Context: an optimization exercise on an open-source flow, tuned for small area. The choices shown serve that exercise and are no tape-out recipe. RTL that was checked went through simulation tests only; none was proved equivalent to the original. The series may have gaps, and a smaller design here may also do less where the tests do not look. Only the layout flow was run in runs 7 to 9; the RTL was not checked for function there. Power and IR drop assume default switching activity.

**Run 1: routed clock nets over the placement**

Scale bar: 100 um.
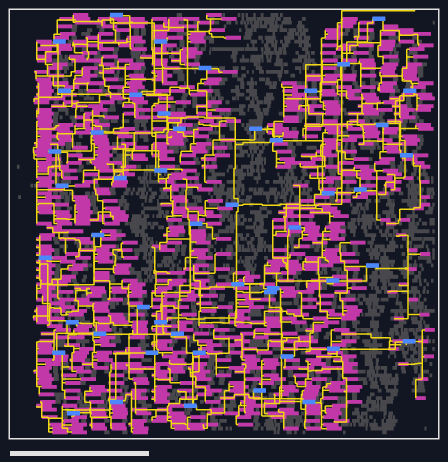
**Run 1: local utilization**

Scale bar: 100 um. 31 x 31 tiles, from white (low) to dark blue (high), 0 to 100% covered.
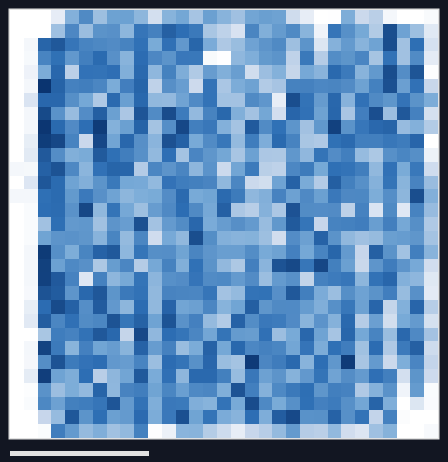
**Run 1: cells coloured by class**

Fill, decap, tap and diode cells in grey.
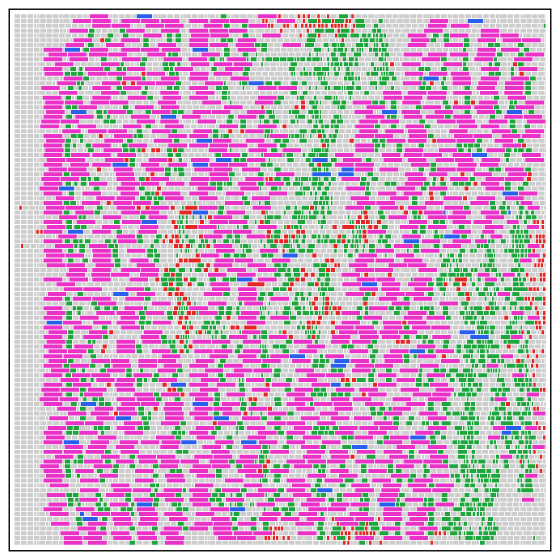
==> flow/design.v <==
localparam    [2:0] ALUOp_and = 3'b000;
localparam    [2:0] ALUOp_or  = 3'b001;
localparam    [2:0] ALUOp_add = 3'b010;
localparam    [2:0] ALUOp_sub = 3'b110;
localparam    [2:0] ALUOp_slt = 3'b111;
localparam          RegDst_Itype = 1'b0;
localparam          RegDst_Rtype = 1'b1;
localparam          ALUSrc_reg = 1'b0;
localparam          ALUSrc_imm = 1'b1;
localparam    [5:0] instr_add_funct = 6'h20;
localparam    [5:0] instr_sub_funct = 6'h22;
localparam    [5:0] instr_and_funct = 6'h24;
localparam    [5:0] instr_or_funct = 6'h25;
localparam    [5:0] instr_slt_funct = 6'h2a;
localparam    [5:0] instr_Rtype_op = 6'h00;
localparam    [5:0] instr_j_op = 6'h02;
localparam    [5:0] instr_beq_op = 6'h04;
localparam    [5:0] instr_bne_op = 6'h05;
localparam    [5:0] instr_addi_op = 6'h08;
localparam    [5:0] instr_ori_op = 6'h0d;
localparam    [5:0] instr_lw_op = 6'h23;
localparam    [5:0] instr_sw_op = 6'h2b;
module ucsbece154a_alu (
    input        [31:0] a_i, b_i,
    input               sub_i, logic_i, or_i, slt_i,
    output wire  [31:0] y_o,
    output wire         eq_o
);
wire [31:0] ax = a_i ^ {32{sub_i}};
wire [31:0] p  = ax ^ b_i;
wire [31:0] g  = ax & b_i;
reg  [31:0] G, P, Gn, Pn;
integer i, d;
always @* begin
    G = g;
    P = p;
    for (d = 1; d < 32; d = d * 2) begin
        Gn = G;
        Pn = P;
        for (i = 0; i < 32; i = i + 1)
            if (i % (2 * d) >= d) begin
                Gn[i] = G[i] | (P[i] & G[(i / (2 * d)) * (2 * d) + d - 1]);
                Pn[i] = P[i] & P[(i / (2 * d)) * (2 * d) + d - 1];
            end
        G = Gn;
        P = Pn;
    end
end
wire [31:0] sum = (p ^ {32{sub_i}}) ^ {G[30:0], 1'b0};
wire        lt  = (a_i[31] ^ b_i[31]) ? a_i[31] : sum[31];
wire [31:0] lg  = or_i ? (p | g) : g;
assign y_o  = logic_i ? lg : slt_i ? {31'b0, lt} : sum;
assign eq_o = &p;
endmodule
module ucsbece154a_rf (
    input               clk,
    input         [4:0] a1_i, a2_i, a3_i,
    output wire  [31:0] rd1_o, rd2_o,
    input               we3_i,
    input        [31:0] wd3_i
);
reg  [31:0] q [1:31];
wire [31:1] s1l, s1h, s2l, s2h;
ucsbece154a_rf_dec d1l (.a_i(a1_i), .s_o(s1l));
ucsbece154a_rf_dec d1h (.a_i(a1_i), .s_o(s1h));
ucsbece154a_rf_dec d2l (.a_i(a2_i), .s_o(s2l));
ucsbece154a_rf_dec d2h (.a_i(a2_i), .s_o(s2h));
genvar gi, gb;
generate
    for (gi = 1; gi < 32; gi = gi + 1) begin : g_reg
        always @(posedge clk)
            if (we3_i && a3_i == gi) q[gi] <= wd3_i;
    end
endgenerate
generate
    for (gb = 0; gb < 32; gb = gb + 1) begin : g_bit
        wire [10:0] n1, n2;
        wire [31:1] s1 = (gb < 16) ? s1l : s1h;
        wire [31:1] s2 = (gb < 16) ? s2l : s2h;
        for (gi = 0; gi < 10; gi = gi + 1) begin : g_grp
            ucsbece154a_rf_sel3 m1 (
                .s_i({s1[3*gi+3], s1[3*gi+2], s1[3*gi+1]}),
                .d_i({q[3*gi+3][gb], q[3*gi+2][gb], q[3*gi+1][gb]}),
                .y_n(n1[gi]));
            ucsbece154a_rf_sel3 m2 (
                .s_i({s2[3*gi+3], s2[3*gi+2], s2[3*gi+1]}),
                .d_i({q[3*gi+3][gb], q[3*gi+2][gb], q[3*gi+1][gb]}),
                .y_n(n2[gi]));
        end
        assign n1[10] = ~(s1[31] & q[31][gb]);
        assign n2[10] = ~(s2[31] & q[31][gb]);
        assign rd1_o[gb] = ~&n1;
        assign rd2_o[gb] = ~&n2;
    end
endgenerate
endmodule
module ucsbece154a_rf_dec (
    input   [4:0] a_i,
    output [31:1] s_o
);
genvar gi;
generate
    for (gi = 1; gi < 32; gi = gi + 1) begin : g_s
        assign s_o[gi] = (a_i == gi);
    end
endgenerate
endmodule
module ucsbece154a_rf_sel3 (
    input  [2:0] s_i, d_i,
    output       y_n
);
assign y_n = ~|(s_i & d_i);
endmodule
module ucsbece154a_controller (
    input         [5:0] op_i, funct_i,
    output wire         RegWrite_o, RegDst_o,
    output wire         ALUSrc_o,
    output wire         Branch_o, MemWrite_o,
    output wire         MemToReg_o,
    output wire         Sub_o,       
    output wire         Logic_o,     
    output wire         Or_o,        
    output wire         Slt_o,       
    output wire         Jump_o,
    output wire         BranchNe_o,
    output wire         ZeroExtImm_o
);
wire rtype = ~(op_i[3] | op_i[2] | op_i[1]);
wire ori   = op_i[3] & op_i[2];
assign RegWrite_o   = rtype | (op_i[3] ^ op_i[5]);
assign RegDst_o     = rtype;
assign ALUSrc_o     = op_i[3] | op_i[5];
assign Branch_o     = op_i[2] & ~op_i[3];
assign BranchNe_o   = op_i[0];
assign MemWrite_o   = op_i[5] & op_i[3];
assign MemToReg_o   = op_i[5];
assign Jump_o       = op_i[1] & ~op_i[5];
assign ZeroExtImm_o = ori;
assign Sub_o        = (rtype & funct_i[1]) | Branch_o;
assign Logic_o      = (rtype & funct_i[2]) | ori;
assign Or_o         = ~rtype | funct_i[0];
assign Slt_o        = rtype & funct_i[3];
endmodule
module ucsbece154a_datapath (
    input               clk, reset,
    input               RegWrite_i,
    input               RegDst_i,
    input               ALUSrc_i,
    input               Branch_i,
    input               MemToReg_i,
    input               Sub_i, Logic_i, Or_i, Slt_i,
    input               Jump_i,
    input               BranchNe_i,
    input               ZeroExtImm_i,
    output wire  [31:0] pc_o,
    input        [31:0] instr_i,
    output wire  [31:0] aluout_o, writedata_o,
    input        [31:0] readdata_i
);
reg  [29:0] pcw;
wire        eq;
wire [31:0] rd1, rd2;
wire [31:0] imm_ext = {{16{instr_i[15] & ~ZeroExtImm_i}}, instr_i[15:0]};
wire        taken   = Branch_i & (eq ^ BranchNe_i);
wire [29:0] pc_next;
ucsbece154a_pcnext pn (
    .pc_i(pcw), .instr_i(instr_i[25:0]),
    .taken_i(taken), .jump_i(Jump_i),
    .pc_o(pc_next)
);
always @(posedge clk) begin
    if (reset) pcw <= 30'b0;
    else pcw <= pc_next;
end
assign pc_o = {pcw, 2'b00};
ucsbece154a_rf rf (
    .clk(clk),
    .a1_i(instr_i[25:21]), .a2_i(instr_i[20:16]),
    .a3_i(RegDst_i ? instr_i[15:11] : instr_i[20:16]),
    .rd1_o(rd1), .rd2_o(rd2),
    .we3_i(RegWrite_i & ~reset),
    .wd3_i(MemToReg_i ? readdata_i : aluout_o)
);
ucsbece154a_alu alu (
    .a_i(rd1), .b_i(ALUSrc_i ? imm_ext : rd2),
    .sub_i(Sub_i), .logic_i(Logic_i), .or_i(Or_i), .slt_i(Slt_i),
    .y_o(aluout_o),
    .eq_o(eq)
);
assign writedata_o = rd2;
endmodule
module ucsbece154a_pcnext (
    input        [29:0] pc_i,
    input        [25:0] instr_i,
    input               taken_i, jump_i,
    output wire  [29:0] pc_o
);
wire [15:0] x = instr_i[15:0] & {16{taken_i}};
wire        t = instr_i[15] & taken_i;
wire [15:0] p = pc_i[15:0] ^ x;
wire [15:0] g = pc_i[15:0] & x;
reg  [15:0] G, P, Gn, Pn;
integer i, d;
always @* begin
    G = g;
    P = p;
    G[0] = g[0] | p[0];      
    for (d = 1; d < 16; d = d * 2) begin
        Gn = G;
        Pn = P;
        for (i = 0; i < 16; i = i + 1)
            if (i % (2 * d) >= d) begin
                Gn[i] = G[i] | (P[i] & G[(i / (2 * d)) * (2 * d) + d - 1]);
                Pn[i] = P[i] & P[(i / (2 * d)) * (2 * d) + d - 1];
            end
        G = Gn;
        P = Pn;
    end
end
wire [15:0] lo  = p ^ {G[14:0], 1'b1};
wire        c16 = G[15];
reg  [13:0] ones, zeros;
always @* begin
    ones[0]  = 1'b1;
    zeros[0] = 1'b1;
    for (i = 1; i < 14; i = i + 1) begin
        ones[i]  = ones[i - 1] & pc_i[15 + i];
        zeros[i] = zeros[i - 1] & ~pc_i[15 + i];
    end
end
wire        up = ~t & c16;       
wire        dn = t & ~c16;       
wire [13:0] hi = pc_i[29:16] ^ (({14{up}} & ones) | ({14{dn}} & zeros));
assign pc_o = jump_i ? {pc_i[29:26], instr_i} : {hi, lo};
endmodule
module ucsbece154a_mips (
    input               clk, reset,
    output wire  [31:0] pc_o,
    input        [31:0] instr_i,
    output wire         MemWrite_o,
    output wire  [31:0] aluout_o, writedata_o,
    input        [31:0] readdata_i
);
wire MemToReg, Branch, ALUSrc, RegDst, RegWrite, Jump;
wire BranchNe, ZeroExtImm, Sub, Logic, Or, Slt;
ucsbece154a_controller c (
    .op_i(instr_i[31:26]), .funct_i(instr_i[5:0]),
    .RegWrite_o(RegWrite), .RegDst_o(RegDst),
    .ALUSrc_o(ALUSrc),
    .Branch_o(Branch), .MemWrite_o(MemWrite_o),
    .MemToReg_o(MemToReg),
    .Sub_o(Sub), .Logic_o(Logic), .Or_o(Or), .Slt_o(Slt),
    .Jump_o(Jump),
    .BranchNe_o(BranchNe),
    .ZeroExtImm_o(ZeroExtImm)
);
ucsbece154a_datapath dp (
    .clk(clk), .reset(reset),
    .RegWrite_i(RegWrite),
    .RegDst_i(RegDst),
    .ALUSrc_i(ALUSrc),
    .Branch_i(Branch),
    .MemToReg_i(MemToReg),
    .Sub_i(Sub), .Logic_i(Logic), .Or_i(Or), .Slt_i(Slt),
    .Jump_i(Jump),
    .BranchNe_i(BranchNe),
    .ZeroExtImm_i(ZeroExtImm),
    .pc_o(pc_o),
    .instr_i(instr_i),
    .aluout_o(aluout_o),
    .writedata_o(writedata_o),
    .readdata_i(readdata_i)
);
endmodule
==> flow/flow/run.sh <==
#!/bin/bash
# Standard layout, with plain buffers (not delay cells) on the ports.
set -euo pipefail
export BUFFER_PORTS_ARGS="-buffer_cell sky130_fd_sc_hd__buf_2"
bash standard.sh > standard.log 2>&1
==> flow/standard.sh <==
#!/bin/bash
# synth_recipe.tcl (not shown) runs the flow's synth.tcl, then flattens the netlist and writes it again
# the make line also repeats each setting of config.mk as NAME=value (left out here)
make -C /OpenROAD-flow-scripts/flow DESIGN_CONFIG=/design/flow/config.mk WORK_HOME=/design/flow/orfs CLKGATE_MAP_FILE= SYNTH_SCRIPT=/design/flow/synth_recipe.tcl "${@:-finish}"
==> flow/config.mk <==
export PLATFORM = sky130hd
export DESIGN_NAME = ucsbece154a_mips
export DESIGN_NICKNAME = ucsbece154a_mips
export VERILOG_FILES = /design/flow/design.v
export SDC_FILE = /design/flow/constraint.sdc
export NUM_CORES = 4
export LEC_CHECK = 0
export CAP_MARGIN = 20
export CORE_MARGIN = 2
export CORE_UTILIZATION = 50
export CTS_BUF_LIST = sky130_fd_sc_hd__clkbuf_16
export CTS_CLUSTER_DIAMETER = 100
export CTS_CLUSTER_SIZE = 24
export SETUP_SLACK_MARGIN = 0.2
export SLEW_MARGIN = 20
export SYNTH_HIERARCHICAL = 1
==> flow/constraint.sdc <==
create_clock -name core_clock -period 9.5 [get_ports {clk}]
set_input_delay 1.9000 -clock core_clock [delete_from_list [all_inputs] [get_ports {clk}]]
set_output_delay 1.9000 -clock core_clock [all_outputs]
set_load 0.01 [all_outputs]
==> impl_results.md, run 1 <==
- Final non-clock buffer share: about 5.0%
- Vias in the first global route: 32900
- Max-Slew Margin vs Limit: between 20% and 30%
- Critical path startpoint category: input pin
- Worst-Margin Slew: 1.13 ns
- Logic pwr share: 18.7%
- Crit-path cells: buf_2 > buf_4 > nand3b_1 > nor2_1 > buf_4 > a222oi_1 > nand4_1 > a2111o_1 > xor2_1 > inv_1 > ha_1 > nand2_1 > o21ai_0 > a221o_1 > o21ai_0 > a21boi_0 > nor3_1 > nand3b_1 > buf_2
- Final wirelength: approximately 160 mm
- Met3 Use GR: around a tenth
- Post-synthesis sequential area ratio: between 60% and 70%
- Vias per cell: 7.63
- TritonCTS clock tree: done
- Routed wl met3: 24.9 mm
- Outcome: timing/DRC/antenna clean
- Tap Count: 1186
- P_int: 6.86 mW
- CP max-delay cell: a221o_1
- Clk Tree Root Cell: clkbuf_16
- GR Util met2: between 50% and 60%
- Seq/total area: about three fifths
- Final total power: approximately 9.5 mW
- Share of the synthesized area in the top cell type: about two thirds
- Cell with the most instances after synthesis: edfxtp_1
- Final Util: a little under three fifths
- Clock share of power: 25.2%
- Largest net degree at the start of global routing: 35
- Port bufs: approximately 160
- Critical Path Max Stage Delay: around 0.53 ns
- Worst Path Class, Setup: input pin to primary output
- GR Util met1: roughly half
- Clk tree area frac: roughly 2.7%
- Top_reg_cell synth: edfxtp_1
- Post-Syn Area: about 46000 um2
- Die Y: between 300 and 400 um
- Post-synth EDFFs: roughly 1000
- Nonclk buf count: 377
- Worst Hold Slack: around 0.57 ns
- Total gr overflow: 0
- Antenna violations before repair: 8
- Cts hold-fix bufs: 0
- Register area: around 30000 um2
## Picture notes: 'routed clock nets over the placement'
flip-flops: in magenta, count 1022. clock drivers: in blue, count 49. clock wires: in yellow, length 10400 um.
There are 50 routed clock nets.

## Picture notes: 'local utilization'
15% of the tiles are over 75% full. The mean over all tiles is 53%. The fullest tile reaches 98%. 5.3% of the tiles are nearly empty.

## Picture notes: 'cells coloured by class'
sequential cells: in magenta, cells 1022. combinational and other logic: in green, cells 1901. remaining buffers and delay cells: in red, cells 377. clock drivers and dummy loads: in blue, cells 59.

[run 1: power groups by stage]
stage	registers, mW	clock network [mW]	logic [mW]
global route	5.35	2.57	1.89
global placement	5.44	0	1.66
finish	5.34	2.40	1.78
floorplan	5.43	0	0.988
CTS	5.34	2.42	1.72
detailed placement	5.44	0	1.72
[run 1: final timing paths]
path                  startpoint      endpoint  cells after the start
setup / recovery     instr_i[22]  aluout_o[19]                     19
hold / removal        dp.pcw[29]    dp.pcw[29]                      2
setup reg to reg  dp.rf.q[1][16]    dp.pcw[29]                     29
hold reg to reg       dp.pcw[29]    dp.pcw[29]                      2
[run 1: logic make-up (layout without fill, tap and decap cells)]
| logic type | count (synthesis) | count (layout) | share of synthesized area [%] |
|---|---|---|---|
| muxes | 77 | 77 | 2.19 |
| and+or+nand+nor | 614 | 614 | 6.99 |
| AOI/OAI and AO/OA | 901 | 901 | 18.3 |
| xor gates and xnor gates | 104 | 104 | 1.99 |
| other | 1 | 5 | 0.00818 |
| buffers and inverters | 184 | 552 | 1.77 |
| adders and majority gates | 87 | 87 | 2.44 |
| DFF | 1022 | 1022 | 66.3 |
[run 1: registers in the layout (all words and copies together) (netlist names)]
signal	flops
dp.pcw	30
dp.rf.q	992
==> run 1 -> run 2 <==
==> flow/flow/run.sh (replaced) <==
#!/bin/bash
# Standard layout, with plain buffers (not delay cells) on the ports.
set -euo pipefail
export BUFFER_PORTS_ARGS="-buffer_cell sky130_fd_sc_hd__buf_1"
bash standard.sh > standard.log 2>&1
--- a/flow/config.mk
+++ b/flow/config.mk
@@ -9,8 +9,8 @@
 export CORE_MARGIN = 2
 export CORE_UTILIZATION = 50
 export CTS_BUF_LIST = sky130_fd_sc_hd__clkbuf_16
-export CTS_CLUSTER_DIAMETER = 100
-export CTS_CLUSTER_SIZE = 24
-export SETUP_SLACK_MARGIN = 0.2
+export CTS_CLUSTER_DIAMETER = 110
+export CTS_CLUSTER_SIZE = 30
+export SETUP_SLACK_MARGIN = 0.05
 export SLEW_MARGIN = 20
 export SYNTH_HIERARCHICAL = 1
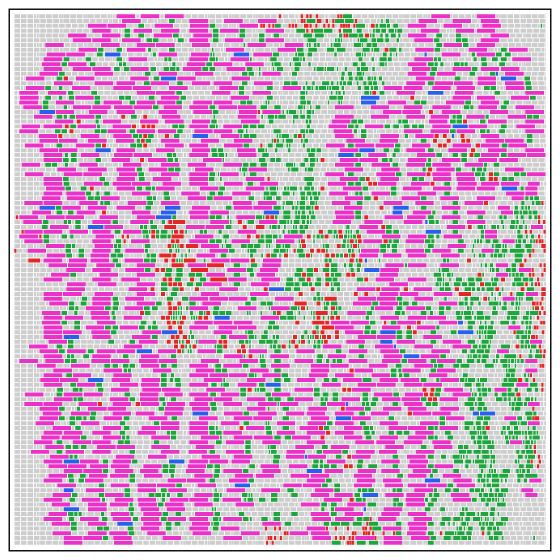
**Above:** run 2 (cells coloured by class).
Fill, decap, tap and diode cells in grey.
sequential cells: in magenta, cells 1022. remaining buffers and delay cells: in red, cells 403. clock drivers and dummy loads: in blue, cells 58. combinational and other logic: in green, cells 1901.

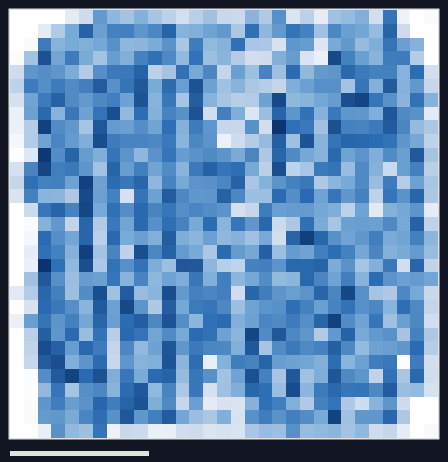
**Above:** run 2 (local utilization).
Scale bar: 100 um. 31 x 31 tiles, from white (low) to dark blue (high), 0 to 100% covered.
3.9% of the tiles are nearly empty. 16% of the tiles are over 75% full. The fullest tile reaches 98%. The mean over all tiles is 53%.

==> run 2 against run 1 <==
  * Worst hold slack better by 0.015 ns
  * Sequential power about the same
  * Clock power shrank 7%
  * Clock skew is 0.010 ns higher
  * Critical path type unchanged
  * Die area stayed put
  * Synthesized cell count is the same
  * Maximum frequency decreased by 2.2%
  * Routed wire length is 1.2% higher
  * Cell count grew 0.55%
==> impl_results.md, run 2 <==
- Outcome: timing/DRC/antenna clean
- Largest Register: dp.rf.q
- FF-to-FF End: dp.pcw[29]
- Antenna violations before repair: 10 (+2)
- Top flop regs: dp.rf.q: 992 flops, dp.pcw: 30 flops
- Max-Slew Margin vs Limit: 22.5% (-2.2 points)
- P_int: 6.68 mW (-2.6%)
- Routed wl met3: 26.5 mm (+6.2%)
- Post-synthesis sequential area ratio: 66.3% (unchanged)
- Critical path startpoint category: input pin
- Critical Path Max Stage Delay: 0.58 ns (+0.05 ns)
- Final total power: 9.35 mW (-1.7%)
- Cell with the most instances after synthesis: edfxtp_1
- Worst Hold Slack: 0.587 ns (+0.0155 ns)
- Worst-Margin Slew: 1.16 ns (+0.0310 ns)
- Vias per cell: 7.61 (-0.27%)
- Port bufs: 159 (unchanged)
- Met3 Use GR: 11.2% (+1.0 points)
- Max FFs per register: 992 (unchanged)
- Reg2reg start: dp.rf.q[16][19]
- CP max-delay cell: o31ai_1
- Final wirelength: 167 mm (+1.2%)
- Vias in the first global route: 32800 (-0.28%)
- Largest power group: registers
- Logic pwr share: 19.0% (+0.3 points)
- CP Launch Point: instr_i[19]
- Post-Syn Area: 45900 um2 (unchanged)
- Largest net degree at the start of global routing: 50 (+43%)
- Worst path depth: 19 (unchanged)
- TritonCTS clock tree: done
- Share of the synthesized area in the top cell type: 65.0% (unchanged)
- Register area: 30400 um2 (unchanged)
- P_clk: 2.23 mW (-7%)
- Top_reg_cell synth: edfxtp_1
- Clk Tree Root Cell: clkbuf_16
- Total gr overflow: 0 (unchanged)
- Setup crit end: aluout_o[31]
- Logic power comb: 1.78 mW (about the same)
- Crit path max fanout: 16
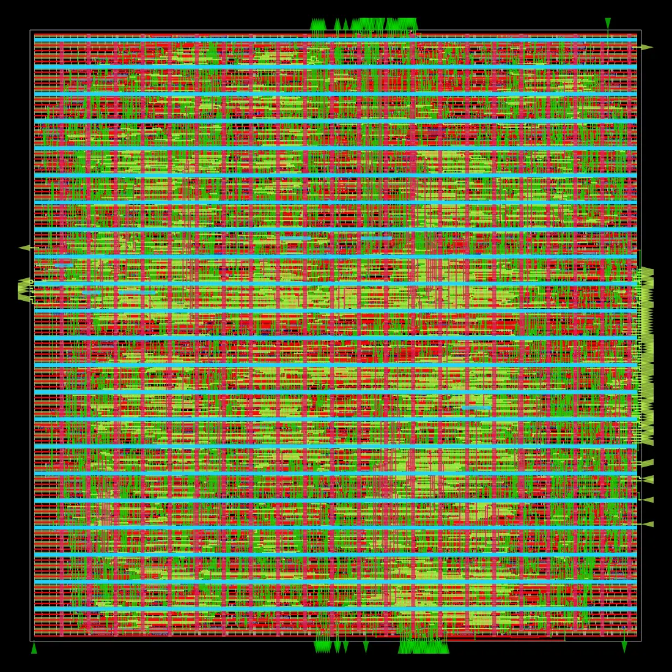
**Above:** run 2 (the whole layout, all layers).
Final Util: 56.1%
row count: 111
Finished Cell Area: 51200 um2
die area: 94200 um2
Ports: 163

## run 2: cell count changes in the layout (fill, tap and decap cells not counted), sizes merged
cell      before  now
buf          377  401
clkbuf        50   45
inv          118  128
bufinv         2    0
clkinvlp       2    0
## run 2: cell families (layout without fill, tap and decap cells)
group | Yosys count | in the layout | share of synthesized area (%)
flops | 1022 | 1022 | 66.3
compound gates | 901 | 901 | 18.3
simple gates | 614 | 614 | 6.99
buf+inv | 184 | 577 | 1.77
xor+xnor | 104 | 104 | 1.99
fa+ha+maj | 87 | 87 | 2.44
mux | 77 | 77 | 2.19
other cells | 1 | 5 | 0.00818
## run 2: layout make-up
| class | count | area share, % |
|---|---|---|
| diodes | 3 | 0.0147 |
| clock buffers | 43 | 2.10 |
| clock inverters | 15 | 0.266 |
| inverters | 116 | 0.850 |
| multi-input cells | 1785 | 29.3 |
| flip-flops and latches | 1022 | 59.3 |
| well taps | 1186 | 2.90 |
| repair buffers | 403 | 5.22 |
## run 2: what timing repair did
action | 4_1_cts | 5_1_grt
pin swaps | 0 | 1
setup endpoints to repair | 2 | 24
hold buffers | 0 | 0
resized for setup | 2 | 21
==> run 2 -> run 3 <==
--- a/flow/design.v
+++ b/flow/design.v
@@ -195,10 +195,9 @@
     input               taken_i, jump_i,
     output wire  [29:0] pc_o
 );
-wire [15:0] x = instr_i[15:0] & {16{taken_i}};
-wire        t = instr_i[15] & taken_i;
-wire [15:0] p = pc_i[15:0] ^ x;
-wire [15:0] g = pc_i[15:0] & x;
+wire [15:0] off = instr_i[15:0];
+wire [15:0] p = pc_i[15:0] ^ off;
+wire [15:0] g = pc_i[15:0] & off;
 reg  [15:0] G, P, Gn, Pn;
 integer i, d;
 always @* begin
@@ -217,20 +216,27 @@
         P = Pn;
     end
 end
-wire [15:0] lo  = p ^ {G[14:0], 1'b1};
-wire        c16 = G[15];
-reg  [13:0] ones, zeros;
+wire [15:0] lo_t = p ^ {G[14:0], 1'b1};      
+reg  [16:0] ones;
+reg  [13:0] hones, hzeros;
 always @* begin
-    ones[0]  = 1'b1;
-    zeros[0] = 1'b1;
+    ones[0] = 1'b1;
+    for (i = 1; i < 17; i = i + 1)
+        ones[i] = ones[i - 1] & pc_i[i - 1];
+    hones[0]  = 1'b1;
+    hzeros[0] = 1'b1;
     for (i = 1; i < 14; i = i + 1) begin
-        ones[i]  = ones[i - 1] & pc_i[15 + i];
-        zeros[i] = zeros[i - 1] & ~pc_i[15 + i];
-    end
-end
-wire        up = ~t & c16;       
-wire        dn = t & ~c16;       
-wire [13:0] hi = pc_i[29:16] ^ (({14{up}} & ones) | ({14{dn}} & zeros));
+        hones[i]  = hones[i - 1] & pc_i[15 + i];
+        hzeros[i] = hzeros[i - 1] & ~pc_i[15 + i];
+    end
+end
+wire [15:0] lo_n = pc_i[15:0] ^ ones[15:0];  
+wire [15:0] lo  = taken_i ? lo_t : lo_n;
+wire        c16 = taken_i ? G[15] : ones[16];
+wire        t   = taken_i & off[15];
+wire        up  = ~t & c16;       
+wire        dn  = t & ~c16;       
+wire [13:0] hi  = pc_i[29:16] ^ (({14{up}} & hones) | ({14{dn}} & hzeros));
 assign pc_o = jump_i ? {pc_i[29:26], instr_i} : {hi, lo};
 endmodule
 module ucsbece154a_mips (
--- a/flow/config.mk
+++ b/flow/config.mk
@@ -11,6 +11,6 @@
 export CTS_BUF_LIST = sky130_fd_sc_hd__clkbuf_16
 export CTS_CLUSTER_DIAMETER = 110
 export CTS_CLUSTER_SIZE = 30
-export SETUP_SLACK_MARGIN = 0.05
+export SETUP_SLACK_MARGIN = 0.2
 export SLEW_MARGIN = 20
 export SYNTH_HIERARCHICAL = 1
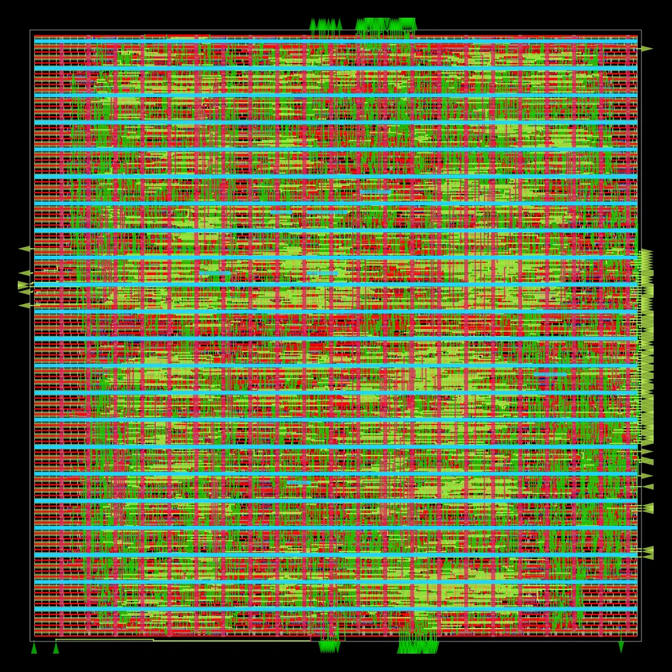
**Above:** run 3 (the whole layout, all layers).
Die Y: 308 um
Finished Cell Area: 51000 um2

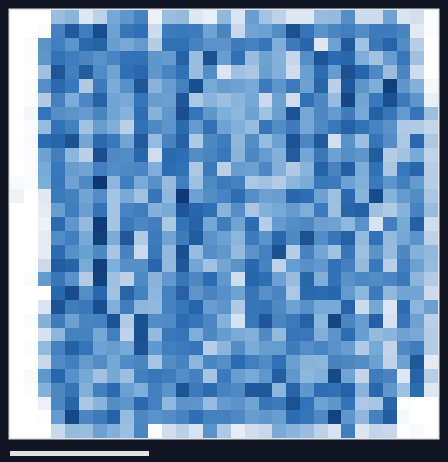
**Above:** run 3 (local utilization).
Scale bar: 100 um. 31 x 31 tiles, from white (low) to dark blue (high), 0 to 100% covered.
The fullest tile reaches 97%. 14% of the tiles are over 75% full. The mean over all tiles is 52%. 6.3% of the tiles are nearly empty.

==> run 3 against run 2 <==
  * Final area decreased by 0.53%
  * Still clean on timing, DRC and antenna
  * Maximum frequency increased by 2.1%
  * Setup slack improved by 0.19 ns
  * Power decreased by 0.24%
  * Routed wire length decreased by 0.81%
  * Critical endpoint is now aluout_o[26]
  * Sequential share of layout area increased by 0.31 points
==> impl_results.md, run 3 <==
- Outcome: timing/DRC/antenna clean
- Simple-gate portion of the synthesized area: 6.84% (-0.15 points)
- Main combinational cell family by area after synthesis: compound AO/OA/AOI/OAI gates
- Final total power: 9.32 mW (-0.24%)
- Cell with the most instances after synthesis: edfxtp_1
- Total gr overflow: 0 (unchanged)
- Post-Syn Area: 46100 um2 (+0.49%)
- Vias in the first global route: 33500 (+2.4%)
- Largest net degree at the start of global routing: 65 (+30%)
- Ports: 163 (unchanged)
- Top flop regs: dp.rf.q: 992 flops, dp.pcw: 30 flops
- Row count: 111 (unchanged)
- Vias per cell: 7.76 (+2.0%)
- Worst-Margin Slew: 1.13 ns (-0.0312 ns)
- Logic pwr share: 19.0% (about the same)
- Max-Slew Margin vs Limit: 24.7% (+2.2 points)
- Port bufs: 159 (unchanged)
- FF-to-FF End: dp.pcw[29]
- Post-Synth XOR/XNOR Area: 2.00% (+0.0093 points)
- Logic power comb: 1.77 mW (about the same)
- Final Util: 55.7% (-0.46 points)
- Die area: 94600 um2 (+0.48%)
- Reg2reg start: dp.rf.q[22][26]
- Share of the synthesized area in the top cell type: 64.6% (-0.32 points)
- Top_reg_cell synth: edfxtp_1
- Post-synthesis sequential area ratio: 65.9% (-0.32 points)
- CP max-delay cell: a2111o_1
- Compound-Gate Fraction of Synth Area: 18.4% (+0.027 points)
- P_int: 6.68 mW (about the same)
- Largest Register: dp.rf.q
- Setup crit end: aluout_o[26]
- P_clk: 2.21 mW (about the same)
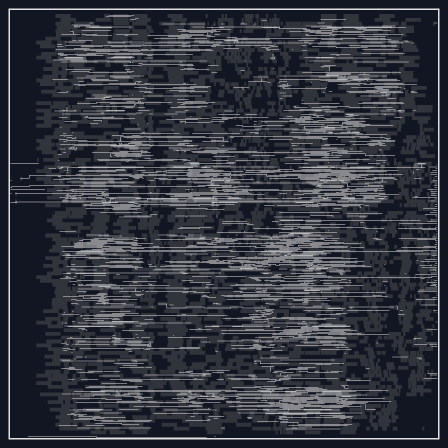
**Above:** run 3 (met3 routing).
717 nets have wire on it. The longest straight run is 169 um. The layer carries 26.7 mm of wire. The wires run mostly horizontal. The layer holds 16% of the routed length.

## run 3: cell types whose count changed after synthesis, moves of 5 or more
cell and delta:
ha_1 +16, o21ai_1 -8, o22ai_1 -15, o211ai_1 +16
mux2i_1 +7, xnor2_1 +5, and2_1 -15, o21ai_0 +11
nand3_1 +5, o21a_1 +5, a22oi_1 +6
## run 3: final cells by class
| type | count | area (um2) | share of cell area [%] |
|---|---|---|---|
| multi-input cells | 1812 | 15200 | 29.9 |
| inverters | 112 | 420 | 0.825 |
| clock buffers | 43 | 1080 | 2.11 |
| well taps | 1186 | 1480 | 2.91 |
| diodes | 2 | 5.00 | 0.00982 |
| repair buffers | 351 | 2250 | 4.42 |
| clock inverters | 11 | 95.1 | 0.187 |
| flip-flops and latches | 1022 | 30400 | 59.6 |
## run 3: worst min path at each step
stage	from	slack (ns)	to
finish	dp.pcw[29]	0.60	dp.pcw[29]
global placement	dp.pcw[29]	0.56	dp.pcw[29]
floorplan	dp.pcw[29]	0.60	dp.pcw[29]
detailed placement	dp.pcw[29]	0.59	dp.pcw[29]
CTS	dp.pcw[29]	0.61	dp.pcw[29]
global route	dp.pcw[29]	0.62	dp.pcw[29]
==> run 3 -> run 4 <==
--- a/flow/config.mk
+++ b/flow/config.mk
@@ -5,12 +5,12 @@
 export SDC_FILE = /design/flow/constraint.sdc
 export NUM_CORES = 4
 export LEC_CHECK = 0
-export CAP_MARGIN = 20
+export CAP_MARGIN = 5
 export CORE_MARGIN = 2
 export CORE_UTILIZATION = 50
 export CTS_BUF_LIST = sky130_fd_sc_hd__clkbuf_16
 export CTS_CLUSTER_DIAMETER = 110
 export CTS_CLUSTER_SIZE = 30
 export SETUP_SLACK_MARGIN = 0.2
-export SLEW_MARGIN = 20
+export SLEW_MARGIN = 5
 export SYNTH_HIERARCHICAL = 1
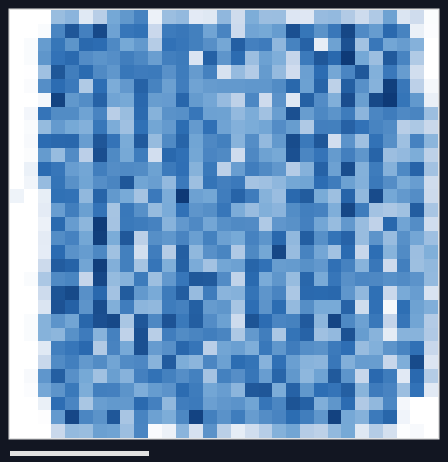
**Above:** run 4 (local utilization).
Scale bar: 100 um. 31 x 31 tiles, from white (low) to dark blue (high), 0 to 100% covered.
15% of the tiles are over 75% full. The fullest tile reaches 96%. 6.5% of the tiles are nearly empty. The mean over all tiles is 52%.

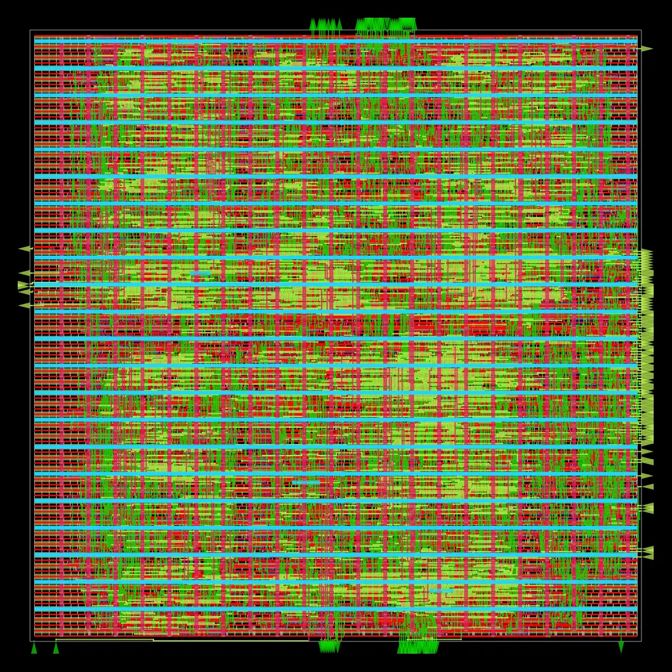
**Above:** run 4 (the whole layout, all layers).
Non-Filler Instances: 4536
Finished Cell Area: 50900 um2
final wirelength: 165 mm
Final Util: 55.6%
Die W: 308 um

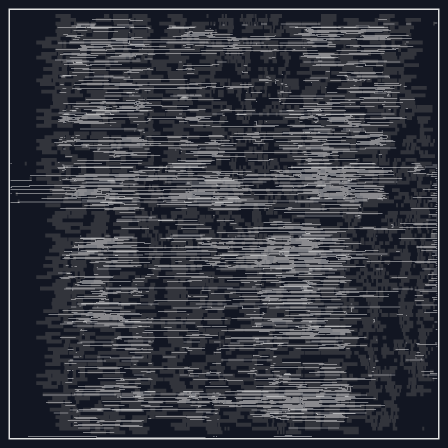
**Above:** run 4 (met3 routing).
730 nets have wire on it. The layer holds 17% of the routed length.

==> run 4 against run 3 <==
  * Global-route usage shrank 0.082 points
  * Routed wire length shrank 0.20%
  * Clock power is essentially flat
  * Maximum frequency up 0.63%
  * Flip-flop and latch count stayed put
  * Largest cell class unchanged
  * Largest power group unchanged
  * Highest routed layer unchanged
==> impl_results.md, run 4 <==
- Outcome: timing/DRC/antenna clean
- Post-synthesis sequential area ratio: 65.9% (unchanged)
- Worst-Margin Slew: 1.35 ns (+0.219 ns)
- Main combinational cell family by area after synthesis: compound AO/OA/AOI/OAI gates
- Residual DRC: 0
- Share of the synthesized area in the top cell type: 64.6% (unchanged)
- Multi-input logic area: 15200 um2 (about the same)
- Simple-gate portion of the synthesized area: 6.84% (unchanged)
- Compound-Gate Fraction of Synth Area: 18.4% (unchanged)
- Cell with the most instances after synthesis: edfxtp_1
- Final non-clock buffer share: 4.25% (-0.18 points)
- Core area: between 90000 and 100000 um2
- Vias in the first global route: 33600 (+0.14%)
- Post-Syn Area: 46100 um2 (unchanged)
- Tap Count: 1186 (unchanged)
- Critical path startpoint category: input pin
- Nonclk buf count: 349 (-0.57%)
- Comb_multi_in: 1812 (unchanged)
- Number of synthesis warnings: 11
- Fraction of area in multi-input gates: 29.9% (+0.049 points)
- Largest net degree at the start of global routing: 65 (unchanged)
- Total gr overflow: 0 (unchanged)
- WP data arrival: 7.18 ns
- Post-Synth XOR/XNOR Area: 2.00% (unchanged)
- Layout clock buffer count: 43 (unchanged)
- Most frequent cells in the layout: edfxtp_1, a222oi_1, buf_4, buf_1, nor2_1
- Die area: 94600 um2 (unchanged)
- Syn Inst Count: roughly 3000
- Num sequential: 1022 (unchanged)
- Largest Register: dp.rf.q
- Logic inverters: 112 (unchanged)
- Seq/total area: 59.8% (+0.12 points)
- Max-Slew Margin vs Limit: 9.51% (-15 points)
- Vias per cell: 7.72 (-0.54%)
- Inst Count DP: ~4500
- Port bufs: 159 (unchanged)
- Reg clk slew, reported paths: 0.11 ns
- Routed wl met3: between 20 and 30 mm
- Drt pass-1 iters: 12
- Register area: 30400 um2 (unchanged)
- CTS H-tree depth: 2
- Clk tree area frac: 2.31% (+0.014 points)
- Leading cell kind: flip-flops and latches
- First-pass GRT wire length: 231 mm
- Row count: 111 (unchanged)
- Ports: 163 (unchanged)
- Top_reg_cell synth: edfxtp_1
- Max FFs per register: 992
- Top flop regs: dp.rf.q: 992 flops, dp.pcw: 30 flops
[run 4: worst paths after layout]
path,startpoint,end,slack [ns],depth (start not counted)
setup / recovery,instr_i[17],aluout_o[0],0.42,22
hold / removal,dp.pcw[29],dp.pcw[29],0.61,2
setup reg to reg,dp.rf.q[13][25],dp.pcw[29],3.13,20
hold reg to reg,dp.pcw[29],dp.pcw[29],0.61,2
[run 4: report_power, final]
group | internal, mW | switching, mW
Sequential | 5.31 | 0.0265
Clock | 0.839 | 1.36
Combinational | 0.522 | 1.24
[run 4: worst max-delay path, stage by stage]
cell and delay (ns):
clkbuf_2 0.25, buf_4 0.24, or3b_4 0.28, nor2_1 0.06, buf_4 0.24, a222oi_1 0.40
nand4_1 0.42, a2111o_1 0.58, inv_1 0.11, o21ai_0 0.11, inv_1 0.10, ha_1 0.27
a21oi_1 0.16, o21ai_1 0.17, a221oi_1 0.32, buf_4 0.19, o32ai_1 0.09, buf_4 0.20
or3b_1 0.41, a31oi_1 0.24, o221ai_1 0.20, buf_1 0.21
[run 4: what timing repair did]
item,in CTS,in global routing
setup endpoints to repair,2,22
gates resized for setup,4,21
buffers inserted,0,2
pin swaps,0,2
==> run 4 -> run 5 <==
--- a/flow/config.mk
+++ b/flow/config.mk
@@ -11,6 +11,6 @@
 export CTS_BUF_LIST = sky130_fd_sc_hd__clkbuf_16
 export CTS_CLUSTER_DIAMETER = 110
 export CTS_CLUSTER_SIZE = 30
-export SETUP_SLACK_MARGIN = 0.2
+export SETUP_SLACK_MARGIN = 0.12
 export SLEW_MARGIN = 5
 export SYNTH_HIERARCHICAL = 1
==> run 5 against run 4 <==
  * Still clean
  * Maximum frequency fell by 0.53%
  * Die area did not move
  * Clock skew fell by 0.00090 ns
  * Clock-buffer cell count did not move
  * Via count barely moved
  * Flip-flop and latch count did not move
  * Critical endpoint unchanged
==> impl_results.md, run 5 <==
- Die W: 308 um (unchanged)
- Flop pwr share: 57.4% (about the same)
- Logic pwr share: 19.0% (about the same)
- Worst-Margin Slew: 1.35 ns (-0.000235 ns)
- Asr flop ratio synth: 0%
- Inst Count DP: 4479 (unchanged)
- Area growth, synth to finish: 10.3%
- FF-to-FF path depth: 20 (unchanged)
- Reg clk slew, reported paths: 0.11 ns (about the same)
- Clock share of power: 23.7% (about the same)
- Compound-Gate Fraction of Synth Area: 18.4% (unchanged)
- Top flop regs: dp.rf.q: 992 flops, dp.pcw: 30 flops
- Psw: 2.63 mW (about the same)
- Ports: 163 (unchanged)
- Residual DRC: 0 (unchanged)
- WP data arrival: 7.23 ns (+0.05 ns)
- Syn Inst Count: 3011 (unchanged)
- Share of the synthesized area in the top cell type: 64.6% (unchanged)
- Core area: 91500 um2 (unchanged)
- CP max-delay cell: a2111o_1
- P_clk: 2.20 mW (about the same)
- Row count: 111 (unchanged)
- Max FFs per register: 992 (unchanged)
- Critical Path Max Stage Delay: 0.57 ns (about the same)
- Simple-gate portion of the synthesized area: 6.84% (unchanged)
- Logic power comb: 1.77 mW (about the same)
- Buf/Inv on CP: 8 (unchanged)
- Outcome: timing/DRC/antenna clean
- Port bufs: 159 (unchanged)
- Number of synthesis warnings: 11 (unchanged)
- Post-Syn Area: 46100 um2 (unchanged)
- Non-Filler Instances: 4536 (unchanged)
- Hold Path Cell Cnt: 2 (unchanged)
- Vias in the first global route: 33600 (-0.018%)
- Vias per cell: 7.72 (about the same)
- P_int: 6.67 mW (about the same)
- Die Y: between 300 and 400 um
- CTS H-tree depth: 2 (unchanged)
- Largest net degree at the start of global routing: 65 (unchanged)
- Critical path startpoint category: input pin
- Seq power: 5.34 mW (about the same)
- Post-synthesis sequential area ratio: 65.9% (unchanged)
- Post-Synth XOR/XNOR Area: 2.00% (unchanged)
- Worst path depth: 22 (unchanged)
- Leakage: between 15 and 20 nW
- Worst hold path type: flop to flop
- Main combinational cell family by area after synthesis: compound AO/OA/AOI/OAI gates
- Most frequent cells in the layout: edfxtp_1, a222oi_1, buf_4, buf_1, nor2_1
- Postcts setup bufs: 0 (unchanged)
- CP top delay family: compound AO/OA/AOI/OAI gates
- Top_reg_cell synth: edfxtp_1
- Cell with the most instances after synthesis: edfxtp_1
==> run 5: cell counts after synthesis <==
Identical to the previous run, type by type.
==> run 5: metal layers <==
metal	up-vias	GRT usage [%]	wire, um	share of wire, %
met4	4	10.0	5270	3.2
met3	378	11.5	27400	17
li1	14200	-	-	-
met1	17300	46.7	60800	37
met5	-	0	20	0.012
met2	3105	50.6	71400	43
==> run 5: cell type report <==
| type | instances | area, um2 |
|---|---|---|
| Antenna cell | 2 | 5.00 |
| Clock inverter | 12 | 100 |
| Inverter | 112 | 420 |
| Clock buffer | 43 | 1080 |
| Sequential cell | 1022 | 30400 |
| Tap cell | 1186 | 1480 |
| Multi-Input combinational cell | 1812 | 15200 |
| Timing Repair Buffer | 347 | 2140 |
| Fill cell | 7205 | 40700 |
==> run 5: final timing paths <==
check / endpoint / startpoint / slack (ns)
worst min register to register: dp.pcw[29] / dp.pcw[29] / 0.61
worst min-delay path: dp.pcw[29] / dp.pcw[29] / 0.61
worst max-delay path: aluout_o[0] / instr_i[19] / 0.37
worst max register to register: dp.pcw[29] / dp.rf.q[13][25] / 3.11
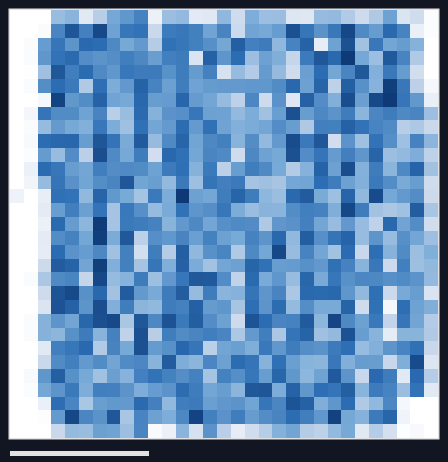
**Above:** run 5 (local utilization).
Scale bar: 100 um. 31 x 31 tiles, from white (low) to dark blue (high), 0 to 100% covered.
6.5% of the tiles are nearly empty. 15% of the tiles are over 75% full. The mean over all tiles is 52%. The fullest tile reaches 96%.

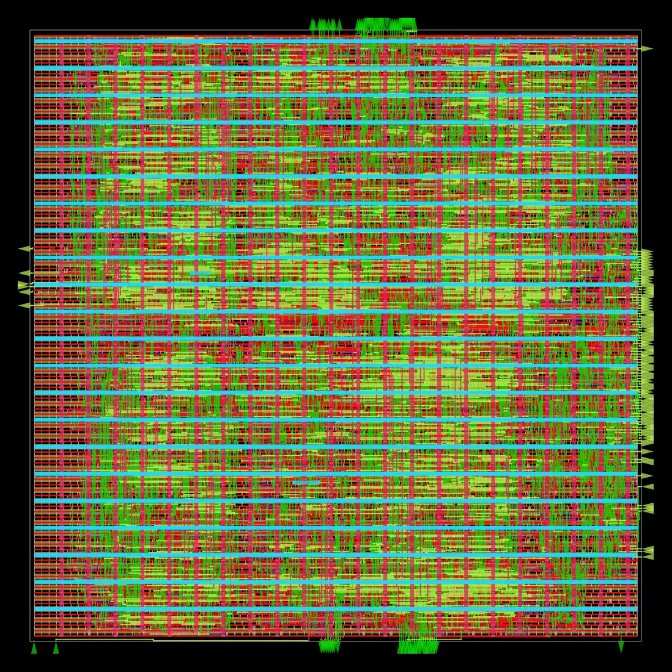
**Above:** run 5 (the whole layout, all layers).
Finished Cell Area: 50800 um2
final wirelength: 165 mm
Final Util: 55.5%
die area: 94600 um2

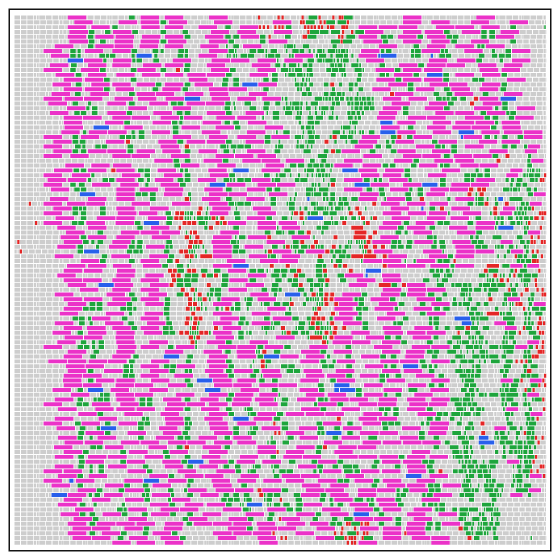
**Above:** run 5 (cells coloured by class).
Fill, decap, tap and diode cells in grey.
clock drivers and dummy loads: in blue, cells 55. combinational and other logic: in green, cells 1924. sequential cells: in magenta, cells 1022. remaining buffers and delay cells: in red, cells 347.

==> run 5 -> run 6 <==
==> flow/config.mk (replaced) <==
export PLATFORM = sky130hd
export DESIGN_NAME = ucsbece154a_mips
export DESIGN_NICKNAME = ucsbece154a_mips
export VERILOG_FILES = /design/flow/design.v
export SDC_FILE = /design/flow/constraint.sdc
export NUM_CORES = 4
export LEC_CHECK = 0
export CAP_MARGIN = 20
export CORE_MARGIN = 2
export CORE_UTILIZATION = 45
export CTS_BUF_LIST = sky130_fd_sc_hd__clkbuf_16
export CTS_CLUSTER_DIAMETER = 100
export CTS_CLUSTER_SIZE = 28
export SETUP_SLACK_MARGIN = 0.2
export SLEW_MARGIN = 20
export SYNTH_HIERARCHICAL = 1
==> run 6 against run 5 <==
  * Flip-flop and latch count did not move
  * First-iteration DRC count rose by 8.7%
  * Maximum frequency rose by 0.33%
  * Sequential share of layout area fell by 0.38 points
  * Combinational power barely moved
  * Still clean on timing, DRC and antenna
  * Power rose by 0.28%
  * Sequential power barely moved
  * Worst hold slack got worse by 0.015 ns
  * Non-clock buffer count rose by 1
  * Via count fell by 0.22%
  * Largest cell class unchanged
  * Global-route usage fell by 3.1 points
==> impl_results.md, run 6 <==
- Seq/total area: 59.4% (-0.38 points)
- Asr flop ratio synth: 0% (unchanged)
- Final non-clock buffer share: 4.22% (+0.0047 points)
- Busiest grt layer: met2
- Clk tree area frac: 2.35% (+0.036 points)
- P_int: 6.69 mW (+0.18%)
- Critical path startpoint category: input pin
- FF-to-FF End: dp.pcw[26]
- Fraction of area in multi-input gates: 29.8% (-0.092 points)
- Reg2reg start: dp.rf.q[22][5]
- Ports: 163 (unchanged)
- Non-Filler Instances: 4724 (+4.1%)
- Largest net degree at the start of global routing: 52 (-20%)
- Final wirelength: 166 mm (+0.46%)
- P_clk: 2.22 mW (about the same)
- Leakage: 16.9 nW (+0.19%)
- Outcome: timing/DRC/antenna clean
- Met3 Use GR: 8.87% (-2.6 points)
- Antenna diode count: 5 (+3)
- Share of the synthesized area in the top cell type: 64.6% (unchanged)
- Post-Syn Area: 46100 um2 (unchanged)
- Leading cell kind: flip-flops and latches
- Logic pwr share: 19.0% (about the same)
- Postcts setup bufs: 0 (unchanged)
- Comb_multi_in: 1812 (unchanged)
- Metal2 WL: 73.2 mm (+2.5%)
- CP max-delay cell: nand2b_1
## run 6: cell families (layout without fill, tap and decap cells)
kind of cell / after synthesis / after routing / share of synthesized area (%)
adders and majority gates: 103 / 103 / 2.86
and+or+nand+nor: 610 / 610 / 6.84
muxes: 82 / 82 / 2.29
AOI/OAI and AO/OA: 910 / 910 / 18.4
xor gates and xnor gates: 105 / 105 / 2.00
buffers and inverters: 178 / 517 / 1.69
DFF: 1022 / 1022 / 65.9
other: 1 / 7 / 0.00814
## run 6: how the worst max path moves through the flow
stage / endpoint / slack [ns] / cells past startpoint
floorplan: dp.pcw[26] / 1.87 / 26
global placement: aluout_o[0] / 0.12 / 17
detailed placement: aluout_o[18] / -0.07 / 18
CTS: aluout_o[0] / 0.19 / 19
global route: aluout_o[18] / 0.18 / 18
finish: aluout_o[0] / 0.40 / 18
## run 6: through the flow
| step | hold WS, ns | worst slack, ns |
|---|---|---|
| after global routing | 0.626 | 0.184 |
| after global placement | 0.557 | 0.115 |
| after floorplan | 0.605 | 1.87 |
| after detailed placement | 0.584 | -0.0730 |
| after CTS | 0.604 | 0.193 |
| final | 0.593 | 0.401 |
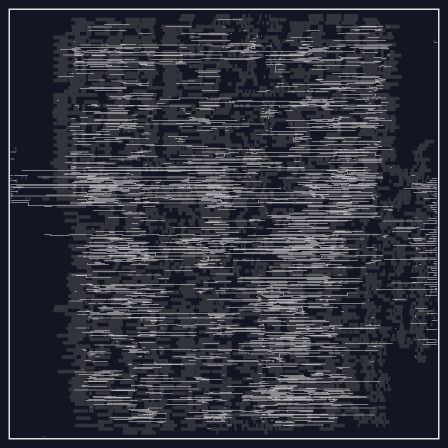
**Above:** run 6 (met3 routing).
727 nets have wire on it. The layer holds 15% of the routed length. The layer carries 25.1 mm of wire.

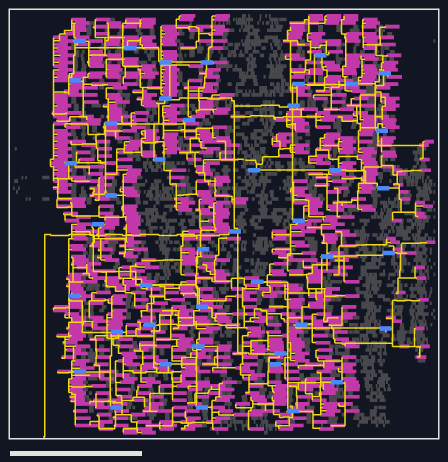
**Above:** run 6 (routed clock nets over the placement).
Scale bar: 100 um.
clock drivers: in blue, count 43. flip-flops: in magenta, count 1022. clock wires: in yellow, length 10200 um.
Position of the flops: spread over the die. There are 44 routed clock nets.

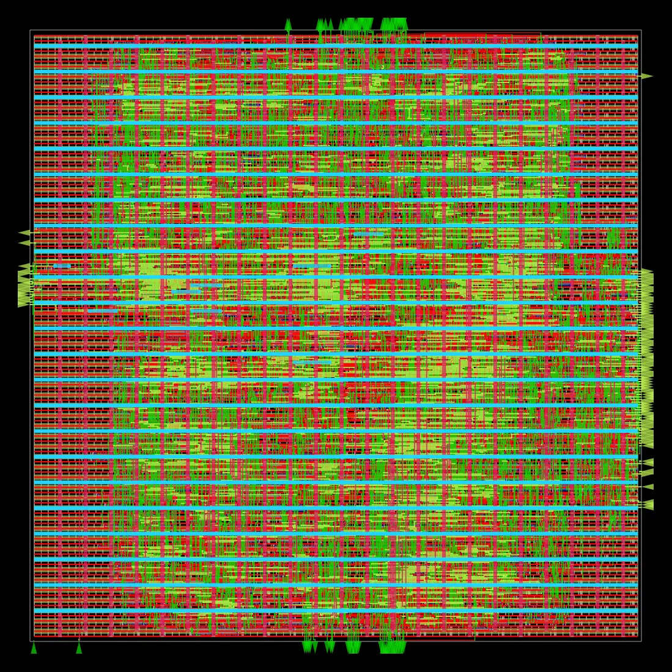
**Above:** run 6 (the whole layout, all layers).
Finished Cell Area: 51200 um2
Final Util: 50.3%

==> run 6 -> run 7 <==
--- a/flow/design.v
+++ b/flow/design.v
@@ -26,27 +26,27 @@
     output wire  [31:0] y_o,
     output wire         eq_o
 );
-wire [31:0] ax = a_i ^ {32{sub_i}};
-wire [31:0] p  = ax ^ b_i;
-wire [31:0] g  = ax & b_i;
-reg  [31:0] G, P, Gn, Pn;
+wire [31:0] bx = b_i ^ {32{sub_i}};
+wire [31:0] p  = a_i ^ bx;
+wire [31:0] g  = a_i & bx;
+reg  [31:0] G, P;
 integer i, d;
 always @* begin
     G = g;
     P = p;
-    for (d = 1; d < 32; d = d * 2) begin
-        Gn = G;
-        Pn = P;
-        for (i = 0; i < 32; i = i + 1)
-            if (i % (2 * d) >= d) begin
-                Gn[i] = G[i] | (P[i] & G[(i / (2 * d)) * (2 * d) + d - 1]);
-                Pn[i] = P[i] & P[(i / (2 * d)) * (2 * d) + d - 1];
-            end
-        G = Gn;
-        P = Pn;
-    end
+    G[0] = g[0] | (p[0] & sub_i);
+    for (d = 1; d < 32; d = d * 2)
+        for (i = 2 * d - 1; i < 32; i = i + 2 * d) begin
+            G[i] = G[i] | (P[i] & G[i - d]);
+            P[i] = P[i] & P[i - d];
+        end
+    for (d = 8; d >= 1; d = d / 2)
+        for (i = 3 * d - 1; i < 32; i = i + 2 * d) begin
+            G[i] = G[i] | (P[i] & G[i - d]);
+            P[i] = P[i] & P[i - d];
+        end
 end
-wire [31:0] sum = (p ^ {32{sub_i}}) ^ {G[30:0], 1'b0};
+wire [31:0] sum = p ^ {G[30:0], sub_i};
 wire        lt  = (a_i[31] ^ b_i[31]) ? a_i[31] : sum[31];
 wire [31:0] lg  = or_i ? (p | g) : g;
 assign y_o  = logic_i ? lg : slt_i ? {31'b0, lt} : sum;
@@ -162,12 +162,8 @@
 wire [31:0] rd1, rd2;
 wire [31:0] imm_ext = {{16{instr_i[15] & ~ZeroExtImm_i}}, instr_i[15:0]};
 wire        taken   = Branch_i & (eq ^ BranchNe_i);
-wire [29:0] pc_next;
-ucsbece154a_pcnext pn (
-    .pc_i(pcw), .instr_i(instr_i[25:0]),
-    .taken_i(taken), .jump_i(Jump_i),
-    .pc_o(pc_next)
-);
+wire [29:0] pc_seq  = pcw + (taken ? imm_ext[29:0] : 30'b0) + 30'd1;
+wire [29:0] pc_next = Jump_i ? {pcw[29:26], instr_i[25:0]} : pc_seq;
 always @(posedge clk) begin
     if (reset) pcw <= 30'b0;
     else pcw <= pc_next;
@@ -188,56 +184,6 @@
     .eq_o(eq)
 );
 assign writedata_o = rd2;
-endmodule
-module ucsbece154a_pcnext (
-    input        [29:0] pc_i,
-    input        [25:0] instr_i,
-    input               taken_i, jump_i,
-    output wire  [29:0] pc_o
-);
-wire [15:0] off = instr_i[15:0];
-wire [15:0] p = pc_i[15:0] ^ off;
-wire [15:0] g = pc_i[15:0] & off;
-reg  [15:0] G, P, Gn, Pn;
-integer i, d;
-always @* begin
-    G = g;
-    P = p;
-    G[0] = g[0] | p[0];      
-    for (d = 1; d < 16; d = d * 2) begin
-        Gn = G;
-        Pn = P;
-        for (i = 0; i < 16; i = i + 1)
-            if (i % (2 * d) >= d) begin
-                Gn[i] = G[i] | (P[i] & G[(i / (2 * d)) * (2 * d) + d - 1]);
-                Pn[i] = P[i] & P[(i / (2 * d)) * (2 * d) + d - 1];
-            end
-        G = Gn;
-        P = Pn;
-    end
-end
-wire [15:0] lo_t = p ^ {G[14:0], 1'b1};      
-reg  [16:0] ones;
-reg  [13:0] hones, hzeros;
-always @* begin
-    ones[0] = 1'b1;
-    for (i = 1; i < 17; i = i + 1)
-        ones[i] = ones[i - 1] & pc_i[i - 1];
-    hones[0]  = 1'b1;
-    hzeros[0] = 1'b1;
-    for (i = 1; i < 14; i = i + 1) begin
-        hones[i]  = hones[i - 1] & pc_i[15 + i];
-        hzeros[i] = hzeros[i - 1] & ~pc_i[15 + i];
-    end
-end
-wire [15:0] lo_n = pc_i[15:0] ^ ones[15:0];  
-wire [15:0] lo  = taken_i ? lo_t : lo_n;
-wire        c16 = taken_i ? G[15] : ones[16];
-wire        t   = taken_i & off[15];
-wire        up  = ~t & c16;       
-wire        dn  = t & ~c16;       
-wire [13:0] hi  = pc_i[29:16] ^ (({14{up}} & hones) | ({14{dn}} & hzeros));
-assign pc_o = jump_i ? {pc_i[29:26], instr_i} : {hi, lo};
 endmodule
 module ucsbece154a_mips (
     input               clk, reset,
==> flow/flow/run.sh (replaced) <==
#!/bin/bash
# Standard layout, with plain buffers (not delay cells) on the ports.
set -euo pipefail
export BUFFER_PORTS_ARGS="-buffer_cell sky130_fd_sc_hd__buf_2"
bash standard.sh > standard.log 2>&1
--- a/flow/config.mk
+++ b/flow/config.mk
@@ -7,10 +7,10 @@
 export LEC_CHECK = 0
 export CAP_MARGIN = 20
 export CORE_MARGIN = 2
-export CORE_UTILIZATION = 45
+export CORE_UTILIZATION = 50
 export CTS_BUF_LIST = sky130_fd_sc_hd__clkbuf_16
 export CTS_CLUSTER_DIAMETER = 100
-export CTS_CLUSTER_SIZE = 28
-export SETUP_SLACK_MARGIN = 0.2
+export CTS_CLUSTER_SIZE = 24
+export SETUP_SLACK_MARGIN = 0.05
 export SLEW_MARGIN = 20
 export SYNTH_HIERARCHICAL = 1
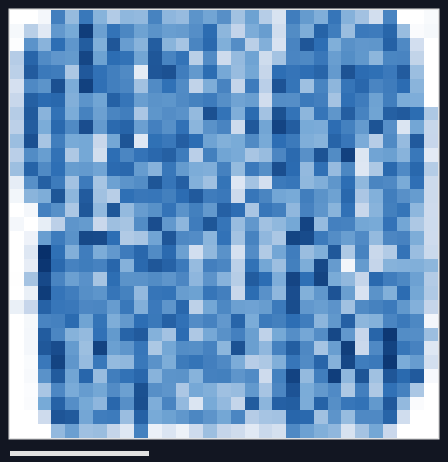
**Above:** run 7 (local utilization).
Scale bar: 100 um. 31 x 31 tiles, from white (low) to dark blue (high), 0 to 100% covered.
The fullest tile reaches 100%. 17% of the tiles are over 75% full. 3.9% of the tiles are nearly empty.

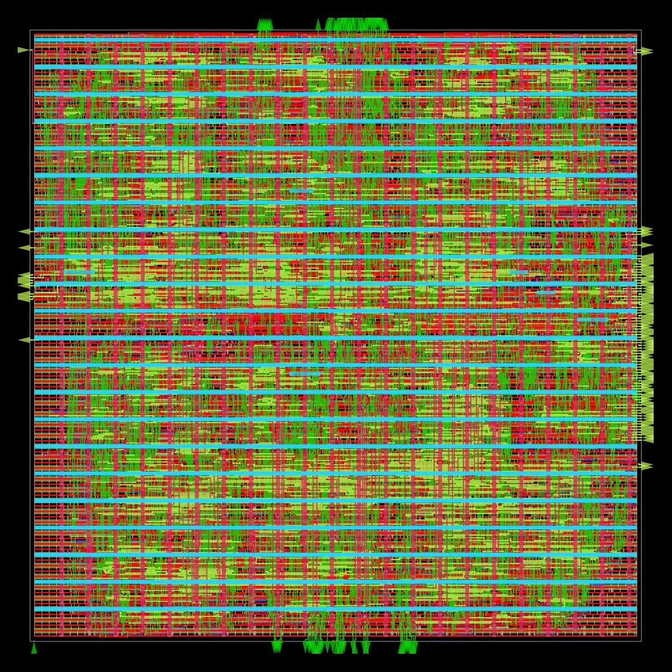
**Above:** run 7 (the whole layout, all layers).
die area: 94200 um2
Die W: 307 um
Non-Filler Instances: 4711

==> run 7 against run 6 <==
  * Still clean
  * Setup slack lost 0.28 ns
  * Cell count shrank 0.28%
  * Worst hold slack lost 0.034 ns
  * Register-to-register slack lost 0.88 ns
  * Combinational power is essentially flat
  * Final area grew 2.7%
  * Sequential power is essentially flat
  * Critical path type unchanged
  * Largest power group unchanged
==> impl_results.md, run 7 <==
- Busiest grt layer: met2
- Maximum clock rate: ~0.11 GHz
- Antenna viol nets, final: 0
- Post-Syn Area: 45900 um2 (-0.48%)
- Cell taking the most area after synthesis: edfxtp_1
- Main combinational cell family by area after synthesis: compound AO/OA/AOI/OAI gates
- Hold Path Cell Cnt: 2
- Worst path depth: 23 (+5)
- Compound-Gate Fraction of Synth Area: 18.8% (+0.45 points)
- Postcts setup bufs: 2 (+2)
- Asr flop ratio synth: 0% (unchanged)
- Logic power comb: 1.79 mW
- Reg2reg start: dp.rf.q[1][4]
- FF-to-FF path depth: 25
- CP Launch Point: instr_i[16]
- P_int: 6.85 mW (+2.5%)
- Worst Hold Slack: 0.559 ns (-0.0344 ns)
- Largest power group: registers
- Share of the synthesized area in the top cell type: 64.9% (+0.31 points)
- Setup WS post-layout: 0.118 ns (-0.284 ns)
- Ports: 163 (unchanged)
- Leakage: 18.3 nW (+7.8%)
- Top flop regs: dp.rf.q: 992 flops, dp.pcw: 30 flops
- Critical path startpoint category: input pin
- FF-to-FF End: dp.pcw[29]
- Metal2 WL: 72.3 mm (-1.2%)
- Setup crit end: aluout_o[12]
- Mux contribution to synthesized area: 1.66% (-0.63 points)
- Final wirelength: 168 mm (+1.5%)
- Outcome: timing/DRC/antenna clean
- Cts hold-fix bufs: 0
- CP max-delay cell: o21ai_0
- Simple-gate portion of the synthesized area: 6.98% (+0.14 points)
- Logic pwr share: 18.8% (-0.2 points)
- Largest net degree at the start of global routing: 60 (+15%)
- P_clk: 2.38 mW (+7%)
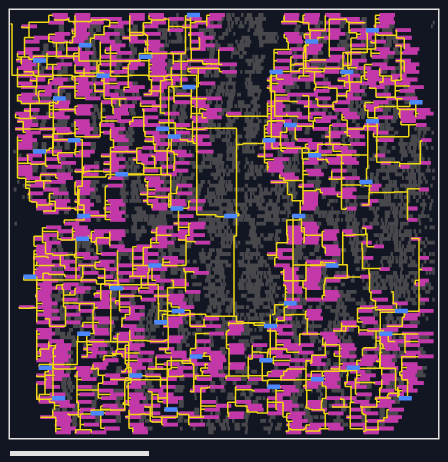
**Above:** run 7 (routed clock nets over the placement).
Scale bar: 100 um.
clock wires: in yellow, length 10400 um. clock drivers: in blue, count 49. flip-flops: in magenta, count 1022.
There are 50 routed clock nets.

==> run 7: cell count changes after synthesis, sizes merged, moves of 13 or more <==
cell	before	now
and3	2	21
xnor2	44	18
a21oi	37	60
clkbuf	38	54
nor2	184	220
fa	4	17
mux2i	28	14
nor2b	34	10
==> run 7: through the flow <==
stage	TNS, ns	instance area [um2]	total power [mW]	util, %
floorplan	0	45900	6.28	-
global placement	-0.556	50500	7.06	55.4
detailed placement	-0.316	50700	7.12	55.6
CTS	0	52200	9.45	57.3
global route	0	52500	9.77	57.6
finish	0	52600	9.50	57.6
==> run 7: area by class of cell <==
| cell class | count | area share [%] |
|---|---|---|
| clock buffer | 50 | 2.38 |
| multi-input combinational | 1823 | 29.0 |
| inverter | 100 | 0.714 |
| antenna | 3 | 0.0143 |
| tap | 1186 | 2.82 |
| clock inverter | 20 | 0.295 |
| timing repair buffer | 507 | 6.94 |
| sequential | 1022 | 57.8 |
==> run 7: logic make-up after synthesis <==
logic type                 count (synthesis)
AOI/OAI and AO/OA                        933
adders and majority gates                112
other                                      1
xor gates and xnor gates                  69
and+or+nand+nor                          638
DFF                                     1022
buffers and inverters                    174
muxes                                     69
==> run 7 -> run 8 <==
--- a/flow/design.v
+++ b/flow/design.v
@@ -60,23 +60,19 @@
     input        [31:0] wd3_i
 );
 reg  [31:0] q [1:31];
-wire [31:1] s1l, s1h, s2l, s2h;
-ucsbece154a_rf_dec d1l (.a_i(a1_i), .s_o(s1l));
-ucsbece154a_rf_dec d1h (.a_i(a1_i), .s_o(s1h));
-ucsbece154a_rf_dec d2l (.a_i(a2_i), .s_o(s2l));
-ucsbece154a_rf_dec d2h (.a_i(a2_i), .s_o(s2h));
+wire [31:1] s1, s2;      
 genvar gi, gb;
 generate
     for (gi = 1; gi < 32; gi = gi + 1) begin : g_reg
         always @(posedge clk)
             if (we3_i && a3_i == gi) q[gi] <= wd3_i;
+        assign s1[gi] = (a1_i == gi);
+        assign s2[gi] = (a2_i == gi);
     end
 endgenerate
 generate
     for (gb = 0; gb < 32; gb = gb + 1) begin : g_bit
         wire [10:0] n1, n2;
-        wire [31:1] s1 = (gb < 16) ? s1l : s1h;
-        wire [31:1] s2 = (gb < 16) ? s2l : s2h;
         for (gi = 0; gi < 10; gi = gi + 1) begin : g_grp
             ucsbece154a_rf_sel3 m1 (
                 .s_i({s1[3*gi+3], s1[3*gi+2], s1[3*gi+1]}),
@@ -91,17 +87,6 @@
         assign n2[10] = ~(s2[31] & q[31][gb]);
         assign rd1_o[gb] = ~&n1;
         assign rd2_o[gb] = ~&n2;
-    end
-endgenerate
-endmodule
-module ucsbece154a_rf_dec (
-    input   [4:0] a_i,
-    output [31:1] s_o
-);
-genvar gi;
-generate
-    for (gi = 1; gi < 32; gi = gi + 1) begin : g_s
-        assign s_o[gi] = (a_i == gi);
     end
 endgenerate
 endmodule
--- a/flow/config.mk
+++ b/flow/config.mk
@@ -8,9 +8,7 @@
 export CAP_MARGIN = 20
 export CORE_MARGIN = 2
 export CORE_UTILIZATION = 50
-export CTS_BUF_LIST = sky130_fd_sc_hd__clkbuf_16
-export CTS_CLUSTER_DIAMETER = 100
-export CTS_CLUSTER_SIZE = 24
-export SETUP_SLACK_MARGIN = 0.05
+export CTS_BUF_LIST = sky130_fd_sc_hd__clkbuf_4 sky130_fd_sc_hd__clkbuf_8
+export SETUP_SLACK_MARGIN = 0.1
 export SLEW_MARGIN = 20
 export SYNTH_HIERARCHICAL = 1
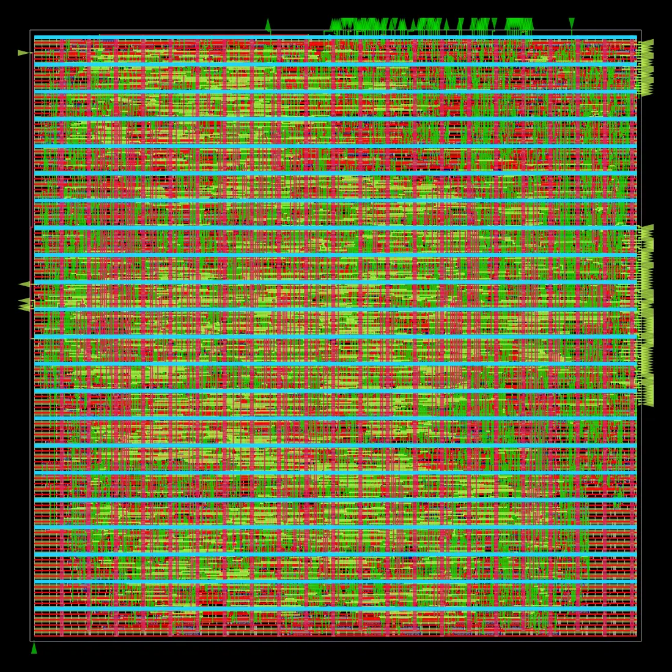
**Above:** run 8 (the whole layout, all layers).
Non-Filler Instances: 4846
Die Y: 306 um

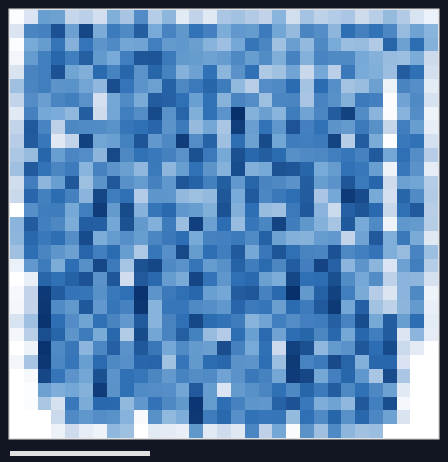
**Above:** run 8 (local utilization).
Scale bar: 100 um. 31 x 31 tiles, from white (low) to dark blue (high), 0 to 100% covered.
21% of the tiles are over 75% full. The fullest tile reaches 100%. 3.4% of the tiles are nearly empty. The mean over all tiles is 57%. The densest ninth of the die: centre.

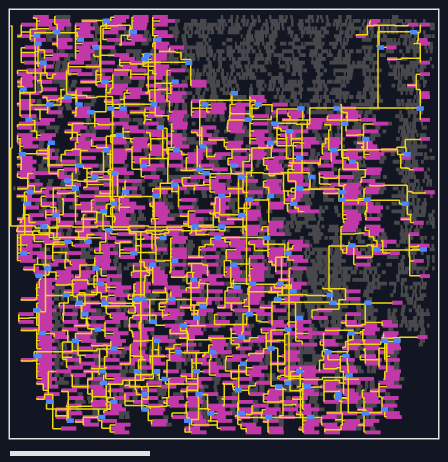
**Above:** run 8 (routed clock nets over the placement).
Scale bar: 100 um.
clock drivers: in blue, count 167. clock wires: in yellow, length 12500 um. flip-flops: in magenta, count 1022.
Position of the flops: spread over the die.

==> run 8 against run 7 <==
  * Power up 16%
  * Clock-buffer cell count increased by 151
  * Sequential power about the same
  * Critical path depth decreased by 1
  * Clock power grew 63%
==> impl_results.md, run 8 <==
- Post-Syn Area: 45500 um2 (-0.87%)
- Final total power: 11.0 mW (+16%)
- Crit-path cells: buf_2 > or3b_4 > buf_4 > nor2_4 > buf_12 > a222oi_1 > nand4_1 > a2111o_1 > mux2_2 > mux2_2 > fa_1 > nand3_1 > a21oi_2 > a2111oi_4 > buf_4 > buf_4 > inv_1 > fa_1 > xnor2_1 > o21ai_0 > buf_4 > buf_2
- P_int: 7.90 mW (+15%)
- Asr flop ratio synth: 0% (unchanged)
- Logic pwr share: 16.6% (-2.2 points)
- Top_reg_cell synth: edfxtp_1
- Cell taking the most area after synthesis: edfxtp_1
- Die area: 93400 um2 (-0.86%)
- Placed cell area: 50900 um2 (+0.38%)
- Reg2reg setup slack: approximately 2.4 ns
- Simple-gate portion of the synthesized area: 6.15% (-0.84 points)
- Max FFs per register: about 1000
- Flop pwr share: 48.4%
- Worst Hold Slack: 0.555 ns (-0.00401 ns)
- Met3 Use GR: about a tenth
- Antenna violations before repair: 2
- Setup WS post-layout: 0.190 ns (+0.0721 ns)
- Compound-Gate Fraction of Synth Area: 19.0% (+0.17 points)
- Required time of the critical path: around 7.6 ns
- Mux contribution to synthesized area: 1.67% (+0.015 points)
- Logic power comb: 1.83 mW (+2%)
- Busiest grt layer: met2
- Maximum clock rate: 0.107 GHz (+0.77%)
- Total gr overflow: 0
- Top flop regs: dp.rf.q: 992 flops, dp.pcw: 30 flops
- Final wirelength: 181 mm (+7.5%)
- Share of the synthesized area in the top cell type: 65.5% (+0.57 points)
- Inst Count DP: approximately 4500
- Initial Util: around half
- Critical path startpoint category: input pin
- TritonCTS clock tree: done
- Leakage: 19.1 nW (+4.8%)
- Die W: 306 um (-0.43%)
- Antenna viol nets, final: 0 (unchanged)
- Final TNS setup: 0 ns (unchanged)
- Metal2 WL: 80.8 mm (+12%)
- Final count of negative-setup-slack endpoints: 0
- CP max-delay cell: a2111o_1
- P_clk: 3.87 mW (+63%)
- Largest cells by area after synthesis: edfxtp_1, a222oi_1, ha_1
- Ports: 163 (unchanged)
- Largest power group: registers
- Main combinational cell family by area after synthesis: compound AO/OA/AOI/OAI gates
- Switching share of power: 28.5%
- Area growth, synth to finish: 20.0%
- Max cap viols: 0
- Final period utilization: a little under 100%
- Metal-1 WL: a little over 60 mm
- Most common cell after layout, fill and taps aside: edfxtp_1
- Vias per cell: roughly 7.5
- Outcome: timing/DRC/antenna clean
- Finished Cell Area: 54600 um2 (+3.8%)
- Final Util: 60.6% (+3.0 points)
- Buf/Inv on CP: 8
- RSZ-0062 raised after global routing: no
- DR iter-0 viols: between 7000 and 8000
- CTS Buffer Depth: 3
- Largest net degree at the start of global routing: 47 (-22%)
- Clock Skew: roughly 0.076 ns
-- run 8: what timing repair did --
item / CTS / global route
setup endpoints to repair: 3 / 7
cloned: 1 / 3
pin swaps: 2 / 15
gates resized for setup: 2 / 15
hold buffers: 0 / 0
buffers inserted: 3 / 15
-- run 8: cell families (layout without fill, tap and decap cells) --
family          Yosys count  after routing
other cells               1              4
buf+inv                 166            899
flops                  1022           1022
fa+ha+maj               112            112
simple gates            558            562
compound gates          933            933
mux                      69             69
xor+xnor                 69             69
-- run 8: area by class of cell --
| cell class | instances | area, um2 |
|---|---|---|
| Clock inverter | 104 | 777 |
| Tap cell | 1176 | 1470 |
| Antenna cell | 2 | 5.00 |
| Sequential cell | 1022 | 30400 |
| Timing Repair Buffer | 494 | 3940 |
| Multi-Input combinational cell | 1747 | 15100 |
| Inverter | 100 | 375 |
| Fill cell | 6907 | 35400 |
| Clock buffer | 201 | 2550 |
-- run 8: path summary, 6_finish.rpt --
check | startpoint | endpoint | cells after the start
max | instr_i[19] | aluout_o[9] | 22
min reg2reg | dp.pcw[27] | dp.pcw[27] | 2
max reg2reg | dp.rf.q[22][7] | dp.pcw[29] | 24
min | dp.pcw[27] | dp.pcw[27] | 2
**Run 8: met3 routing**

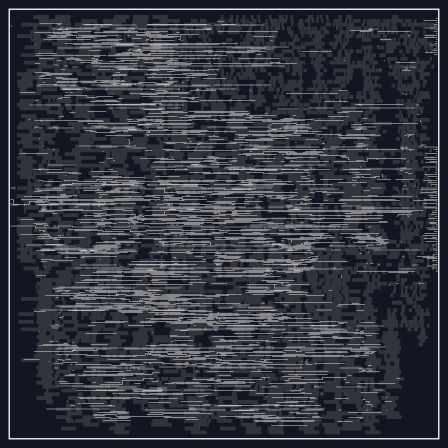

--- run 9 (changed files replaced; the others as in run 8) ---
removed: flow/flow/run.sh
removed: flow/standard.sh
==> flow/design.v <==
localparam    [2:0] ALUOp_and = 3'b000;
localparam    [2:0] ALUOp_or  = 3'b001;
localparam    [2:0] ALUOp_add = 3'b010;
localparam    [2:0] ALUOp_sub = 3'b110;
localparam    [2:0] ALUOp_slt = 3'b111;
localparam          RegDst_Itype = 1'b0;
localparam          RegDst_Rtype = 1'b1;
localparam          ALUSrc_reg = 1'b0;
localparam          ALUSrc_imm = 1'b1;
localparam    [5:0] instr_add_funct = 6'h20;
localparam    [5:0] instr_sub_funct = 6'h22;
localparam    [5:0] instr_and_funct = 6'h24;
localparam    [5:0] instr_or_funct = 6'h25;
localparam    [5:0] instr_slt_funct = 6'h2a;
localparam    [5:0] instr_Rtype_op = 6'h00;
localparam    [5:0] instr_j_op = 6'h02;
localparam    [5:0] instr_beq_op = 6'h04;
localparam    [5:0] instr_bne_op = 6'h05;
localparam    [5:0] instr_addi_op = 6'h08;
localparam    [5:0] instr_ori_op = 6'h0d;
localparam    [5:0] instr_lw_op = 6'h23;
localparam    [5:0] instr_sw_op = 6'h2b;
module ucsbece154a_alu (
    input        [31:0] a_i, b_i,
    input         [2:0] f_i,
    output reg   [31:0] y_o,
    output wire         zero_o
);
localparam    [2:0] ALUOp_and = 3'b000;
localparam    [2:0] ALUOp_or  = 3'b001;
localparam    [2:0] ALUOp_add = 3'b010;
localparam    [2:0] ALUOp_sub = 3'b110;
localparam    [2:0] ALUOp_slt = 3'b111;
localparam          RegDst_Itype = 1'b0;
localparam          RegDst_Rtype = 1'b1;
localparam          ALUSrc_reg = 1'b0;
localparam          ALUSrc_imm = 1'b1;
localparam    [5:0] instr_add_funct = 6'h20;
localparam    [5:0] instr_sub_funct = 6'h22;
localparam    [5:0] instr_and_funct = 6'h24;
localparam    [5:0] instr_or_funct = 6'h25;
localparam    [5:0] instr_slt_funct = 6'h2a;
localparam    [5:0] instr_Rtype_op = 6'h00;
localparam    [5:0] instr_j_op = 6'h02;
localparam    [5:0] instr_beq_op = 6'h04;
localparam    [5:0] instr_bne_op = 6'h05;
localparam    [5:0] instr_addi_op = 6'h08;
localparam    [5:0] instr_ori_op = 6'h0d;
localparam    [5:0] instr_lw_op = 6'h23;
localparam    [5:0] instr_sw_op = 6'h2b;
always @ * begin
    case (f_i)
        ALUOp_and: y_o = a_i & b_i;
        ALUOp_or: y_o = a_i | b_i;
        ALUOp_add: y_o = a_i + b_i;
        ALUOp_sub: y_o = a_i - b_i;
        ALUOp_slt: y_o = {31'b0, ($signed(a_i)<$signed(b_i))};
        default: begin
            y_o = 32'b0;
        end
    endcase
end
assign zero_o = (y_o == 32'b0);
endmodule
module ucsbece154a_rf (
    input               clk,
    input         [4:0] a1_i, a2_i, a3_i,
    output wire  [31:0] rd1_o, rd2_o,
    input               we3_i,
    input        [31:0] wd3_i
);
reg [31:0] registers[31:0];  
always @ (posedge clk) begin  
    if(we3_i && a3_i !=0)  
        registers[a3_i] <= wd3_i;  
end
assign rd1_o = (a1_i != 0) ? registers[a1_i] : 0;  
assign rd2_o = (a2_i != 0) ? registers[a2_i] : 0;  
endmodule
module ucsbece154a_controller (
    input         [5:0] op_i, funct_i,
    output reg          RegWrite_o, RegDst_o,
    output reg          ALUSrc_o,
    output reg          Branch_o, MemWrite_o,
    output reg          MemToReg_o,
    output reg    [2:0] ALUControl_o,
    output reg          Jump_o,
    output reg          BranchZero_o,
    output reg          ZeroExtImm_o
);
localparam    [2:0] ALUOp_and = 3'b000;
localparam    [2:0] ALUOp_or  = 3'b001;
localparam    [2:0] ALUOp_add = 3'b010;
localparam    [2:0] ALUOp_sub = 3'b110;
localparam    [2:0] ALUOp_slt = 3'b111;
localparam          RegDst_Itype = 1'b0;
localparam          RegDst_Rtype = 1'b1;
localparam          ALUSrc_reg = 1'b0;
localparam          ALUSrc_imm = 1'b1;
localparam    [5:0] instr_add_funct = 6'h20;
localparam    [5:0] instr_sub_funct = 6'h22;
localparam    [5:0] instr_and_funct = 6'h24;
localparam    [5:0] instr_or_funct = 6'h25;
localparam    [5:0] instr_slt_funct = 6'h2a;
localparam    [5:0] instr_Rtype_op = 6'h00;
localparam    [5:0] instr_j_op = 6'h02;
localparam    [5:0] instr_beq_op = 6'h04;
localparam    [5:0] instr_bne_op = 6'h05;
localparam    [5:0] instr_addi_op = 6'h08;
localparam    [5:0] instr_ori_op = 6'h0d;
localparam    [5:0] instr_lw_op = 6'h23;
localparam    [5:0] instr_sw_op = 6'h2b;
always @ * begin
   {
        RegWrite_o,
        RegDst_o,
        ALUSrc_o,
        Branch_o,
        MemWrite_o,
        MemToReg_o,
        ALUControl_o,
        Jump_o,
        BranchZero_o,
        ZeroExtImm_o
    } = {12{1'b0}};
    case (op_i)
        instr_Rtype_op: begin
            RegWrite_o = 1'b1;
            RegDst_o = RegDst_Rtype;
            ALUSrc_o = ALUSrc_reg;
            Branch_o = 1'b0;
            MemWrite_o = 1'b0;
            MemToReg_o = 1'b0;
            Jump_o = 1'b0;
            case (funct_i)
                instr_add_funct: ALUControl_o = ALUOp_add;
                instr_sub_funct: ALUControl_o = ALUOp_sub;
                instr_and_funct: ALUControl_o = ALUOp_and;
                instr_or_funct: ALUControl_o = ALUOp_or;
                instr_slt_funct: ALUControl_o = ALUOp_slt;
                default:
                    ;
            endcase
        end
        instr_j_op: begin
            RegWrite_o = 1'b0;
            Branch_o = 1'b0;
            MemWrite_o = 1'b0;
            Jump_o = 1'b1;
        end
        instr_beq_op: begin
            RegWrite_o = 1'b0;
            ALUSrc_o = ALUSrc_reg;
            Branch_o = 1'b1;
            MemWrite_o = 1'b0;
            ALUControl_o = ALUOp_sub;
            Jump_o = 1'b0;
        end
        instr_bne_op: begin
            RegWrite_o = 1'b0;
            ALUSrc_o = ALUSrc_reg;
            Branch_o = 1'b1;
            MemWrite_o = 1'b0;
            ALUControl_o = ALUOp_sub;
            Jump_o = 1'b0;
            BranchZero_o = 1'b1;
        end
        instr_addi_op: begin
            RegWrite_o = 1'b1;
            RegDst_o = RegDst_Itype;
            ALUSrc_o = ALUSrc_imm;
            Branch_o = 1'b0;
            MemWrite_o = 1'b0;
            MemToReg_o = 1'b0;
            ALUControl_o = ALUOp_add;
            Jump_o = 1'b0;
        end
        instr_ori_op: begin
            RegWrite_o = 1'b1;
            RegDst_o = RegDst_Itype;
            ALUSrc_o = ALUSrc_imm;
            Branch_o = 1'b0;
            MemWrite_o = 1'b0;
            MemToReg_o = 1'b0;
            ALUControl_o = ALUOp_or;
            Jump_o = 1'b0;
            ZeroExtImm_o = 1'b1;
        end
        instr_lw_op: begin
            RegWrite_o = 1'b1;
            RegDst_o = RegDst_Itype;
            ALUSrc_o = ALUSrc_imm;
            Branch_o = 1'b0;
            MemWrite_o = 1'b0;
            MemToReg_o = 1'b1;
            ALUControl_o = ALUOp_add;
            Jump_o = 1'b0;
        end
        instr_sw_op: begin
            RegWrite_o = 1'b0;
            ALUSrc_o = ALUSrc_imm;
            Branch_o = 1'b0;
            MemWrite_o = 1'b1;
            ALUControl_o = ALUOp_add;
            Jump_o = 1'b0;
        end
        default:
            ;
    endcase
end
endmodule
module ucsbece154a_datapath (
    input               clk, reset,
    input               RegWrite_i,
    input               RegDst_i,
    input               ALUSrc_i,
    input               Branch_i,
    input               MemToReg_i,
    input         [2:0] ALUControl_i,
    input               Jump_i,
    input               BranchZero_i,  
    input               ZeroExtImm_i,  
    output reg   [31:0] pc_o,
    input        [31:0] instr_i,
    output wire  [31:0] aluout_o, writedata_o,
    input        [31:0] readdata_i
);
localparam    [2:0] ALUOp_and = 3'b000;
localparam    [2:0] ALUOp_or  = 3'b001;
localparam    [2:0] ALUOp_add = 3'b010;
localparam    [2:0] ALUOp_sub = 3'b110;
localparam    [2:0] ALUOp_slt = 3'b111;
localparam          RegDst_Itype = 1'b0;
localparam          RegDst_Rtype = 1'b1;
localparam          ALUSrc_reg = 1'b0;
localparam          ALUSrc_imm = 1'b1;
localparam    [5:0] instr_add_funct = 6'h20;
localparam    [5:0] instr_sub_funct = 6'h22;
localparam    [5:0] instr_and_funct = 6'h24;
localparam    [5:0] instr_or_funct = 6'h25;
localparam    [5:0] instr_slt_funct = 6'h2a;
localparam    [5:0] instr_Rtype_op = 6'h00;
localparam    [5:0] instr_j_op = 6'h02;
localparam    [5:0] instr_beq_op = 6'h04;
localparam    [5:0] instr_bne_op = 6'h05;
localparam    [5:0] instr_addi_op = 6'h08;
localparam    [5:0] instr_ori_op = 6'h0d;
localparam    [5:0] instr_lw_op = 6'h23;
localparam    [5:0] instr_sw_op = 6'h2b;
wire pc_src, alu_zero;
wire [4:0] write_reg;
wire[31:0] pc_next, pc_branch, pc_jump;
wire[31:0] result, rd1, rd2, alusrc_b, imm_ext;
assign pc_src = Branch_i && (alu_zero != BranchZero_i);  
assign imm_ext = ZeroExtImm_i ? {16'b0,instr_i[15:0]} : {{16{instr_i[15]}},instr_i[15:0]};  
assign pc_jump = {pc_o[31:28], instr_i[25:0], 2'b0};  
assign pc_branch = (pc_o + 4) + (imm_ext << 2);  
assign pc_next = Jump_i ? pc_jump : (pc_src ? pc_branch : (pc_o + 4));  
assign result = MemToReg_i ? readdata_i : aluout_o;  
always @(posedge clk) begin  
    if (reset) pc_o <= 0;
    else pc_o <= pc_next;
end
ucsbece154a_rf rf (
    .clk(clk), 
    .a1_i(instr_i[25:21]), .a2_i(instr_i[20:16]), .a3_i(write_reg),  
    .rd1_o(rd1), .rd2_o(rd2),
    .we3_i(RegWrite_i),
    .wd3_i(result)
);
ucsbece154a_alu alu (
    .a_i(rd1), .b_i(alusrc_b),
    .f_i(ALUControl_i), 
    .y_o(aluout_o),
    .zero_o(alu_zero)
);
assign writedata_o = rd2; 
assign write_reg = RegDst_i ? instr_i[15:11] : instr_i[20:16];  
assign alusrc_b = ALUSrc_i ? imm_ext: rd2;  
endmodule
module ucsbece154a_mips (
    input               clk, reset,
    output wire  [31:0] pc_o,
    input        [31:0] instr_i,
    output wire         MemWrite_o,
    output wire  [31:0] aluout_o, writedata_o,
    input        [31:0] readdata_i
);
wire MemToReg, Branch, ALUSrc, RegDst, RegWrite, Jump;
wire BranchZero, ZeroExtImm;
wire [2:0] ALUControl;
ucsbece154a_controller c (
    .op_i(instr_i[31:26]), .funct_i(instr_i[5:0]),
    .RegWrite_o(RegWrite), .RegDst_o(RegDst),
    .ALUSrc_o(ALUSrc),
    .Branch_o(Branch), .MemWrite_o(MemWrite_o),
    .MemToReg_o(MemToReg),
    .ALUControl_o(ALUControl),
    .Jump_o(Jump),
    .BranchZero_o(BranchZero),
    .ZeroExtImm_o(ZeroExtImm)
);
ucsbece154a_datapath dp (
    .clk(clk), .reset(reset),
    .RegWrite_i(RegWrite),
    .RegDst_i(RegDst),
    .ALUSrc_i(ALUSrc),
    .Branch_i(Branch),
    .MemToReg_i(MemToReg),
    .ALUControl_i(ALUControl),
    .Jump_i(Jump),
    .BranchZero_i(BranchZero),
    .ZeroExtImm_i(ZeroExtImm),
    .pc_o(pc_o),
    .instr_i(instr_i),
    .aluout_o(aluout_o),
    .writedata_o(writedata_o),
    .readdata_i(readdata_i)
);
endmodule
==> flow/run.sh <==
#!/bin/bash
# synth_recipe.tcl (not shown) runs the flow's synth.tcl, then flattens the netlist and writes it again
# the make line also repeats each setting of config.mk as NAME=value (left out here)
make -C /OpenROAD-flow-scripts/flow DESIGN_CONFIG=/design/flow/config.mk WORK_HOME=/design/flow/orfs CLKGATE_MAP_FILE= SYNTH_SCRIPT=/design/flow/synth_recipe.tcl finish
==> flow/config.mk <==
export PLATFORM = sky130hd
export DESIGN_NAME = ucsbece154a_mips
export DESIGN_NICKNAME = ucsbece154a_mips
export VERILOG_FILES = /design/flow/design.v
export SDC_FILE = /design/flow/constraint.sdc
export NUM_CORES = 4
export LEC_CHECK = 0
export CAP_MARGIN = 20
export CORE_MARGIN = 2
export CORE_UTILIZATION = 40
export SETUP_SLACK_MARGIN = 0.4
export SLEW_MARGIN = 20
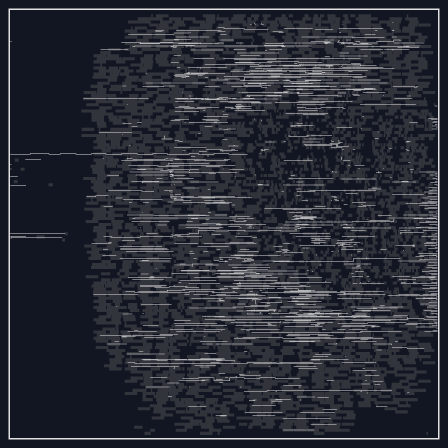
**Above:** run 9 (met3 routing).
The layer carries 16400 um of wire. 507 nets have wire on it. The layer holds 9.0% of the routed length. The longest straight run is 180 um. The wires run mostly horizontal.

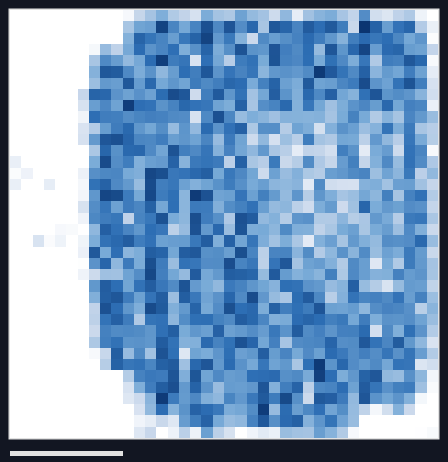
**Above:** run 9 (local utilization).
Scale bar: 100 um. 38 x 38 tiles, from white (low) to dark blue (high), 0 to 100% covered.
The emptiest ninth of the die: south-west. 14% of the tiles are over 75% full. The mean over all tiles is 45%. The fullest tile reaches 98%. 20% of the tiles are nearly empty.

==> run 9 against run 8 <==
  * Still clean on timing, DRC and antenna
  * Flip-flop and latch count up 32
  * Non-clock buffer count down 39
  * Global-route usage decreased by 13 points
  * Via count fell by 1.5%
  * Clock power is 6.7% higher
  * Largest power group unchanged
==> impl_results.md, run 9 <==
- Max FFs per register: 1024 (+3.2%)
- Die W: 379 um (+24%)
- Non-Filler Instances: 5744 (+19%)
- Logic pwr share: 19.1% (+2.5 points)
- Antenna diode count: 2 (unchanged)
- Layout clock buffer count: 128 (-36%)
- Tap Count: 1876 (+60%)
- Final TNS setup: 0 ns (unchanged)
- Top flop regs: dp.rf.registers: 1024 flops, dp.pc_o: 30 flops
- Maximum clock rate: 0.112 GHz (+3.9%)
- Main combinational cell family by area after synthesis: multiplexers
- Largest cells by area after synthesis: edfxtp_1, mux4_2, ha_1
- Area growth, synth to finish: 18.1%
- Vias per cell: 6.23 (-17%)
- Comb_multi_in: 2045 (+17%)
- CTS Buffer Depth: 3 (unchanged)
- Nonclk buf count: 455 (-7.9%)
- Asr flop ratio synth: 0% (unchanged)
- Final total power: 11.7 mW (+5.8%)
- P_int: 8.55 mW (+8.3%)
- Most common cell after layout, fill and taps aside: edfxtp_1
- Top_reg_cell synth: edfxtp_1
- Switching share of power: 26.8% (-1.7 points)
- CP max-delay cell: clkdlybuf4s50_1
- Initial Util: 40.3% (-10 points)
- Final period utilization: 94.4% (-3.6 points)
- Setup WS post-layout: 0.536 ns (+0.346 ns)
- Die area: 144000 um2 (+54%)
- Fillers: 11800 (+71%)
- Clock Skew: 0.0360 ns (-0.0395 ns)
- Placed cell area: 62200 um2 (+22%)
- Fraction of area in multi-input gates: 36.6% (+9.0 points)
- Critical path startpoint category: input pin
- Post-Syn Area: 56300 um2 (+24%)
- Logic inverters: 117 (+17%)
- Total gr overflow: 0 (unchanged)
- Resized cells post-CTS: 31 (+29)
- Leakage: 22.6 nW (+18%)
- Clk tree area frac: 5.05% (-1.0 points)
- Antenna violations before repair: 5 (+3)
- Leading cell kind: flip-flops and latches
- Outcome: timing/DRC/antenna clean
- Required time of the critical path: 7.60 ns (about the same)
- Register area: 31400 um2 (+3.2%)
- Final count of negative-setup-slack endpoints: 0 (unchanged)
- Largest power group: registers
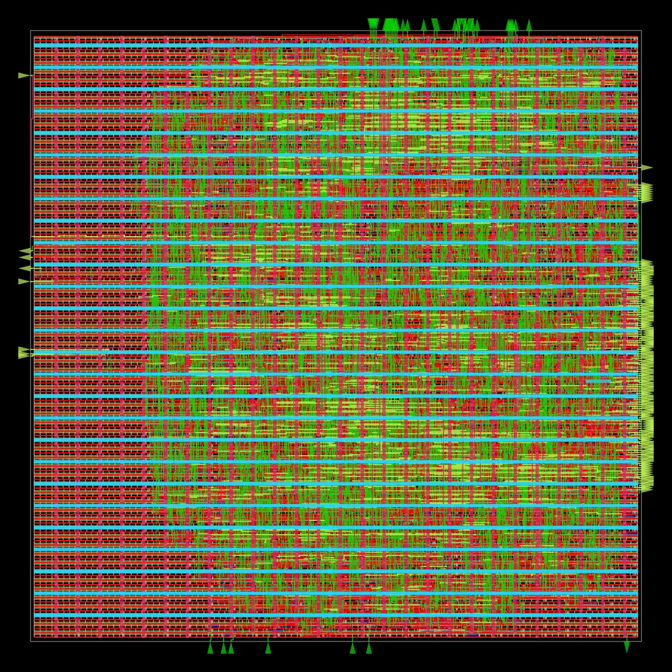
**Above:** run 9 (the whole layout, all layers).
final wirelength: 181 mm
Die Y: 379 um

## run 9: cell types whose count changed after synthesis, sizes merged, moves of 37 or more
cell and delta:
buf +55, mux4 +640, mux2i +37, xnor2 +44, a222oi -640, nand4 -131, a2111o -62, clkbuf +116
nand2b +38, xor2 -38, a21oi +87, nand2 +96
## run 9: metal layers
metal | up-vias | global-route usage, % | wire length, um
met3 | 278 | 4.64 | 16400
met5 | - | 0 | 13
met1 | 18900 | 34.4 | 72100
met2 | 1789 | 40.7 | 87200
met4 | 2 | 7.91 | 5790
li1 | 14800 | - | -
## run 9: kinds of logic after synthesis
family	Yosys count
and+or+nand+nor	630
DFF	1054
AOI/OAI and AO/OA	452
buffers and inverters	354
other	1
adders and majority gates	129
xor gates and xnor gates	75
muxes	725
## run 9: final timing paths
kind                               start            to  slack (ns)  cells after the start
setup / recovery             instr_i[21]  aluout_o[26]        0.54                     18
setup reg to reg  dp.rf.registers[15][0]   dp.pc_o[31]        2.45                     25
hold reg to reg              dp.pc_o[29]   dp.pc_o[29]        0.55                      2
hold / removal               dp.pc_o[29]   dp.pc_o[29]        0.55                      2

==> gallery <==
Met3 routing.
(a)
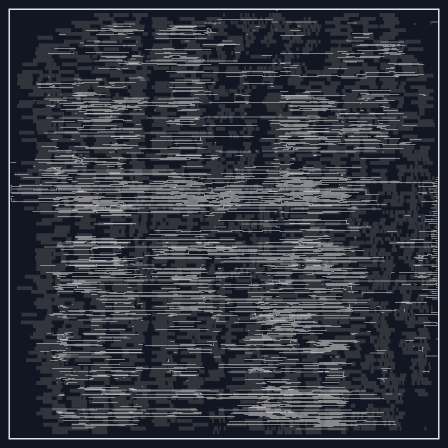
(b)
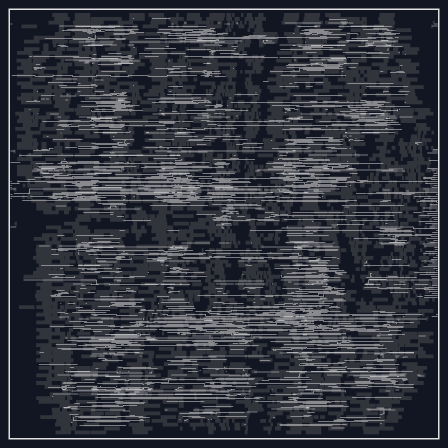
(c)
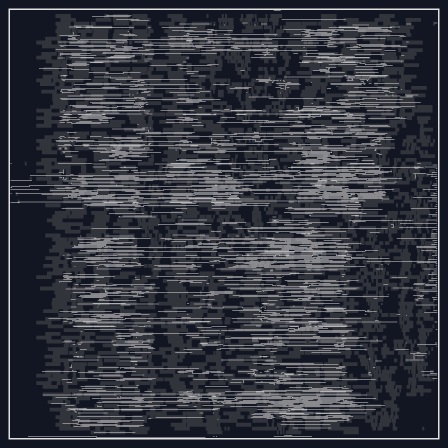
run 7 -> (b)
run 2 -> (a)
run 5 -> (c)

Key to (c):
The wires run mostly horizontal. 715 nets have wire on it. The layer carries 27.4 mm of wire. The layer holds 17% of the routed length. The longest straight run is 161 um.


==> gallery <==
Cells coloured by class.
Fill, decap, tap and diode cells in grey.
panel A
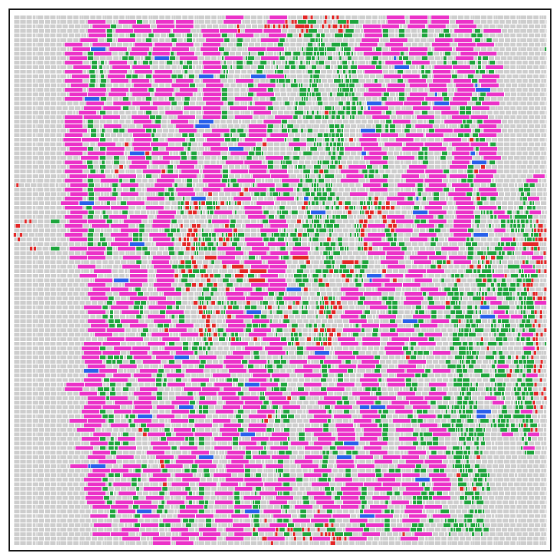
panel B
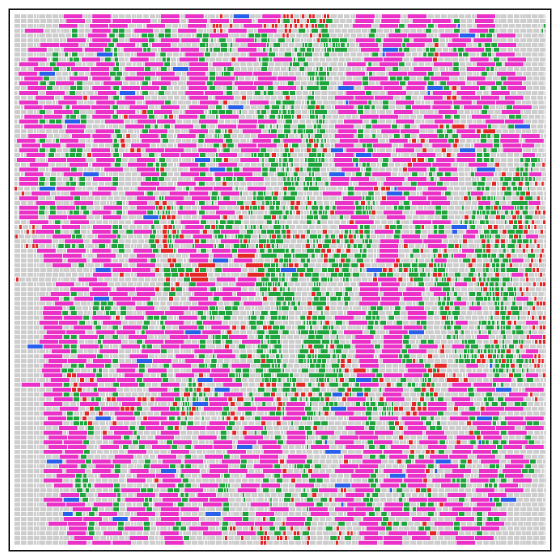
panel C
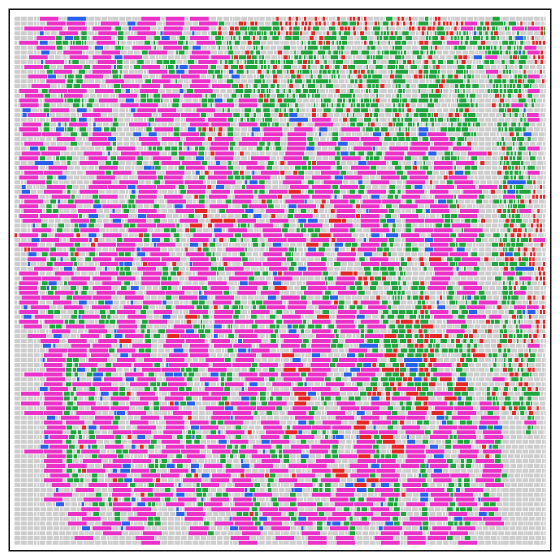
panel D
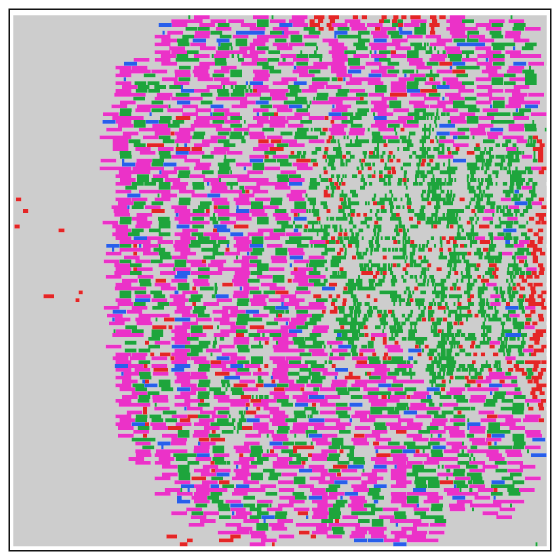
For run 6, see panel A.
For run 9, see panel D.
For run 7, see panel B.
For run 8, see panel C.
The one with the most cells is panel D.

Key to panel B:
remaining buffers and delay cells: in red, cells 507. sequential cells: in magenta, cells 1022. combinational and other logic: in green, cells 1923. clock drivers and dummy loads: in blue, cells 70.

==> afterwards: timing with drivers on the ports <==
How much do the figures lean on ideal ports? The routed layouts below were timed once more, with nothing changed but the port constraints.
Step 1, drivers: a clkbuf_16 drives clk and a buf_2 each remaining input, both assumed.
Step 2 moves the port delays by t, midway between the first and last clock arrival at a register: inputs arrive t later, outputs are due t later. That takes back most of the time a late clock gives input paths.
Three values: ideal, step 1, step 2; two values: the first two.
run | t (ns) | setup slack, ns | worst setup path after step 2
run 1 | 0.724 | 0.376 / 0.248 / -0.134 | input to register
run 2 | 0.708 | 0.173 / 0.139 / -0.272 | input to register
run 3 | 0.694 | 0.363 / 0.338 / 0.281 | input to register
run 4 | 0.686 | 0.420 / 0.395 / 0.368 | input to register
run 5 | 0.687 | 0.371 / 0.335 / 0.268 | input to register
run 6 | 0.719 | 0.401 / 0.301 / 0.301 | input to output
run 7 | 0.719 | 0.118 / 0.038 / -0.199 | input to register
run 8 | 0.937 | 0.190 / 0.165 / -0.290 | input to register
run 9 | 0.796 | 0.536 / 0.468 / 0.434 | input to register
Met with ideal ports but missed after step 2: setup timing in run 1, run 2, run 7 and run 8. For run 1, which loses most, drivers alone change the setup slack by -0.128 ns; drivers and shift together by -0.510 ns.
